Context: an optimization exercise on an open-source flow, tuned for small area. The choices shown serve that exercise and are no tape-out recipe.
At most, simulation tests tie the RTL to the original design; equivalence was not proved.
Not every run is shown, and edits may drop behaviour that the tests do not exercise.
For runs 2 to 5, only the layout was checked, not whether the RTL still works.

[flow/config.mk]
export PLATFORM = sky130hd
export DESIGN_NAME = cordic_pipelined
export DESIGN_NICKNAME = cordic_pipelined
export VERILOG_FILES = /design/flow/design.v
export SDC_FILE = /design/flow/constraint.sdc
export NUM_CORES = 4
export LEC_CHECK = 0
export CAP_MARGIN = 20
export CORE_MARGIN = 2
export CORE_UTILIZATION = 40
export SLEW_MARGIN = 20
[flow/design.v]
`timescale 1ns/100ps
module cordic_stage(clk, x_i, y_i, z_i, x_o, y_o, z_o, arctan);
  parameter z_width = 12; 
  parameter iter_width = 17;  	 
  parameter i=0;  		 
  input signed [z_width:0] arctan;
  input clk;
  input signed [iter_width:0] x_i, y_i;
  input signed [z_width:0] z_i;
  output [iter_width:0] x_o, y_o;
  output [z_width:0] z_o;
  reg d;
  reg signed [iter_width:0] x_o, x_next;
  reg signed [iter_width:0] y_o, y_next;
  reg signed [z_width:0] z_o, z_next;
  always @ (posedge clk)
    begin
      x_o <= x_next;
      y_o <= y_next;
      z_o <= z_next; 
    end
  always @(*)
    begin    
      d = (z_i[11] == 0) ? 0 : 1;
      if(d == 0) begin
        x_next = x_i - (y_i >>> i);
        y_next = y_i + (x_i >>> i);
        z_next = z_i - arctan;
      end
      else begin
        x_next = x_i + (y_i >>> i);
        y_next = y_i - (x_i >>> i);
        z_next = z_i + arctan;
      end
  end
endmodule
`timescale 1ns/100ps
module cordic_pipelined(clk, z0, xn, yn);
  parameter z_width = 12; 
  parameter iter_width = 17;   
  input clk;
  input signed [z_width:0] z0;
  output reg signed [iter_width:0] xn, yn;
  parameter N = 10;  
  reg [(N-1):0] d;
  wire signed [iter_width:0] x [N:0];
  wire signed [iter_width:0] y [N:0];
  wire signed [z_width:0] z [N:0];
  reg signed [z_width:0] z_start;
  assign x[0] = 'b01_0011_0110_1110_1001;   
  assign y[0] = 0;
  assign z[0] = z_start;
  reg [(N-1):0] flip;
  wire flip_in;
  assign flip_in = ((z0[z_width]==1) && (z0 < 'h1A60)) || 
   	((z0[z_width]==0) && (z0 > 'h05A0));    
  always @ (posedge clk)
    flip <= {flip[(N-2):0], flip_in};
  always @ (flip, x[N], y[N]) begin
    if (flip[N-1]) begin    
  	xn = ~( x[N]-1 );  
	yn = ~( y[N]-1 );  
    end
    else begin		 
	xn = x[N];	 
	yn = y[N];	 
    end
  end
  always @ (z0) begin
    if (((z0[z_width]==1) && (z0 < 'h1A60)) || 
   	((z0[z_width]==0) && (z0 > 'h05A0))) begin    
	if (z0[z_width] == 1) begin 			 
	    z_start = z0 + 'hB40; 	   
	end
	else begin
	    z_start = z0 - 'hB40;	   
	end
    end
    else begin
	z_start = z0; 
    end
  end
  wire signed [z_width:0] arctan [(N-1):0];
  assign arctan[0] = 'b0_0010_1101_0000;  
  assign arctan[1] = 'b0_0001_1010_1001;  
  assign arctan[2] = 'b0_0000_1110_0000;  
  assign arctan[3] = 'b0_0000_0111_0010;  
  assign arctan[4] = 'b0_0000_0011_1001;  
  assign arctan[5] = 'b0_0000_0001_1100;  
  assign arctan[6] = 'b0_0000_0000_1110;  
  assign arctan[7] = 'b0_0000_0000_0111;  
  assign arctan[8] = 'b0_0000_0000_0011;  
  assign arctan[9] = 'b0_0000_0000_0001;  
  genvar i;
  generate
    for(i=0; i<N; i=i+1)
      begin: stage_generate
        cordic_stage #(.i(i)) stage_i
        (
          .clk(clk), 
          .x_i(x[i]), .x_o(x[i+1]), 
          .y_i(y[i]), .y_o(y[i+1]), 
          .z_i(z[i]), .z_o(z[i+1]),
          .arctan(arctan[i])
        );
      end
  endgenerate
endmodule
[flow/run.sh]
#!/bin/bash
# synth_recipe.tcl (not shown) runs the flow's synth.tcl, then flattens the netlist and writes it again
# the make line also repeats each setting of config.mk as NAME=value (left out here)
make -C /OpenROAD-flow-scripts/flow DESIGN_CONFIG=/design/flow/config.mk WORK_HOME=/design/flow/orfs CLKGATE_MAP_FILE= SYNTH_SCRIPT=/design/flow/synth_recipe.tcl finish
[flow/constraint.sdc]
create_clock -name core_clock -period 5.0 [get_ports {clk}]
set_input_delay 1.0000 -clock core_clock [delete_from_list [all_inputs] [get_ports {clk}]]
set_output_delay 1.0000 -clock core_clock [all_outputs]
set_load 0.01 [all_outputs]
Fig. 1: run 1, placed cells, one color a class
Fill, decap, tap and diode cells in gray.
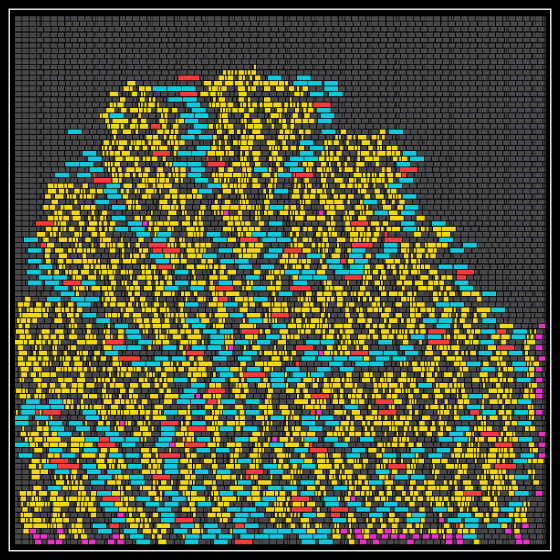
remaining buffers and delay cells: drawn in magenta, cells 61. clock drivers and dummy loads: drawn in red, cells 85. combinational and other logic: drawn in yellow, cells 2,764. sequential cells: drawn in cyan, cells 426.

Fig. 2: run 1, signal wires by layer
Scale bar: 100 um. Only two layers are drawn.
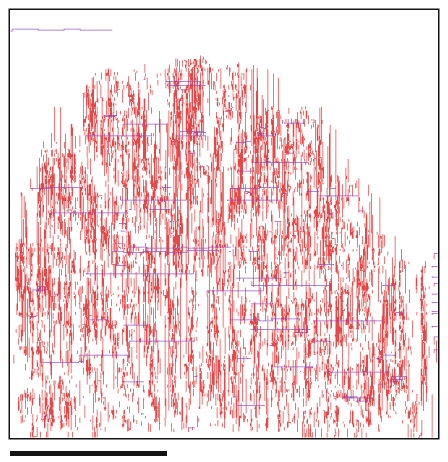
metal 3: drawn in purple, wire length 1,530 um. metal 2: drawn in red, wire length 31.2 mm.

Fig. 3: run 1, power grid
Pins as bars on the die edge.
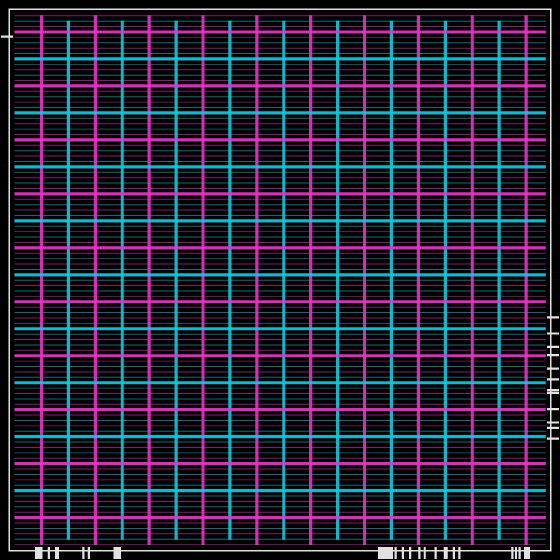
VDD: drawn in cyan. VSS: drawn in magenta.
The core has 98 rows. 19 straps on met4. 99 met1 rails follow the rows.
core area: 71,400 um2
Die Ht: 272 um
die width: 272 um

Fig. 4: run 1, routed clock nets over the placement
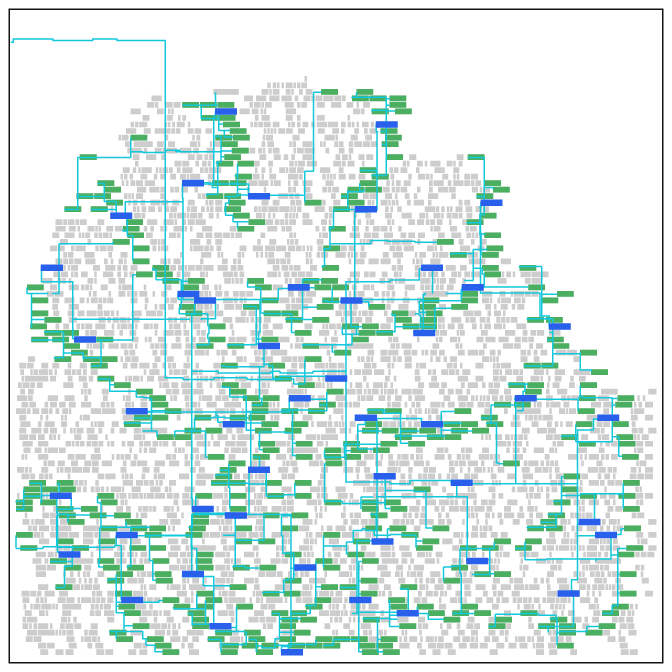
flip-flops: drawn in green, count 426. clock drivers: drawn in blue, count 46. clock wires: drawn in cyan, length 5,760 um.
Position of the flops: spread over the die.
Max Clock Skew: 33.6 ps
clock latency on the worst-skew pair: 600 ps

==> impl_results.md, run 1 <==
- Post-CTS Hold Fix Bufs: 0
- Final Hold Slack: 323 ps
- Gr usage total: 16.8%
- Final Setup Violations: 0
- R2R Setup Slk: 920 ps
- CP endpoint: stage_generate[0].stage_i.z_o[10]$_DFF_P_
- XOR/XNOR share of the synthesized area: 15.9%
- Most used DFF post-synth: dfxtp_1
- Tap Cells: 950
- Invs w/o clock: 204
- Number of sequential cells: 426
- RSZ-0062 raised after global routing: false
- Hold Crit Depth: 0
- Worst-case reg-to-reg path depth: 13
- Fill cells: 7,066
- Buffers excl. clock: 61
- Multi-input gate area: 19,300 um2
- Port bufs: 49
- Final hold violation count: 0
- CTS tree: done
- CP Launch Point: z0[12]
- Grt met1 use: 20.3%
- GRT met2 Usage: 31.4%
- Sequential share of cell area: 26.6%
- GP Congestion: 0.865
- Synth warnings: 11
- DP Wirelength: 49,900 um
- Setup WS post-layout: 830 ps
- Placed Area: 30,300 um2
- H-tree Lvls: 2
- Compound-gate portion of the synthesized area: 17.2%
- DR vias: 22,000
- Commonest cells post-synth: dfxtp_1, ha_1, xnor2_1
- CP max FO: 6
- Final nets: 3,722
- Clk slew on worst S/H paths: 60 ps
- CTS root buf: clkbuf_16
- Ant diodes: 0
- Largest area class, layout: multi-input gates
- Clock Path Buffers: 3
- Setup tns final: 0 ps
- Sink Count: 426
- CP delay by family, top: compound AO/OA/AOI/OAI gates
- Synthesized Nets: 3,666
- Status: timing/DRC/antenna clean
- Fmax: 0.240 GHz
- Post-Route M1 WL: 27,800 um
- Hold Path Class: register to register
- Met3 Routed Length: 1530 um
- Finished Core Util: 45.0%
- Grt peak-use layer: met2
- First-pass GRT wire length: 104,000 um
- Synth top area share: 29.6%
- Data required, critical path: 5490 ps
- EDFF count, synth: 0
- Setup bufs post-CTS: 0
- Multi-input comb cells: 2,560
- Slew @ Worst Pin: 901 ps
- Yosys cell types: 76
- Min Tclk post-route: 4170 ps
- Die footprint: 74,100 um2
- Share of cells above drive strength 1: 4.38%
- Largest cells by area after synthesis: dfxtp_1, ha_1, xnor2_1
- Mapped Cells: 3,243
- Post-Synth Adder-Cell Area: 18.5%
- Cell taking the most area after synthesis: dfxtp_1
- Largest net degree at the start of global routing: 37
run 1: placed cells by master (no fill, tap or decap), drive strengths merged, types with 13 or more instances in the layout:
| master | instances |
|---|---|
| a211o | 13 |
| a211oi | 25 |
| a21o | 85 |
| a21oi | 286 |
| a31o | 16 |
| a31oi | 31 |
| and2 | 19 |
| and3 | 16 |
| clkbuf | 61 |
| clkdlybuf4s50 | 49 |
| dfxtp | 426 |
| fa | 27 |
| ha | 382 |
| inv | 205 |
| mux2 | 21 |
| mux2i | 25 |
| nand2 | 140 |
| nand2b | 41 |
| nand3 | 43 |
| nor2 | 282 |
| nor2b | 41 |
| nor3 | 107 |
| nor4 | 21 |
| o21a | 41 |
| o21ai | 122 |
| o21bai | 53 |
| o31ai | 16 |
| o41ai | 15 |
| or3 | 32 |
| xnor2 | 359 |
| xor2 | 160 |
run 1: registers in the layout (all words and copies together) (netlist names):
signal and cells:
stage_generate.stage_i.x_o 157, stage_generate.stage_i.z_o 97, stage_generate.stage_i.y_o 162, flip 10
Fig. 5: run 1, clock nets
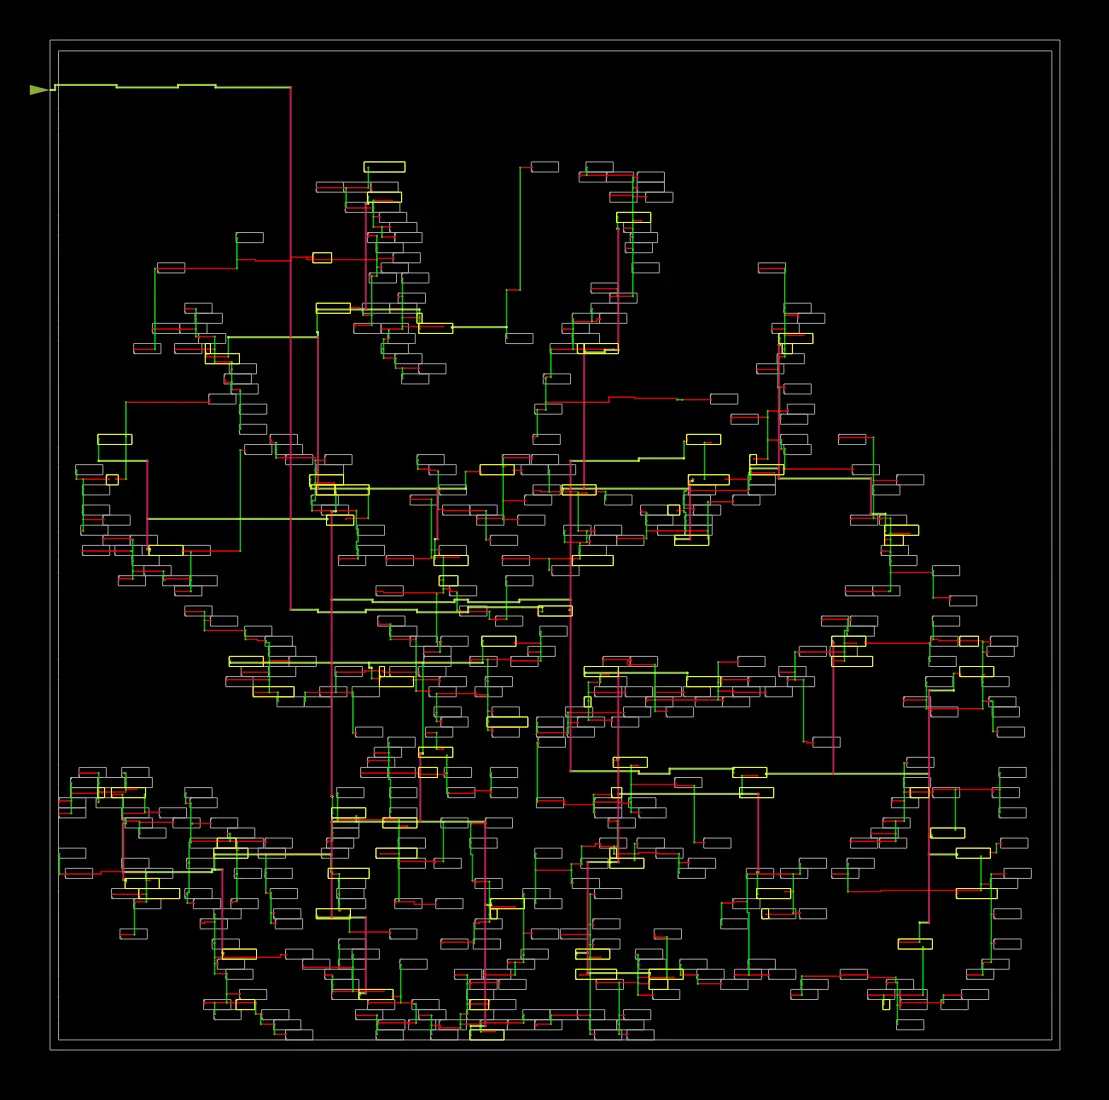

## Run 2: files that changed since run 1, shown whole
==> flow/design.v <==
`timescale 1ns/100ps
module cordic_stage(x_i, y_i, d, x_o, y_o);
  parameter i = 0;
  input  signed [17:0] x_i, y_i;
  input  d;
  output signed [17:0] x_o, y_o;
  assign x_o = d ? x_i + (y_i >>> i) : x_i - (y_i >>> i);
  assign y_o = d ? y_i - (x_i >>> i) : y_i + (x_i >>> i);
endmodule
`timescale 1ns/100ps
module cordic_pipelined(clk, z0, xn, yn);
  input clk;
  input signed [12:0] z0;
  output signed [17:0] xn, yn;
  wire flip_in = (z0[12] && z0 < -13'sh5A0) || (!z0[12] && z0 > 13'sh5A0);
  wire signed [12:0] zs = flip_in ? (z0[12] ? z0 + 13'shB40 : z0 - 13'shB40) : z0;
  wire d0_in = zs[12];
  wire signed [12:0] z1_full = d0_in ? zs + 13'sh2D0 : zs - 13'sh2D0;
  reg flip1, d0_1; reg signed [10:0] z1_r;
  always @(posedge clk) begin flip1 <= flip_in; d0_1 <= d0_in; z1_r <= z1_full[10:0]; end
  wire d1 = z1_r[10];
  wire signed [10:0] z2 = d1 ? z1_r + 11'sh1A9 : z1_r - 11'sh1A9;
  wire d2 = z2[10];
  wire signed [10:0] z3 = d2 ? z2 + 11'sh0E0 : z2 - 11'sh0E0;
  reg flip2; reg [2:0] dd2; reg signed [8:0] z3_r;
  always @(posedge clk) begin flip2 <= flip1; dd2 <= {d2,d1,d0_1}; z3_r <= z3[8:0]; end
  wire d3 = z3_r[8];
  wire signed [8:0] z4 = d3 ? z3_r + 9'sh072 : z3_r - 9'sh072;
  wire d4 = z4[8];
  wire signed [8:0] z5 = d4 ? z4 + 9'sh039 : z4 - 9'sh039;
  wire d5 = z5[8];
  wire signed [8:0] z6 = d5 ? z5 + 9'sh01C : z5 - 9'sh01C;
  wire d6 = z6[8];
  wire signed [8:0] z7 = d6 ? z6 + 9'sh00E : z6 - 9'sh00E;
  reg flip3; reg [6:0] dd3; reg signed [4:0] z7_r;
  always @(posedge clk) begin flip3 <= flip2; dd3 <= {d6,d5,d4,d3,dd2}; z7_r <= z7[4:0]; end
  wire d7 = z7_r[4];
  wire signed [4:0] z8 = d7 ? z7_r + 5'sh07 : z7_r - 5'sh07;
  wire d8 = z8[4];
  wire signed [4:0] z9 = d8 ? z8 + 5'sh03 : z8 - 5'sh03;
  wire d9 = z9[4];
  reg [10:0] p4, p5, p6;
  always @(posedge clk) begin p4 <= {flip3, d9, d8, d7, dd3}; p5 <= p4; p6 <= p5; end
  reg signed [17:0] xl, yl;
  always @(*) begin
    case (p6[4:0])
      5'd0: begin xl = 18'h3c7d6; yl = 18'h1fc90; end
      5'd1: begin xl = 18'h1fc94; yl = 18'h0382a; end
      5'd2: begin xl = 18'h17528; yl = 18'h15e13; end
      5'd3: begin xl = 18'h15e14; yl = 18'h28ad8; end
      5'd4: begin xl = 18'h0bdc4; yl = 18'h1db2a; end
      5'd5: begin xl = 18'h1db2c; yl = 18'h3423c; end
      5'd6: begin xl = 18'h1edff; yl = 18'h0854a; end
      5'd7: begin xl = 18'h0854a; yl = 18'h21201; end
      5'd8: begin xl = 18'h046c0; yl = 18'h1fabf; end
      5'd9: begin xl = 18'h1fac1; yl = 18'h3b941; end
      5'd10: begin xl = 18'h1bfd8; yl = 18'h0f774; end
      5'd11: begin xl = 18'h0f775; yl = 18'h24028; end
      5'd12: begin xl = 18'h12ce5; yl = 18'h19dd6; end
      5'd13: begin xl = 18'h19dd6; yl = 18'h2d31b; end
      5'd14: begin xl = 18'h1ff9a; yl = 18'h00798; end
      5'd15: begin xl = 18'h00796; yl = 18'h20066; end
      5'd16: begin xl = 18'h00798; yl = 18'h1ff9a; end
      5'd17: begin xl = 18'h1ff9c; yl = 18'h3f868; end
      5'd18: begin xl = 18'h19dd6; yl = 18'h12ce5; end
      5'd19: begin xl = 18'h12ce4; yl = 18'h2622a; end
      5'd20: begin xl = 18'h0f774; yl = 18'h1bfd8; end
      5'd21: begin xl = 18'h1bfd8; yl = 18'h3088c; end
      5'd22: begin xl = 18'h1fabf; yl = 18'h046c0; end
      5'd23: begin xl = 18'h046be; yl = 18'h20541; end
      5'd24: begin xl = 18'h0854a; yl = 18'h1edff; end
      5'd25: begin xl = 18'h1edff; yl = 18'h37ab5; end
      5'd26: begin xl = 18'h1db2a; yl = 18'h0bdc4; end
      5'd27: begin xl = 18'h0bdc3; yl = 18'h224d6; end
      5'd28: begin xl = 18'h15e13; yl = 18'h17528; end
      5'd29: begin xl = 18'h17526; yl = 18'h2a1ed; end
      5'd30: begin xl = 18'h1fc90; yl = 18'h3c7d6; end
      5'd31: begin xl = 18'h3c7d2; yl = 18'h20370; end
      default: begin xl = 18'h0; yl = 18'h0; end
    endcase
  end
  wire signed [17:0] x6, y6;
  cordic_stage #(.i(5)) st5 (.x_i(xl), .y_i(yl), .d(p6[5]), .x_o(x6), .y_o(y6));
  reg signed [17:0] x7_r, y7_r; reg [4:0] q7;
  always @(posedge clk) begin x7_r <= x6; y7_r <= y6; q7 <= {p6[10], p6[9:6]}; end
  wire signed [17:0] x7, y7;
  cordic_stage #(.i(6)) st6 (.x_i(x7_r), .y_i(y7_r), .d(q7[0]), .x_o(x7), .y_o(y7));
  reg signed [17:0] x8_r, y8_r; reg [3:0] q8;
  always @(posedge clk) begin x8_r <= x7; y8_r <= y7; q8 <= {q7[4], q7[3:1]}; end
  wire signed [17:0] x8, y8;
  cordic_stage #(.i(7)) st7 (.x_i(x8_r), .y_i(y8_r), .d(q8[0]), .x_o(x8), .y_o(y8));
  reg signed [17:0] x9_r, y9_r; reg [2:0] q9;
  always @(posedge clk) begin x9_r <= x8; y9_r <= y8; q9 <= {q8[3], q8[2:1]}; end
  wire signed [17:0] x9, y9;
  cordic_stage #(.i(8)) st8 (.x_i(x9_r), .y_i(y9_r), .d(q9[0]), .x_o(x9), .y_o(y9));
  reg signed [17:0] x10_r, y10_r; reg [1:0] q10;
  always @(posedge clk) begin x10_r <= x9; y10_r <= y9; q10 <= {q9[2], q9[1]}; end
  wire signed [17:0] xf, yf;
  cordic_stage #(.i(9)) st9 (.x_i(x10_r), .y_i(y10_r), .d(q10[0]), .x_o(xf), .y_o(yf));
  assign xn = q10[1] ? -xf : xf;
  assign yn = q10[1] ? -yf : yf;
endmodule
Fig. 6: run 2, clock nets
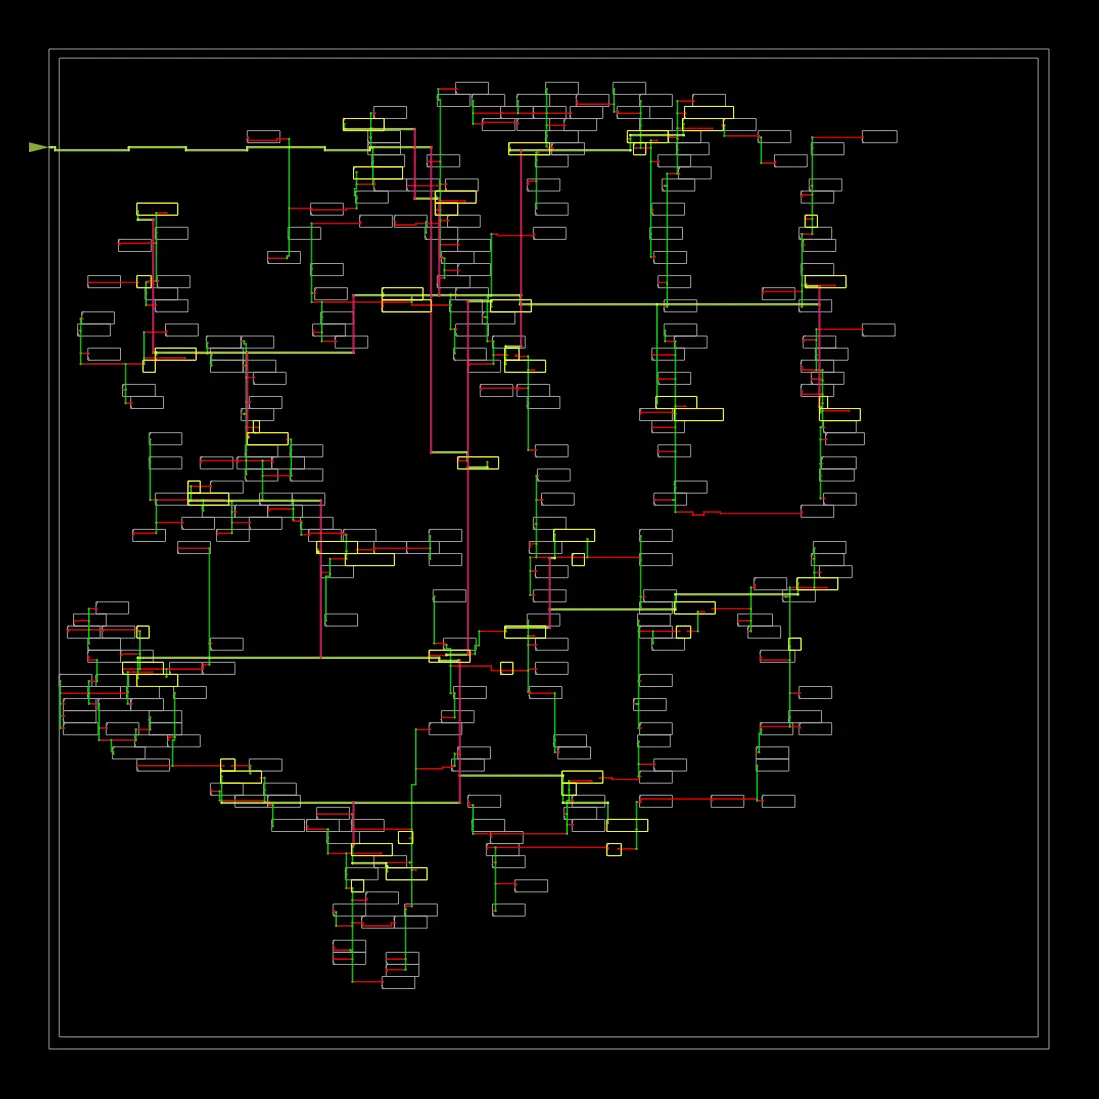
clkbuf count: 31

Fig. 7: run 2, routed clock nets over the placement
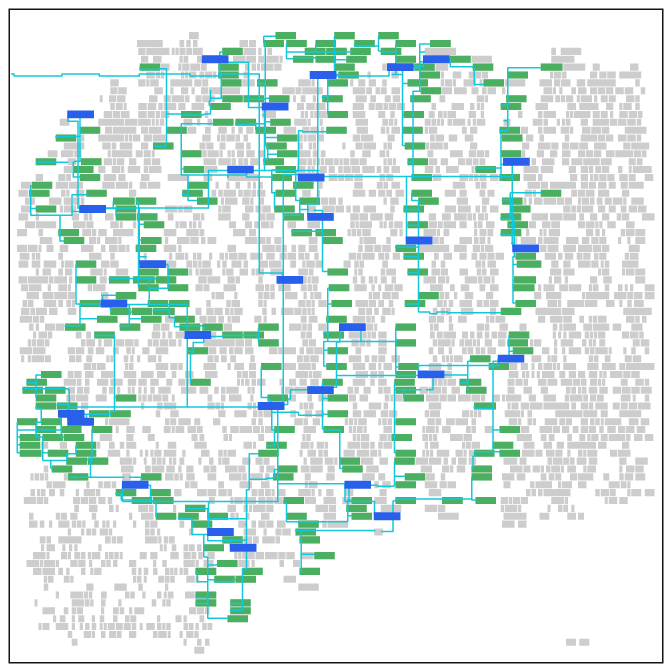
clock wires: drawn in cyan, length 3,270 um. clock drivers: drawn in blue, count 29. flip-flops: drawn in green, count 261.
Position of the flops: spread over the die. There are 30 routed clock nets.

==> impl_results.md, run 2 <==
- Status: finished with violations
- Layout check failures: setup timing
- R2R Setup Slk: 300 ps
- Synthesized Nets: 2,613
- DR vias: 16,900
- Largest net degree at the start of global routing: 73
- Commonest cells post-synth: dfxtp_1, ha_1, a21oi_1
- Port bufs: 49
- Critical Path Max Stage Delay: 480 ps
- Count leader, synth: dfxtp_1
- Count of state elements after synthesis: 261
- Met3 Routed Length: 1550 um
- Critical R2R Capture: z7_r[3]$_DFF_P_
- Worst-case reg-to-reg path depth: 26
- Crit Path Class: register to output pin
- Grt total ovfl: 0
- Worst slew margin: 46.5%
- Max Clock Skew: 8.78 ps
- Fmax: 0.190 GHz
- H-tree Lvls: 1
- Worst path bufs/invs: 3
- Buffers excl. clock: 179
- Clock latency on the worst-skew pair: 550 ps
- Post-route ant nets: 0
- Setup WS post-layout: -261 ps
- Cell count along the critical path: 17
- Num rows: 81
- Final Non-Filler Cells: 3,128
- Maximum Capacitance Violations: 0
- GP Congestion: 0.947
- R2R Path Start: z3_r[8]$_DFF_P_
- Grt peak-use layer: met2
- Most common cell after layout, fill and taps aside: dfxtp_1
- Largest area class, layout: multi-input gates
- Sequential share of cell area: 22.5%
- Post-Route M1 WL: 20,400 um
- Multi-input comb cells: 1,865
- CP Launch Point: x10_r[9]$_DFF_P_
- Die Ht: 225 um
- CP endpoint: yn[17]
- Slew Viols, Final: 0
- Synth warnings: 1
- GRT met2 Usage: 38.3%
- Mapped Cells: 2,342
- Number of sequential cells: 261
- Multi-input gate area: 14,200 um2
- Yosys cell types: 81
- Clock Network Area Fraction: 4.42%
- Hold Crit Depth: 0
- Top sig layer: met4
- DP Wirelength: 39,100 um
- Post-route DRC: 0
- Core area: 48,500 um2
- Synth top area share: 26.7%
- Min Tclk post-route: 5260 ps
- DRT Wirelength: 49,800 um
- Clk slew on worst S/H paths: 60 ps
- Clock Path Buffers: 3
- Most used DFF post-synth: dfxtp_1
- Most frequent cells in the layout: dfxtp_1, ha_1, a21oi_1
- Multi-input gate share of total cell area: 61.0%
- Post-DR wirelength/cell: 15.9 um
- Reg area: 5240 um2
- Share of cells above drive strength 1: 14.2%
- Worst setup SP type: register
- Most used cell, CP: ha_4
- Hold Path Class: register to register
- Setup tns final: -465 ps
- Cell taking the most area after synthesis: dfxtp_1
- Placed Area: 21,300 um2
- Post-CTS Hold Fix Bufs: 0
- Initial DRC Count: 830
- CP max FO: 3
- Period utilization: 105%
- WL met2: 26,400 um
- Ant diodes: 0
- Final hold violation count: 0
- Die width: 225 um
- RSZ-0062 raised after global routing: true
- Cells along the critical path: inv_2, ha_4, nand2_4, nor3_4, nand2_1, ha_1, mux2_4, ha_4, or4_4, o21ba_4, o21ai_4, nor3b_4, o211ai_1, buf_4, o41ai_4, xnor3_1, buf_2
- Design area: 23,200 um2
- Initial antenna violation count: 0
- Number of I/O pins: 50
- Grt met1 use: 21.6%
- DR pass1 iterations: 7
- Sink Count: 261
- Placed insts: 3,041
- Fill cells: 4,725
- Data required, critical path: 4000 ps
- First-pass GRT wire length: 81,800 um
- Gr usage total: 19.4%
- Area delta synth->final: 18.9%
- CP max stage cell: or4_4
- Sequential area share after synthesis: 26.7%
- Tap Cells: 622
- Final Setup Violations: 6
- Async set-reset flop share out of synthesis: 0%
- Mapped cell area: 19,600 um2
- CTS root buf: clkbuf_16
- Num CTS Buffers: 29
- Post-place setup slack: -162 ps
- CP delay by family, top: simple AND/OR/NAND/NOR gates
- Invs w/o clock: 148
- Die footprint: 50,700 um2
- CP endpoint kind: output pin
- DR vias/cell: 5.41
- Final nets: 2,755
- Worst Path Arrival: 4260 ps
- CTS tree: done
- Buffering overhead: 6.23%
- Finished Core Util: 47.9%
- Largest cells by area after synthesis: dfxtp_1, ha_1, xnor2_1
- EDFF count, synth: 0
- Initial Util: 40.3%
- Syn_area_per_cell: 8.35 um2
- Slew @ Worst Pin: 802 ps
- Grt met3 use: 1.79%
- Vias in the first global route: 16,700
- Final Hold Slack: 325 ps
Fig. 8: run 2, placed cells, one color a class
Fill, decap, tap and diode cells in gray.
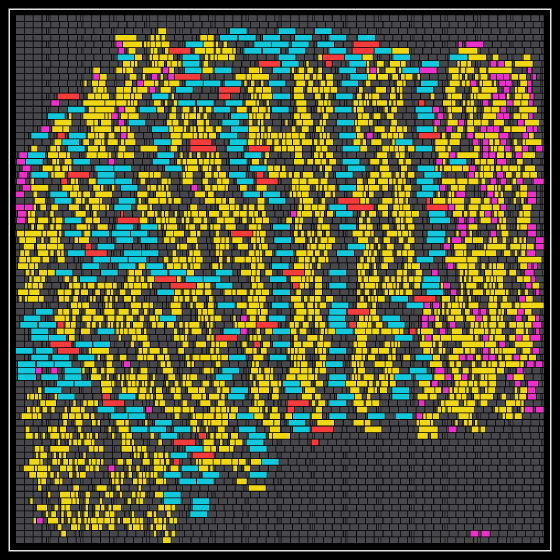
clock drivers and dummy loads: drawn in red, cells 53. remaining buffers and delay cells: drawn in magenta, cells 179. sequential cells: drawn in cyan, cells 261. combinational and other logic: drawn in yellow, cells 2,013.

[run 2: cell count changes after synthesis, sizes merged, moves of 66 or more]
cell / change
xor2: -69
nor2: -102
xnor2: -166
ha: -142
dfxtp: -165
a21oi: -66
[run 2: cell families after synthesis]
logic type	count (synthesis)	share of synthesized area, %
AND/OR/NAND/NOR	620	15.6
buffers and inverters	216	4.15
AO/OA/AOI/OAI	666	21.5
adder cells (fa/ha/maj)	257	17.1
multiplexers	37	2.09
XOR/XNOR	285	12.8
flip-flops	261	26.7
[run 2: worst min path at each step]
stage                  start        endpoint  slack (ps)
2_1_floorplan   d0_1$_DFF_P_  dd2[0]$_DFF_P_         310
3_3_place_gp   p5[9]$_DFF_P_   p6[9]$_DFF_P_         310
3_5_place_dp   p4[3]$_DFF_P_   p5[3]$_DFF_P_         310
4_1_cts        p6[7]$_DFF_P_   q7[1]$_DFF_P_         330
5_1_grt        p4[3]$_DFF_P_   p5[3]$_DFF_P_         330
6_report       p4[3]$_DFF_P_   p5[3]$_DFF_P_         320
[run 2: timing repair]
item                       in CTS  in global routing
pin swaps                      32                 66
gates cloned                    0                  0
setup buffers                  17                 20
setup endpoints to repair      22                 24
resized for setup             101                118
Fig. 9: run 2, signal wires by layer
Scale bar: 50 um. Only two layers are drawn.
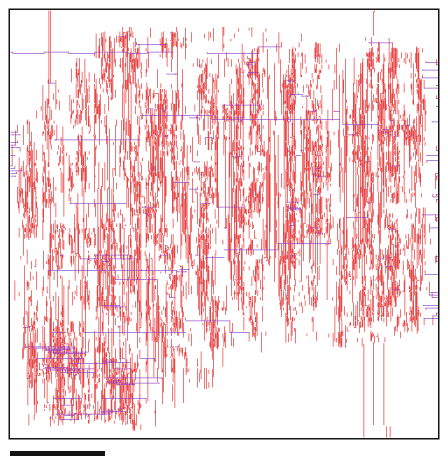

--- run 3: outline of the changes from run 2 ---
flow/design.v: 102 -> 1775 lines; modules unchanged: 0
  cordic_fa: new, 6 lines
  cordic_ha: new, 6 lines
  cordic_cct: new, 6 lines
  cordic_cci: new, 6 lines
  cordic_pipelined: edited, 92 -> 1749 lines
  removed: cordic_stage
==> module cordic_fa as of run 3 <==
module cordic_fa(a, b, c, s, co);
  input a, b, c;
  output s, co;
  assign s  = a ^ b ^ c;
  assign co = (a & b) | (a & c) | (b & c);
endmodule
==> module cordic_cct as of run 3 <==
module cordic_cct(a, b, c, p, nco);
  input a, b, c;
  output p, nco;
  assign p   = a ^ b;
  assign nco = ~((a & b) | (p & c));
endmodule
==> module cordic_cci as of run 3 <==
module cordic_cci(a, b, nc, p, co);
  input a, b, nc;
  output p, co;
  assign p  = a ^ b;
  assign co = (a & b) | (p & ~nc);
endmodule
==> module cordic_ha as of run 3 <==
module cordic_ha(a, b, s, co);
  input a, b;
  output s, co;
  assign s  = a ^ b;
  assign co = a & b;
endmodule
--- a/flow/config.mk
+++ b/flow/config.mk
@@ -10,2 +10,3 @@
 export CORE_UTILIZATION = 40
 export SLEW_MARGIN = 20
+export SYNTH_HIERARCHICAL = 1
Fig. 10: run 3, signal wires by layer
Scale bar: 50 um. Only two layers are drawn.
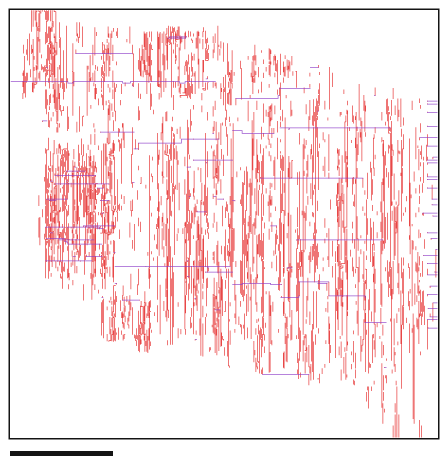
metal 3: drawn in purple, wire length 971 um. metal 2: drawn in red, wire length 14,600 um.
post-DR wirelength/cell: 14.2 um
DR vias: 8,876

Fig. 11: run 3, routed clock nets over the placement
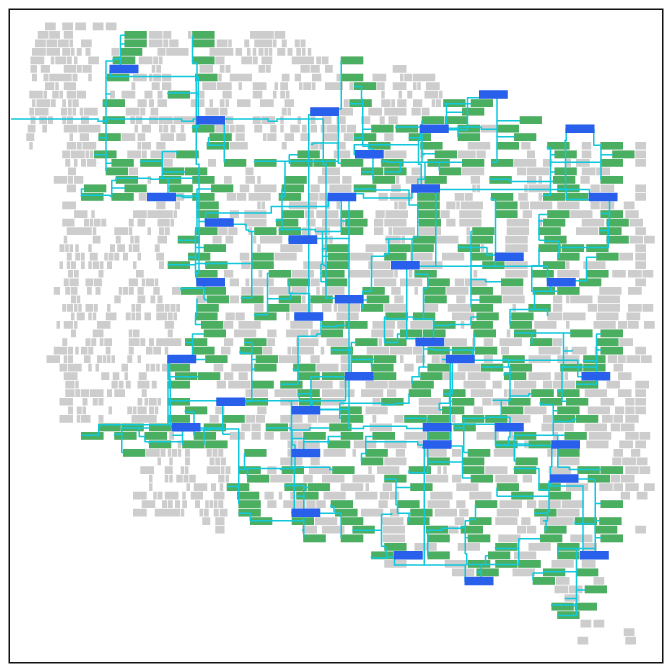
clock wires: drawn in cyan, length 3,830 um. clock drivers: drawn in blue, count 37. flip-flops: drawn in green, count 352.
There are 38 routed clock nets.
Max Clock Skew: 24.6 ps

Fig. 12: run 3, power grid
Pins as bars on the die edge.
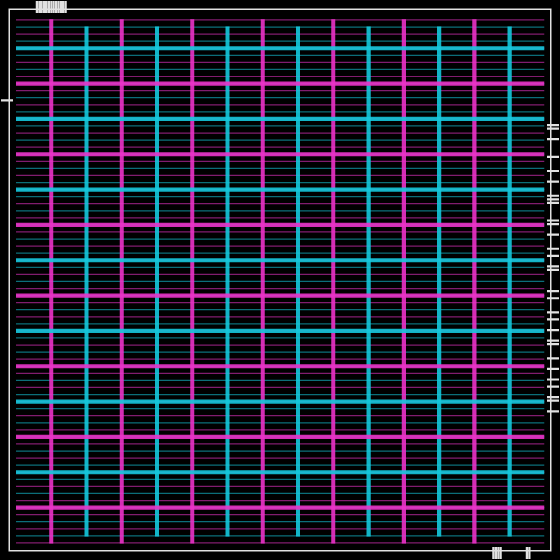
VDD: drawn in cyan. VSS: drawn in magenta.
50 signal pins sit on the boundary. 14 straps on met5. 75 met1 rails follow the rows.

==> impl_results.md, run 3 <==
- Status: timing/DRC/antenna clean
- Initial antenna violation count: 0
- Synth top area share: 42.4%
- Reg area: 7050 um2
- Maximum Capacitance Violations: 0
- DR vias/cell: 4.54
- CTS tree: done
- Num CTS Buffers: 37
- Most common cell after layout, fill and taps aside: dfxtp_1
- Endpoint, Worst Hold: d6_p5$_DFF_P_
- Cell taking the most area after synthesis: dfxtp_1
- Largest cells by area after synthesis: dfxtp_1, fa_1, ha_1
- Share of cells above drive strength 1: 7.95%
- Post-Route M1 WL: 11,300 um
- CTS root buf: clkbuf_16
- Mux contribution to synthesized area: 1.51%
- Number of I/O pins: 50
- Worst slew margin: 44.6%
- Fmax: 0.210 GHz
- Data required, critical path: 4000 ps
- GP Congestion: 0.841
- Grt met3 use: 2.12%
- Sequential share of cell area: 37.6%
- Finished Core Util: 45.7%
- Sequential area share after synthesis: 42.4%
- R2R Setup Slk: 490 ps
- Hold Crit Depth: 0
- Port bufs: 49
- Post-Synth Adder-Cell Area: 29.4%
- Slew @ Worst Pin: 829 ps
- Post-synthesis simple-gate area fraction: 4.25%
- Die width: 208 um
- EDFF count, synth: 0
- Core area: 40,900 um2
- Tap Cells: 532
- Critical R2R Capture: z6_r3[5]$_DFF_P_
- Die footprint: 43,200 um2
- Max reg flops: 29
- Num rows: 74
- CP delay by family, top: adder cells
- Multi-input comb cells: 827
- Ant diodes: 0
- Initial Util: 40.6%
- Period utilization: 95.1%
- Fill cells: 3,777
- Area delta synth->final: 12.6%
- Largest net degree at the start of global routing: 63
- Grt total ovfl: 0
- Worst-case reg-to-reg path depth: 20
- Final nets: 1,686
- Final Setup Violations: 0
- Synthesized Nets: 1,663
- Critical Path Max Stage Delay: 550 ps
- Clock latency on the worst-skew pair: 510 ps
- Number of sequential cells: 352
- Initial DRC Count: 422
- Setup WS post-layout: 244 ps
- DR pass1 iterations: 4
- Post-place setup slack: 494 ps
- Clkbuf count: 53
- Placed insts: 1,887
- Worst setup SP type: register
- Clock Path Buffers: 3
- Top sig layer: met4
- Mapped Cells: 1,371
- Post-route ant nets: 0
- Gr usage total: 13.2%
- Most used cell, CP: fa_1
- Worst Path Arrival: 3760 ps
- Sink Count: 352
- R2R Path Start: z3_r2[8]$_DFF_P_
- Setup tns final: 0 ps
- Cells along the critical path: fa_1, fa_1, fa_1, fa_1, fa_1, xor2_1, clkdlybuf4s50_1
- H-tree Lvls: 2
- First-pass GRT wire length: 46,900 um
- Mapped cell area: 16,600 um2
- Clk slew on worst S/H paths: 60 ps
- Design area: 18,700 um2
- Final hold violation count: 0
- Vias in the first global route: 9,459
- Min Tclk post-route: 4760 ps
- Met3 Routed Length: 970 um
- Post-route DRC: 0
- GRT met2 Usage: 24.4%
- Most frequent cells in the layout: dfxtp_1, fa_1, inv_1
- Final Non-Filler Cells: 1,954
- Buffers excl. clock: 65
- Worst Hold Launch: d6_p4$_DFF_P_
- Count leader, synth: dfxtp_1
- Grt peak-use layer: met2
- RSZ-0062 raised after global routing: false
- Compound-gate portion of the synthesized area: 7.78%
- DP Wirelength: 21,800 um
- Synth warnings: 7
- Invs w/o clock: 111
- Grt met1 use: 15.3%
- CP endpoint kind: output pin
-- run 3: changes by cell type in the layout (fill, tap and decap cells not counted), moves of 34 or more --
cell      previous run  this run
a21o_1              59        11
a21oi_1            209        51
buf_4              120        16
dfxtp_1            251       351
fa_1                13       187
ha_1               232        91
inv_1              144       108
nand2_1            122        49
nor2_1             178        50
nor2b_1             40         4
nor3_1              68        10
o21ai_0            112        60
o21bai_1            42         8
xnor2_1            190       107
-- run 3: worst max-delay path by stage --
stage,startpoint,end,slack [ps],depth (start not counted)
floorplan,d7_p6$_DFF_P_,ay7_s6_p7$_DFF_P_,600,10
global placement,z0[6],z1_r1[10]$_DFF_P_,610,16
detailed placement,z0[7],z1_r1[10]$_DFF_P_,490,16
CTS,nd9_p10$_DFF_P_,yn[17],40,15
global route,xnh5_p10$_DFF_P_,xn[17],40,14
finish,yt9_17_p10$_DFF_P_,xn[17],240,7
-- run 3: timing repair --
action / in CTS / in global routing
resized for setup: 0 / 1
hold buffers: 0 / 0
setup endpoints to repair: 0 / 1
buffers inserted: 0 / 0
Fig. 13: run 3, placed cells, one color a class
Fill, decap, tap and diode cells in gray.
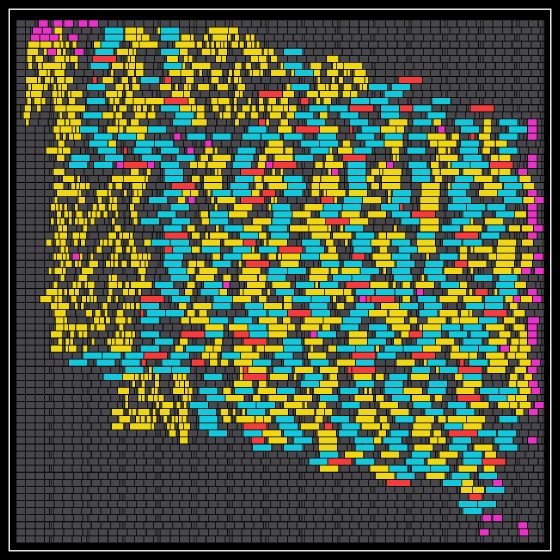

==> inputs of run 4 (changes only) <==
--- a/flow/config.mk
+++ b/flow/config.mk
@@ -8,5 +8,7 @@
 export CAP_MARGIN = 20
 export CORE_MARGIN = 2
 export CORE_UTILIZATION = 40
+export CTS_BUF_LIST = sky130_fd_sc_hd__clkbuf_2
+export CTS_CLUSTER_SIZE = 20
 export SLEW_MARGIN = 20
 export SYNTH_HIERARCHICAL = 1
Fig. 14: run 4, placed cells, one color a class
Fill, decap, tap and diode cells in gray.
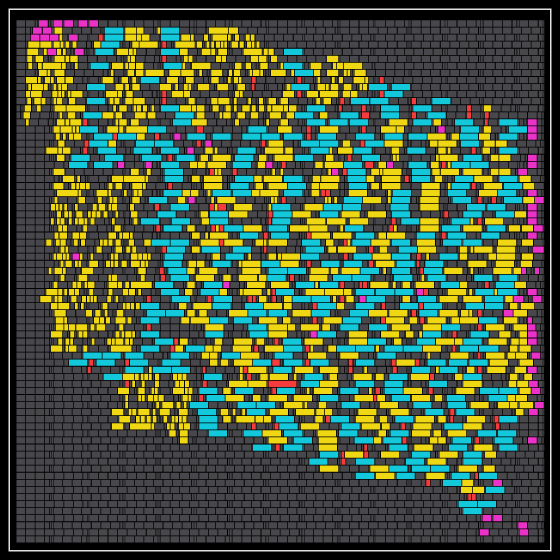
clock drivers and dummy loads: drawn in red, cells 151. sequential cells: drawn in cyan, cells 352. combinational and other logic: drawn in yellow, cells 938. remaining buffers and delay cells: drawn in magenta, cells 65.

Fig. 15: run 4, clock nets
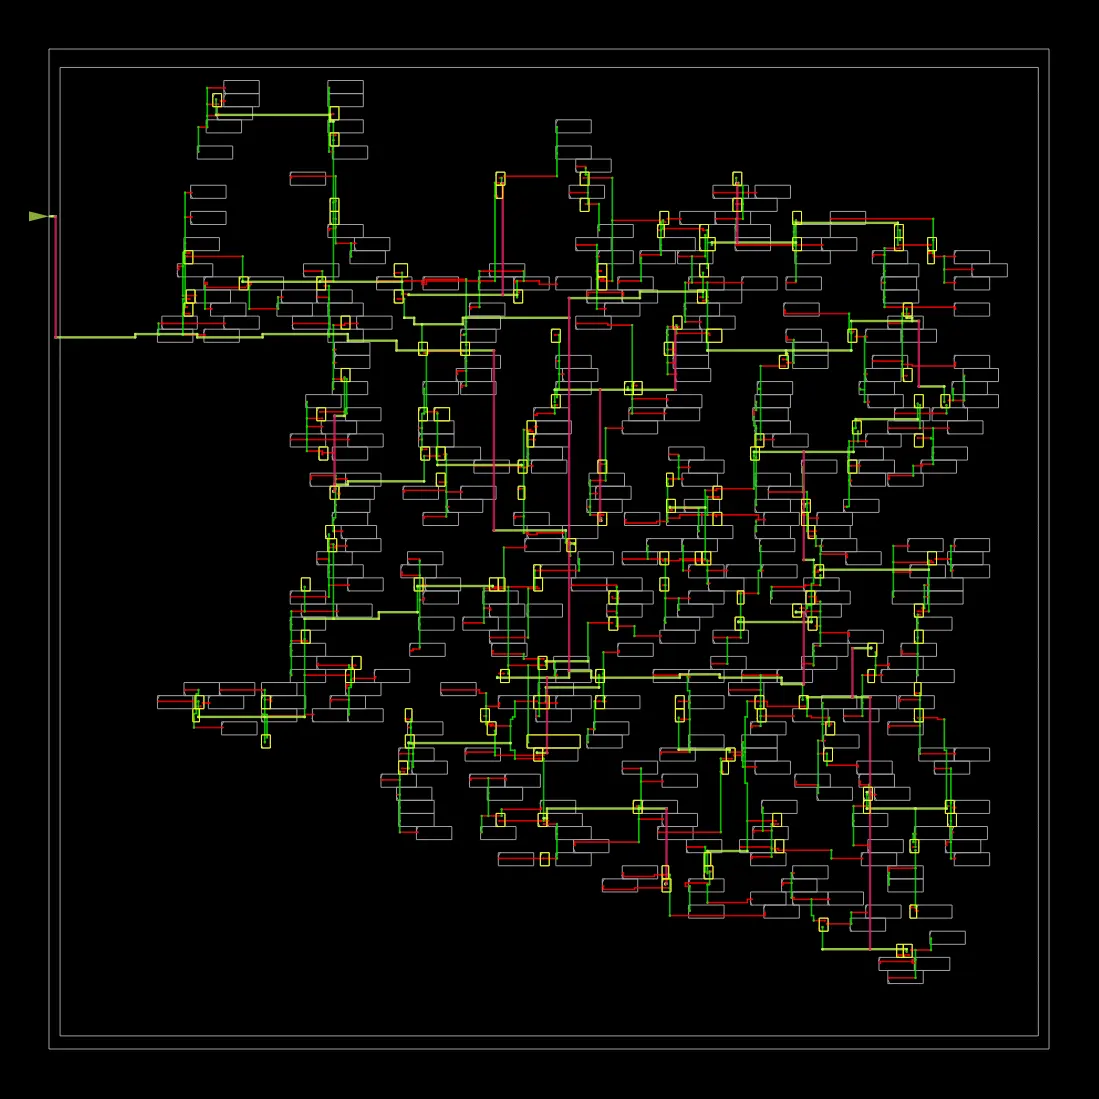
clkbuf count: 121
clock latency on the worst-skew pair: 900 ps
Max Clock Skew: 92.3 ps

==> impl_results.md, run 4 <==
- Compound-gate portion of the synthesized area: 7.78%
- Die width: 208 um
- Placed insts: 1,887
- Initial DRC Count: 343
- Initial Util: 40.6%
- Num rows: 74
- Mux contribution to synthesized area: 1.51%
- CP delay by family, top: adder cells
- Cts repair resizes: 8
- Max reg flops: 29
- H-tree Lvls: 3
- Slew Viols, Final: 0
- DR pass1 iterations: 5
- Most frequent cells in the layout: dfxtp_1, fa_1, clkbuf_2
- Setup bufs post-CTS: 0
- Worst slew margin: 44.4%
- Clk slew on worst S/H paths: 110 ps
- Gr usage total: 13.5%
- Yosys cell types: 67
- CP Launch Point: xi9_17_p10$_DFF_P_
- Post-DR wirelength/cell: 13.8 um
- First-pass GRT wire length: 47,700 um
- Post-Synth Adder-Cell Area: 29.4%
- Critical Path Max Stage Delay: 510 ps
- Setup WS post-layout: 211 ps
- Share of cells above drive strength 1: 12.6%
- Count leader, synth: dfxtp_1
- Cell count along the critical path: 8
- XOR/XNOR share of the synthesized area: 9.50%
- Slew @ Worst Pin: 831 ps
- Syn_area_per_cell: 12.1 um2
- Worst Hold Launch: f_r3$_DFF_P_
- Core area: 40,900 um2
- Largest net degree at the start of global routing: 63
- Sink Count: 352
- Worst-case reg-to-reg path depth: 20
- Clock Path Buffers: 3
- Count of state elements after synthesis: 352
- R2R Setup Slk: 480 ps
- Num CTS Buffers: 86
- Post-place setup slack: 494 ps
- Port bufs: 49
- CTS root buf: clkbuf_2
- RSZ-0062 raised after global routing: true
- Grt total ovfl: 0
- Synth top area share: 42.4%
- CP endpoint: yn[17]
- Cells along the critical path: fa_1, fa_1, fa_1, fa_1, fa_1, xnor2_1, xnor2_1, buf_2
- Sequential area share after synthesis: 42.4%
- Data required, critical path: 4000 ps
- DP Wirelength: 21,800 um
- Post-synthesis simple-gate area fraction: 4.25%
- Worst path bufs/invs: 1
- DR vias/cell: 4.51
- EDFF count, synth: 0
- Final Setup Violations: 0
- Period utilization: 95.8%
- Number of I/O pins: 50
- Mapped Cells: 1,371
- Maximum Capacitance Violations: 0
- CP max FO: 5
- Most used cell, CP: fa_1
- Fill cells: 3,881
- Die Ht: 208 um
- Synthesized Nets: 1,663
- Async set-reset flop share out of synthesis: 0%
- Final hold violation count: 0
- CP max stage cell: fa_1
- Final Hold Slack: 320 ps
- Status: timing/DRC/antenna clean
- Crit Path Class: register to output pin
- Final Non-Filler Cells: 2,041
- CP endpoint kind: output pin
- Endpoint, Worst Hold: f_p4$_DFF_P_
- Worst setup SP type: register
- Critical R2R Capture: z6_r3[5]$_DFF_P_
- DRT Wirelength: 28,200 um
- Final nets: 1,735
- Most common cell after layout, fill and taps aside: dfxtp_1
- Initial antenna violation count: 2
- Worst Path Arrival: 3790 ps
- Setup tns final: 0 ps
- Mapped cell area: 16,600 um2
- CTS tree: done
- DR vias: 9,202
- Hold Path Class: register to register
- Post-route DRC: 0
- Synth warnings: 7
- Largest family of logic cells by synthesized area: adder cells
- Post-route ant nets: 0
- Vias in the first global route: 9,892
- Die footprint: 43,200 um2
- Cell taking the most area after synthesis: dfxtp_1
- Most used DFF post-synth: dfxtp_1
- GP Congestion: 0.841
- Commonest cells post-synth: dfxtp_1, fa_1, xnor2_1
- R2R Path Start: z3_r2[8]$_DFF_P_
- Post-CTS Hold Fix Bufs: 0
- Hold Crit Depth: 0
- Area delta synth->final: 9.90%
- Largest cells by area after synthesis: dfxtp_1, fa_1, ha_1
- Min Tclk post-route: 4790 ps
- Fmax: 0.209 GHz
Fig. 16: run 4, routed clock nets over the placement
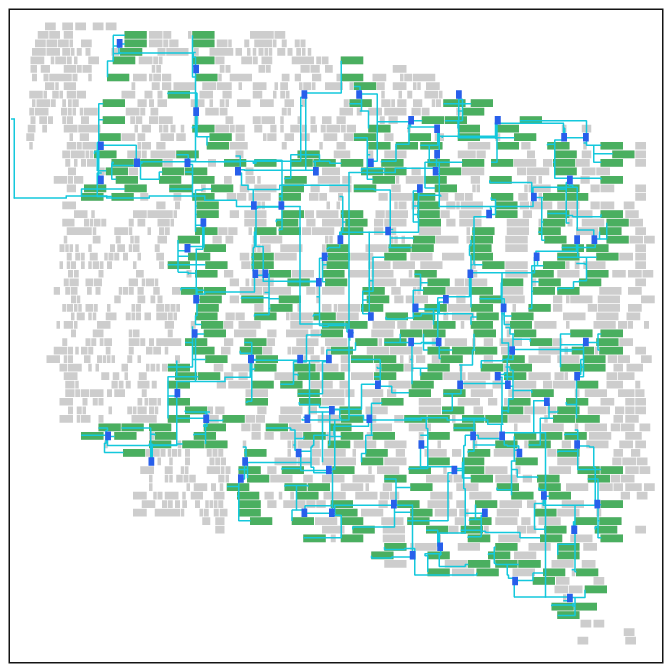
clock drivers: drawn in blue, count 86. clock wires: drawn in cyan, length 4,250 um. flip-flops: drawn in green, count 352.
There are 87 routed clock nets.

[run 4: area by class of cell]
class	count	area, um2	area share (%)
inverter	111	422	2.31
multi-input combinational	827	8750	47.9
clock inverter	30	165	0.904
sequential	352	7050	38.6
clock buffer	121	606	3.32
tap	532	666	3.64
timing repair buffer	65	601	3.29
antenna	3	7.51	0.0411
[run 4: metal layers]
layer  GRT usage (%)  routed length [um]  vias to the layer above
li1                -                   -                     4602
met1            14.9               11300                     4353
met2            24.9               15000                      196
met3            3.13                1240                       51
met4            5.01                 624                        0
met5               0                   0                        -
[run 4: per-stage QoR]
step / cell area (um2) / utilization, %
2_1_floorplan: 16600 / -
3_3_place_gp: 17500 / 42.7
3_5_place_dp: 17500 / 42.7
4_1_cts: 18300 / 44.6
5_1_grt: 18300 / 44.6
6_report: 18300 / 44.6
[run 4: modules after synthesis, one instance, submodules excluded]
module,flops+latches,cells inside,copies in the design,area (um2)
cordic_fa,0,1,180,20.0
cordic_ha,0,1,34,12.5
cordic_pipelined,352,1157,1,12600
Fig. 17: run 4, signal wires by layer
Scale bar: 50 um. Only two layers are drawn.
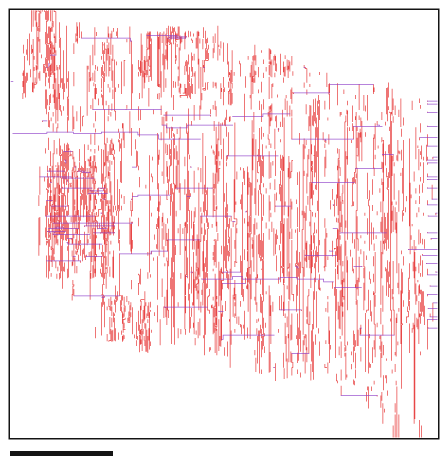

==> inputs of run 5 (changes only) <==
--- a/flow/config.mk
+++ b/flow/config.mk
@@ -8,7 +8,6 @@
 export CAP_MARGIN = 20
 export CORE_MARGIN = 2
 export CORE_UTILIZATION = 40
-export CTS_BUF_LIST = sky130_fd_sc_hd__clkbuf_2
-export CTS_CLUSTER_SIZE = 20
+export CTS_BUF_LIST = sky130_fd_sc_hd__clkbuf_4
 export SLEW_MARGIN = 20
 export SYNTH_HIERARCHICAL = 1
Fig. 18: run 5, signal wires by layer
Scale bar: 50 um. Only two layers are drawn.
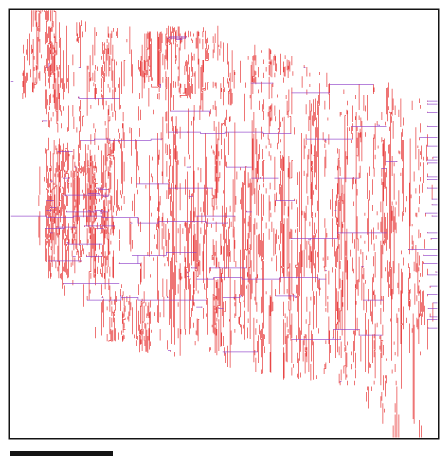
metal 3: drawn in purple, wire length 1,160 um. metal 2: drawn in red, wire length 15,100 um.

Fig. 19: run 5, placed cells, one color a class
Fill, decap, tap and diode cells in gray.
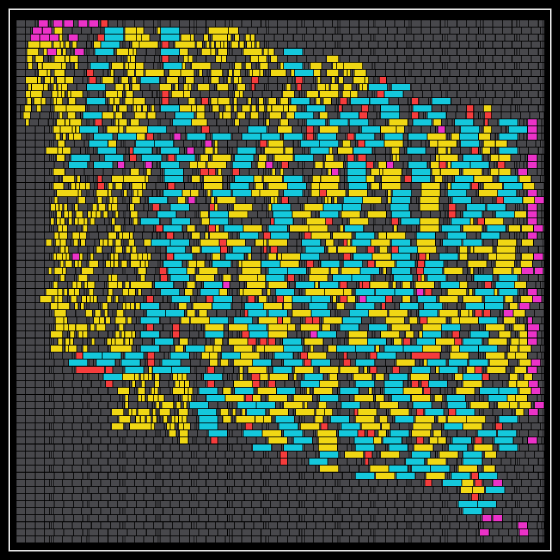
clock drivers and dummy loads: drawn in red, cells 158. remaining buffers and delay cells: drawn in magenta, cells 65. combinational and other logic: drawn in yellow, cells 938. sequential cells: drawn in cyan, cells 352.

Fig. 20: run 5, routed clock nets over the placement
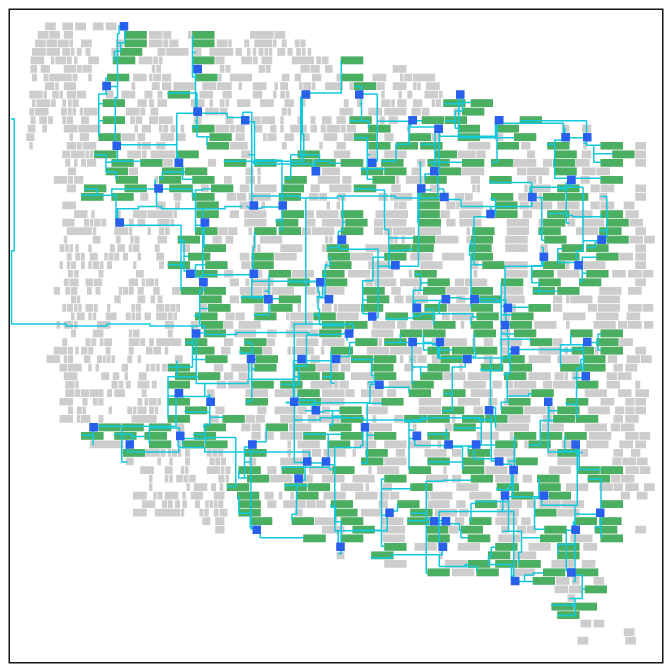
flip-flops: drawn in green, count 352. clock wires: drawn in cyan, length 4,420 um. clock drivers: drawn in blue, count 89.
There are 90 routed clock nets.
Max Clock Skew: 52.7 ps
clock latency on the worst-skew pair: 730 ps

==> impl_results.md, run 5 <==
- Mapped cell area: 16,600 um2
- Synthesized Nets: 1,663
- Commonest cells post-synth: dfxtp_1, fa_1, xnor2_1
- Post-Route M1 WL: 11,400 um
- Final hold violation count: 0
- CP max FO: 5
- Largest cells by area after synthesis: dfxtp_1, fa_1, ha_1
- Ant diodes: 3
- Final Non-Filler Cells: 2,048
- Die Ht: 208 um
- Die footprint: 43,200 um2
- Buffers excl. clock: 65
- Finished Core Util: 45.6%
- Multi-input comb cells: 827
- Design area: 18,700 um2
- DR pass1 iterations: 4
- Sequential share of cell area: 37.8%
- Cell taking the most area after synthesis: dfxtp_1
- Worst path bufs/invs: 1
- Clk slew on worst S/H paths: 60 ps
- Most frequent cells in the layout: dfxtp_1, fa_1, clkbuf_4
- Slew @ Worst Pin: 843 ps
- RSZ-0062 raised after global routing: false
- Post-DR wirelength/cell: 13.8 um
- Cells along the critical path: fa_1, fa_1, fa_1, fa_1, fa_1, xnor2_1, xnor2_1, clkbuf_2
- Data required, critical path: 4000 ps
- Largest net degree at the start of global routing: 63
- Reg area: 7050 um2
- WL met2: 15,100 um
- CP delay by family, top: adder cells
- Period utilization: 94.1%
- Syn_area_per_cell: 12.1 um2
- Most used cell, CP: fa_1
- Grt met1 use: 14.9%
- Worst-case reg-to-reg path depth: 20
- Placed insts: 1,887
- DP Wirelength: 21,800 um
- Status: timing/DRC/antenna clean
- Clkbuf count: 132
- Worst Hold Launch: lut5$func$/design/flow/design.v:759$5471.$result[31]$_DFF_P_
- EDFF count, synth: 0
- Critical R2R Capture: z6_r3[5]$_DFF_P_
- Final Setup Violations: 0
- Mapped Cells: 1,371
- DR vias: 9,201
- Count leader, synth: dfxtp_1
- Setup WS post-layout: 296 ps
- CTS root buf: clkbuf_4
- Invs w/o clock: 111
- Yosys cell types: 67
- Num CTS Buffers: 89
- Core area: 40,900 um2
- Number of I/O pins: 50
- Clock Path Buffers: 3
- R2R Path Start: z3_r2[8]$_DFF_P_
- Fill cells: 3,841
- Setup tns final: 0 ps
- Max reg flops: 29
- Buffering overhead: 3.28%
- Most used DFF post-synth: dfxtp_1
- Tap Cells: 532
- Area delta synth->final: 12.3%
- First-pass GRT wire length: 47,900 um
- Gr usage total: 13.5%
- Die width: 208 um
- Worst setup SP type: register
- CP Launch Point: xi9_17_p10$_DFF_P_
- Worst slew margin: 43.6%
- Setup bufs post-CTS: 0
- Multi-input gate share of total cell area: 46.8%
- Most common cell after layout, fill and taps aside: dfxtp_1
- DRT Wirelength: 28,300 um
- R2R Setup Slk: 490 ps
- Synth top area share: 42.4%
## run 5: cell types whose count changed in the layout (fill, tap and decap cells not counted), moves of 2 or more
| cell | previous run | this run |
|---|---|---|
| buf_2 | 2 | 0 |
| clkbuf_2 | 122 | 1 |
| clkbuf_4 | 0 | 132 |
| clkinv_1 | 23 | 15 |
| clkinv_2 | 2 | 4 |
| clkinv_4 | 5 | 2 |
| dfxtp_1 | 349 | 351 |
| dfxtp_2 | 3 | 1 |
| ha_1 | 85 | 91 |
| ha_2 | 6 | 0 |
| inv_6 | 0 | 5 |
## run 5: cell families after synthesis
group / synth area share (%)
compound gates: 7.78
fa+ha+maj: 29.4
mux: 1.51
simple gates: 4.25
flops: 42.4
buf+inv: 5.19
xor+xnor: 9.50
Fig. 21: run 5, clock nets
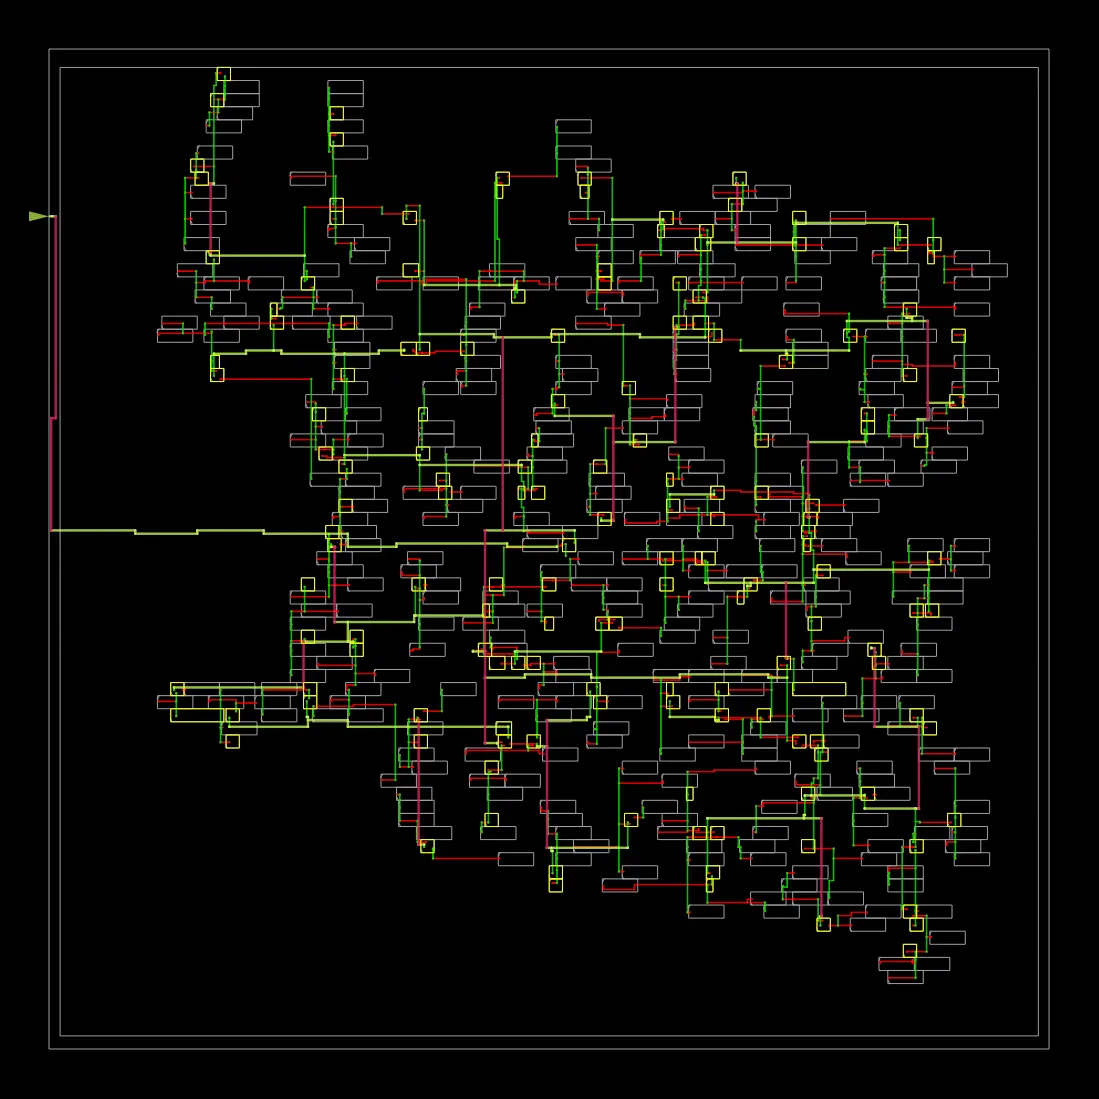

==> run 6: too many edits to list; what changed since run 5 <==
flow/design.v: 1775 -> 1759 lines; modules unchanged: 4
  cordic_pipelined: edited, 1749 -> 1733 lines
--- a/flow/config.mk
+++ b/flow/config.mk
@@ -9,5 +9,7 @@
 export CORE_MARGIN = 2
 export CORE_UTILIZATION = 40
-export CTS_BUF_LIST = sky130_fd_sc_hd__clkbuf_4
+export CTS_BUF_LIST = sky130_fd_sc_hd__clkbuf_8
+export CTS_CLUSTER_DIAMETER = 100
+export CTS_CLUSTER_SIZE = 20
 export SLEW_MARGIN = 20
 export SYNTH_HIERARCHICAL = 1
Fig. 22: run 6, clock nets
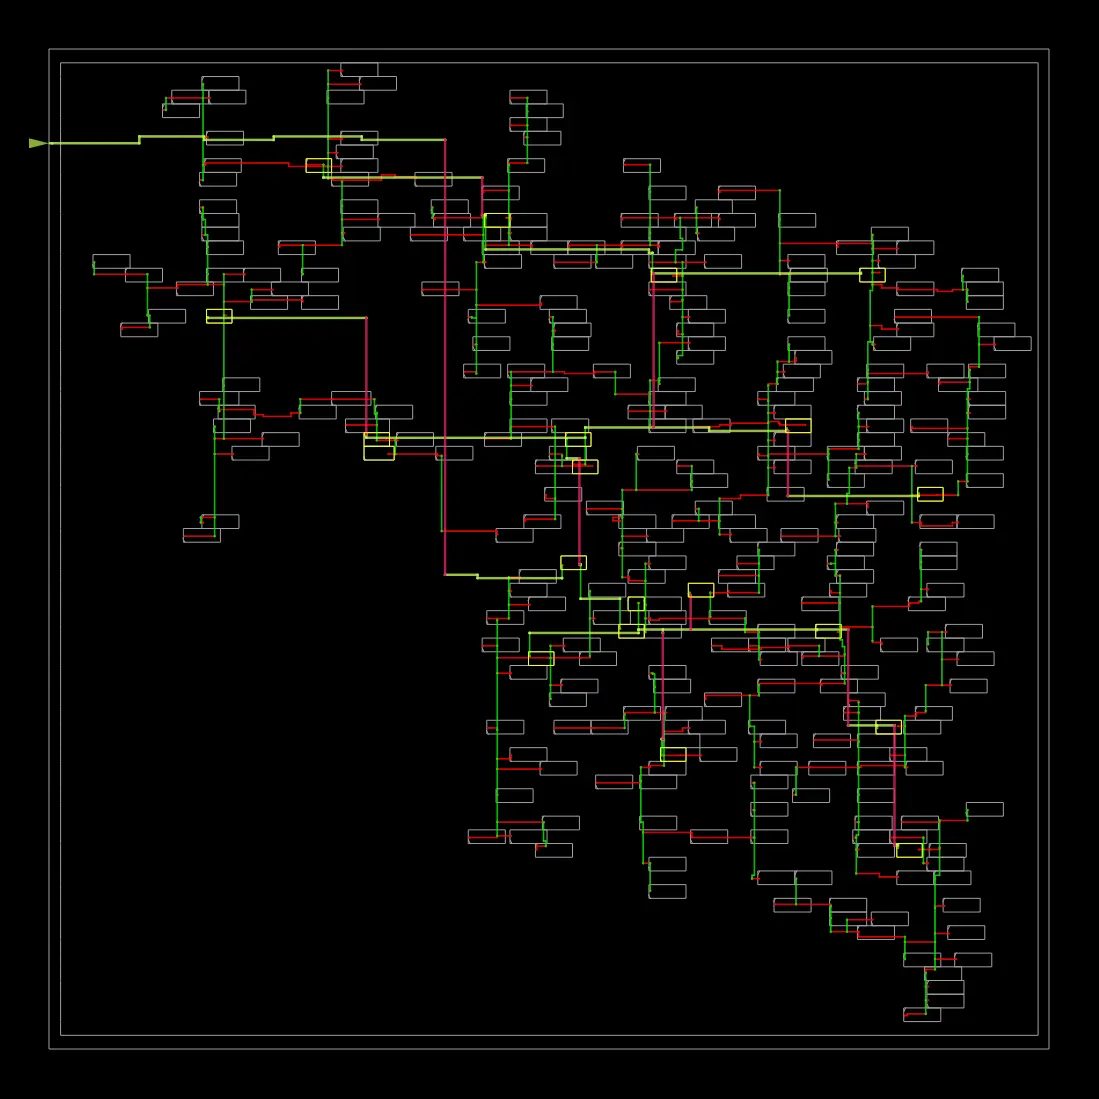
Num CTS Buffers: 18
clock latency on the worst-skew pair: 550 ps
number of sequential cells: 289
Max Clock Skew: 50.2 ps

Fig. 23: run 6, power grid
Pins as bars on the die edge.
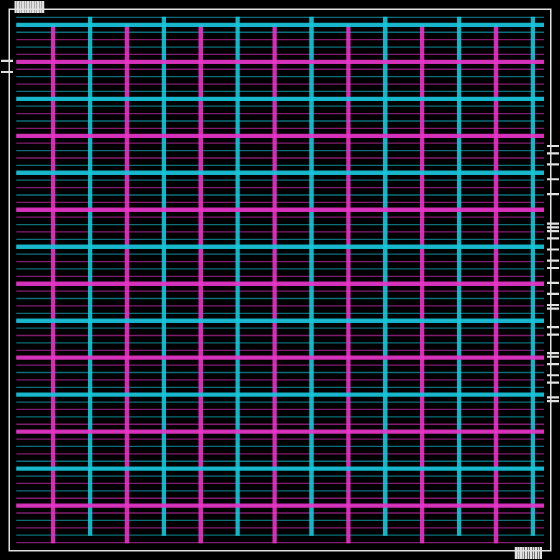
VDD: drawn in cyan. VSS: drawn in magenta.
The core has 71 rows. 50 signal pins sit on the boundary. 14 straps on met5. 14 straps on met4. 72 met1 rails follow the rows.

==> impl_results.md, run 6 <==
- CP max stage cell: clkdlybuf4s50_1
- H-tree Lvls: 1
- DR pass1 iterations: 5
- Min Tclk post-route: 4800 ps
- Most used DFF post-synth: dfxtp_1
- Critical Path Max Stage Delay: 540 ps
- Setup bufs post-CTS: 0
- Final hold violation count: 0
- Most used cell, CP: fa_1
- CP delay by family, top: adder cells
- Clock Path Buffers: 3
- Maximum Capacitance Violations: 0
- Worst setup SP type: register
- Largest net degree at the start of global routing: 51
- Multi-input gate share of total cell area: 52.4%
- DP Wirelength: 26,100 um
- Synth top area share: 38.2%
- Finished Core Util: 44.1%
- Final nets: 1,620
- First-pass GRT wire length: 52,500 um
- Grt total ovfl: 0
- Post-synthesis simple-gate area fraction: 8.00%
- Status: timing/DRC/antenna clean
- Invs w/o clock: 71
- Largest area class, layout: multi-input gates
- Final Hold Slack: 332 ps
- Die width: 199 um
- Compound-gate portion of the synthesized area: 12.9%
- Setup tns final: 0 ps
- Post-route ant nets: 0
- CP max FO: 6
- Final Setup Violations: 0
- Tap Cells: 511
- Cells along the critical path: fa_1, fa_1, fa_1, fa_1, fa_1, xor2_1, clkdlybuf4s50_1
- Multi-input comb cells: 906
- Mapped cell area: 15,100 um2
- Initial Util: 40.4%
- Yosys cell types: 80
- Max reg flops: 11
- Share of cells above drive strength 1: 7.43%
- Count leader, synth: dfxtp_1
- Hold Path Class: register to register
- Placed insts: 1,877
- Count of state elements after synthesis: 289
- Synth warnings: 7
- DR vias/cell: 5.06
- EDFF count, synth: 0
- Final Non-Filler Cells: 1,897
- GP Congestion: 0.937
- Async set-reset flop share out of synthesis: 0%
- Commonest cells post-synth: dfxtp_1, fa_1, xnor2_1
- Most common cell after layout, fill and taps aside: dfxtp_1
- Worst Path Arrival: 3800 ps
- Design area: 16,500 um2
- Buffers excl. clock: 100
- Buffering overhead: 5.38%
- Setup WS post-layout: 202 ps
- DR vias: 9,592
- Fill cells: 3,579
- Post-route DRC: 0
- Post-Synth Adder-Cell Area: 25.5%
- Mapped Cells: 1,351
- Largest cells by area after synthesis: dfxtp_1, fa_1, xnor2_1
- Period utilization: 96.0%
- Area delta synth->final: 9.11%
- Initial antenna violation count: 0
- Clock Network Area Fraction: 1.65%
Fig. 24: run 6, placed cells, one color a class
Fill, decap, tap and diode cells in gray.
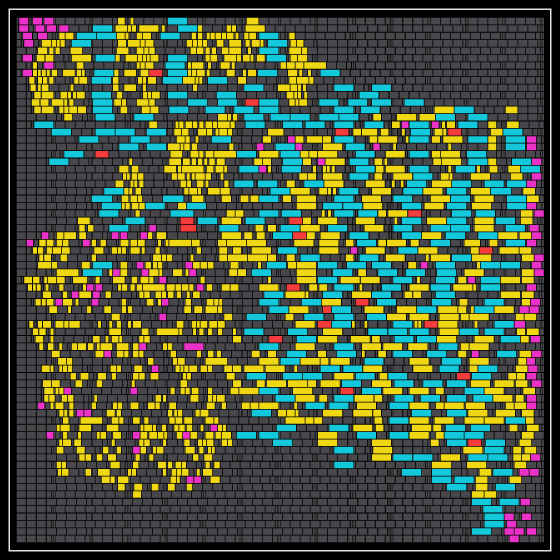
clock drivers and dummy loads: drawn in red, cells 20. sequential cells: drawn in cyan, cells 289. remaining buffers and delay cells: drawn in magenta, cells 100. combinational and other logic: drawn in yellow, cells 977.
sequential share of cell area: 35.1%
num rows: 71
core area: 37,500 um2

## run 6: cell count changes after synthesis, moves of 14 or more
cell and delta:
inv_1 -41, nand2b_1 +18, o21ai_0 -15, buf_4 -15, a21oi_1 +23, fa_1 -40, clkbuf_1 -14, xnor2_1 +14
ha_1 -18, xor2_1 -41, dfxtp_1 -63, buf_2 +38, nor2b_1 +29
## run 6: metal layers
layer  GRT usage (%)  vias to the layer above  share of wire, %
met5               0                        -                 0
met4            5.58                        0               3.0
met3            2.14                       57               5.0
met2            30.7                      266                51
met1            21.2                     4619                41
li1                -                     4650                 -
## run 6: repair_timing
item	in CTS	in global routing
gates cloned	0	0
setup endpoints to repair	1	4
gates resized for setup	3	1
## run 6: path summary, 6_finish.rpt
kind / from / endpoint / slack (ps) / depth (start not counted)
worst min-delay path: d9_p6$_DFF_P_ / d9_p7$_DFF_P_ / 330 / 0
worst max-delay path: yt9_17_p10$_DFF_P_ / xn[17] / 200 / 7
worst max register to register: d0_p5$_DFF_P_ / ax6_s6_p6$_DFF_P_ / 300 / 13
worst min register to register: d9_p6$_DFF_P_ / d9_p7$_DFF_P_ / 330 / 0

-- afterwards: timing with drivers on the ports --
The flow's constraints put no driver on any port. The routed layouts listed below were extracted and timed again, unchanged, in two steps. Step 1: set_driving_cell puts a clkbuf_16 on clk and a buf_2 on each other input, an assumption about the parent block. Step 2 times the ports against the registers' clock, not the clock port: input delays grow and output delays shrink by t, the midpoint of the rising clock arrivals with the driver on. Slacks: no drivers / after step 1 / after step 2; pairs: no drivers / after step 1.
| run | shift t [ns] | setup WS [ns] | latest minus earliest clock arrival (ns) | cell pins on the clock port's net |
|---|---|---|---|---|
| run 1 | 0.654 | 0.830 / 0.833 / 0.213 | 0.034 / 0.034 | 1 |
| run 2 | 0.595 | -0.261 / -0.312 / 0.284 | 0.009 / 0.009 | 1 |
| run 3 | 0.551 | 0.244 / 0.195 / 0.491 | 0.025 / 0.025 | 1 |
| run 4 | 0.894 | 0.211 / 0.168 / 0.475 | 0.102 / 0.103 | 1 |
| run 5 | 0.749 | 0.296 / 0.252 / 0.492 | 0.058 / 0.058 | 1 |
| run 6 | 0.575 | 0.202 / 0.152 / 0.301 | 0.051 / 0.052 | 1 |
The setup slack of run 1, which loses most, moves by +0.003 ns with the drivers and by -0.617 ns with both steps.
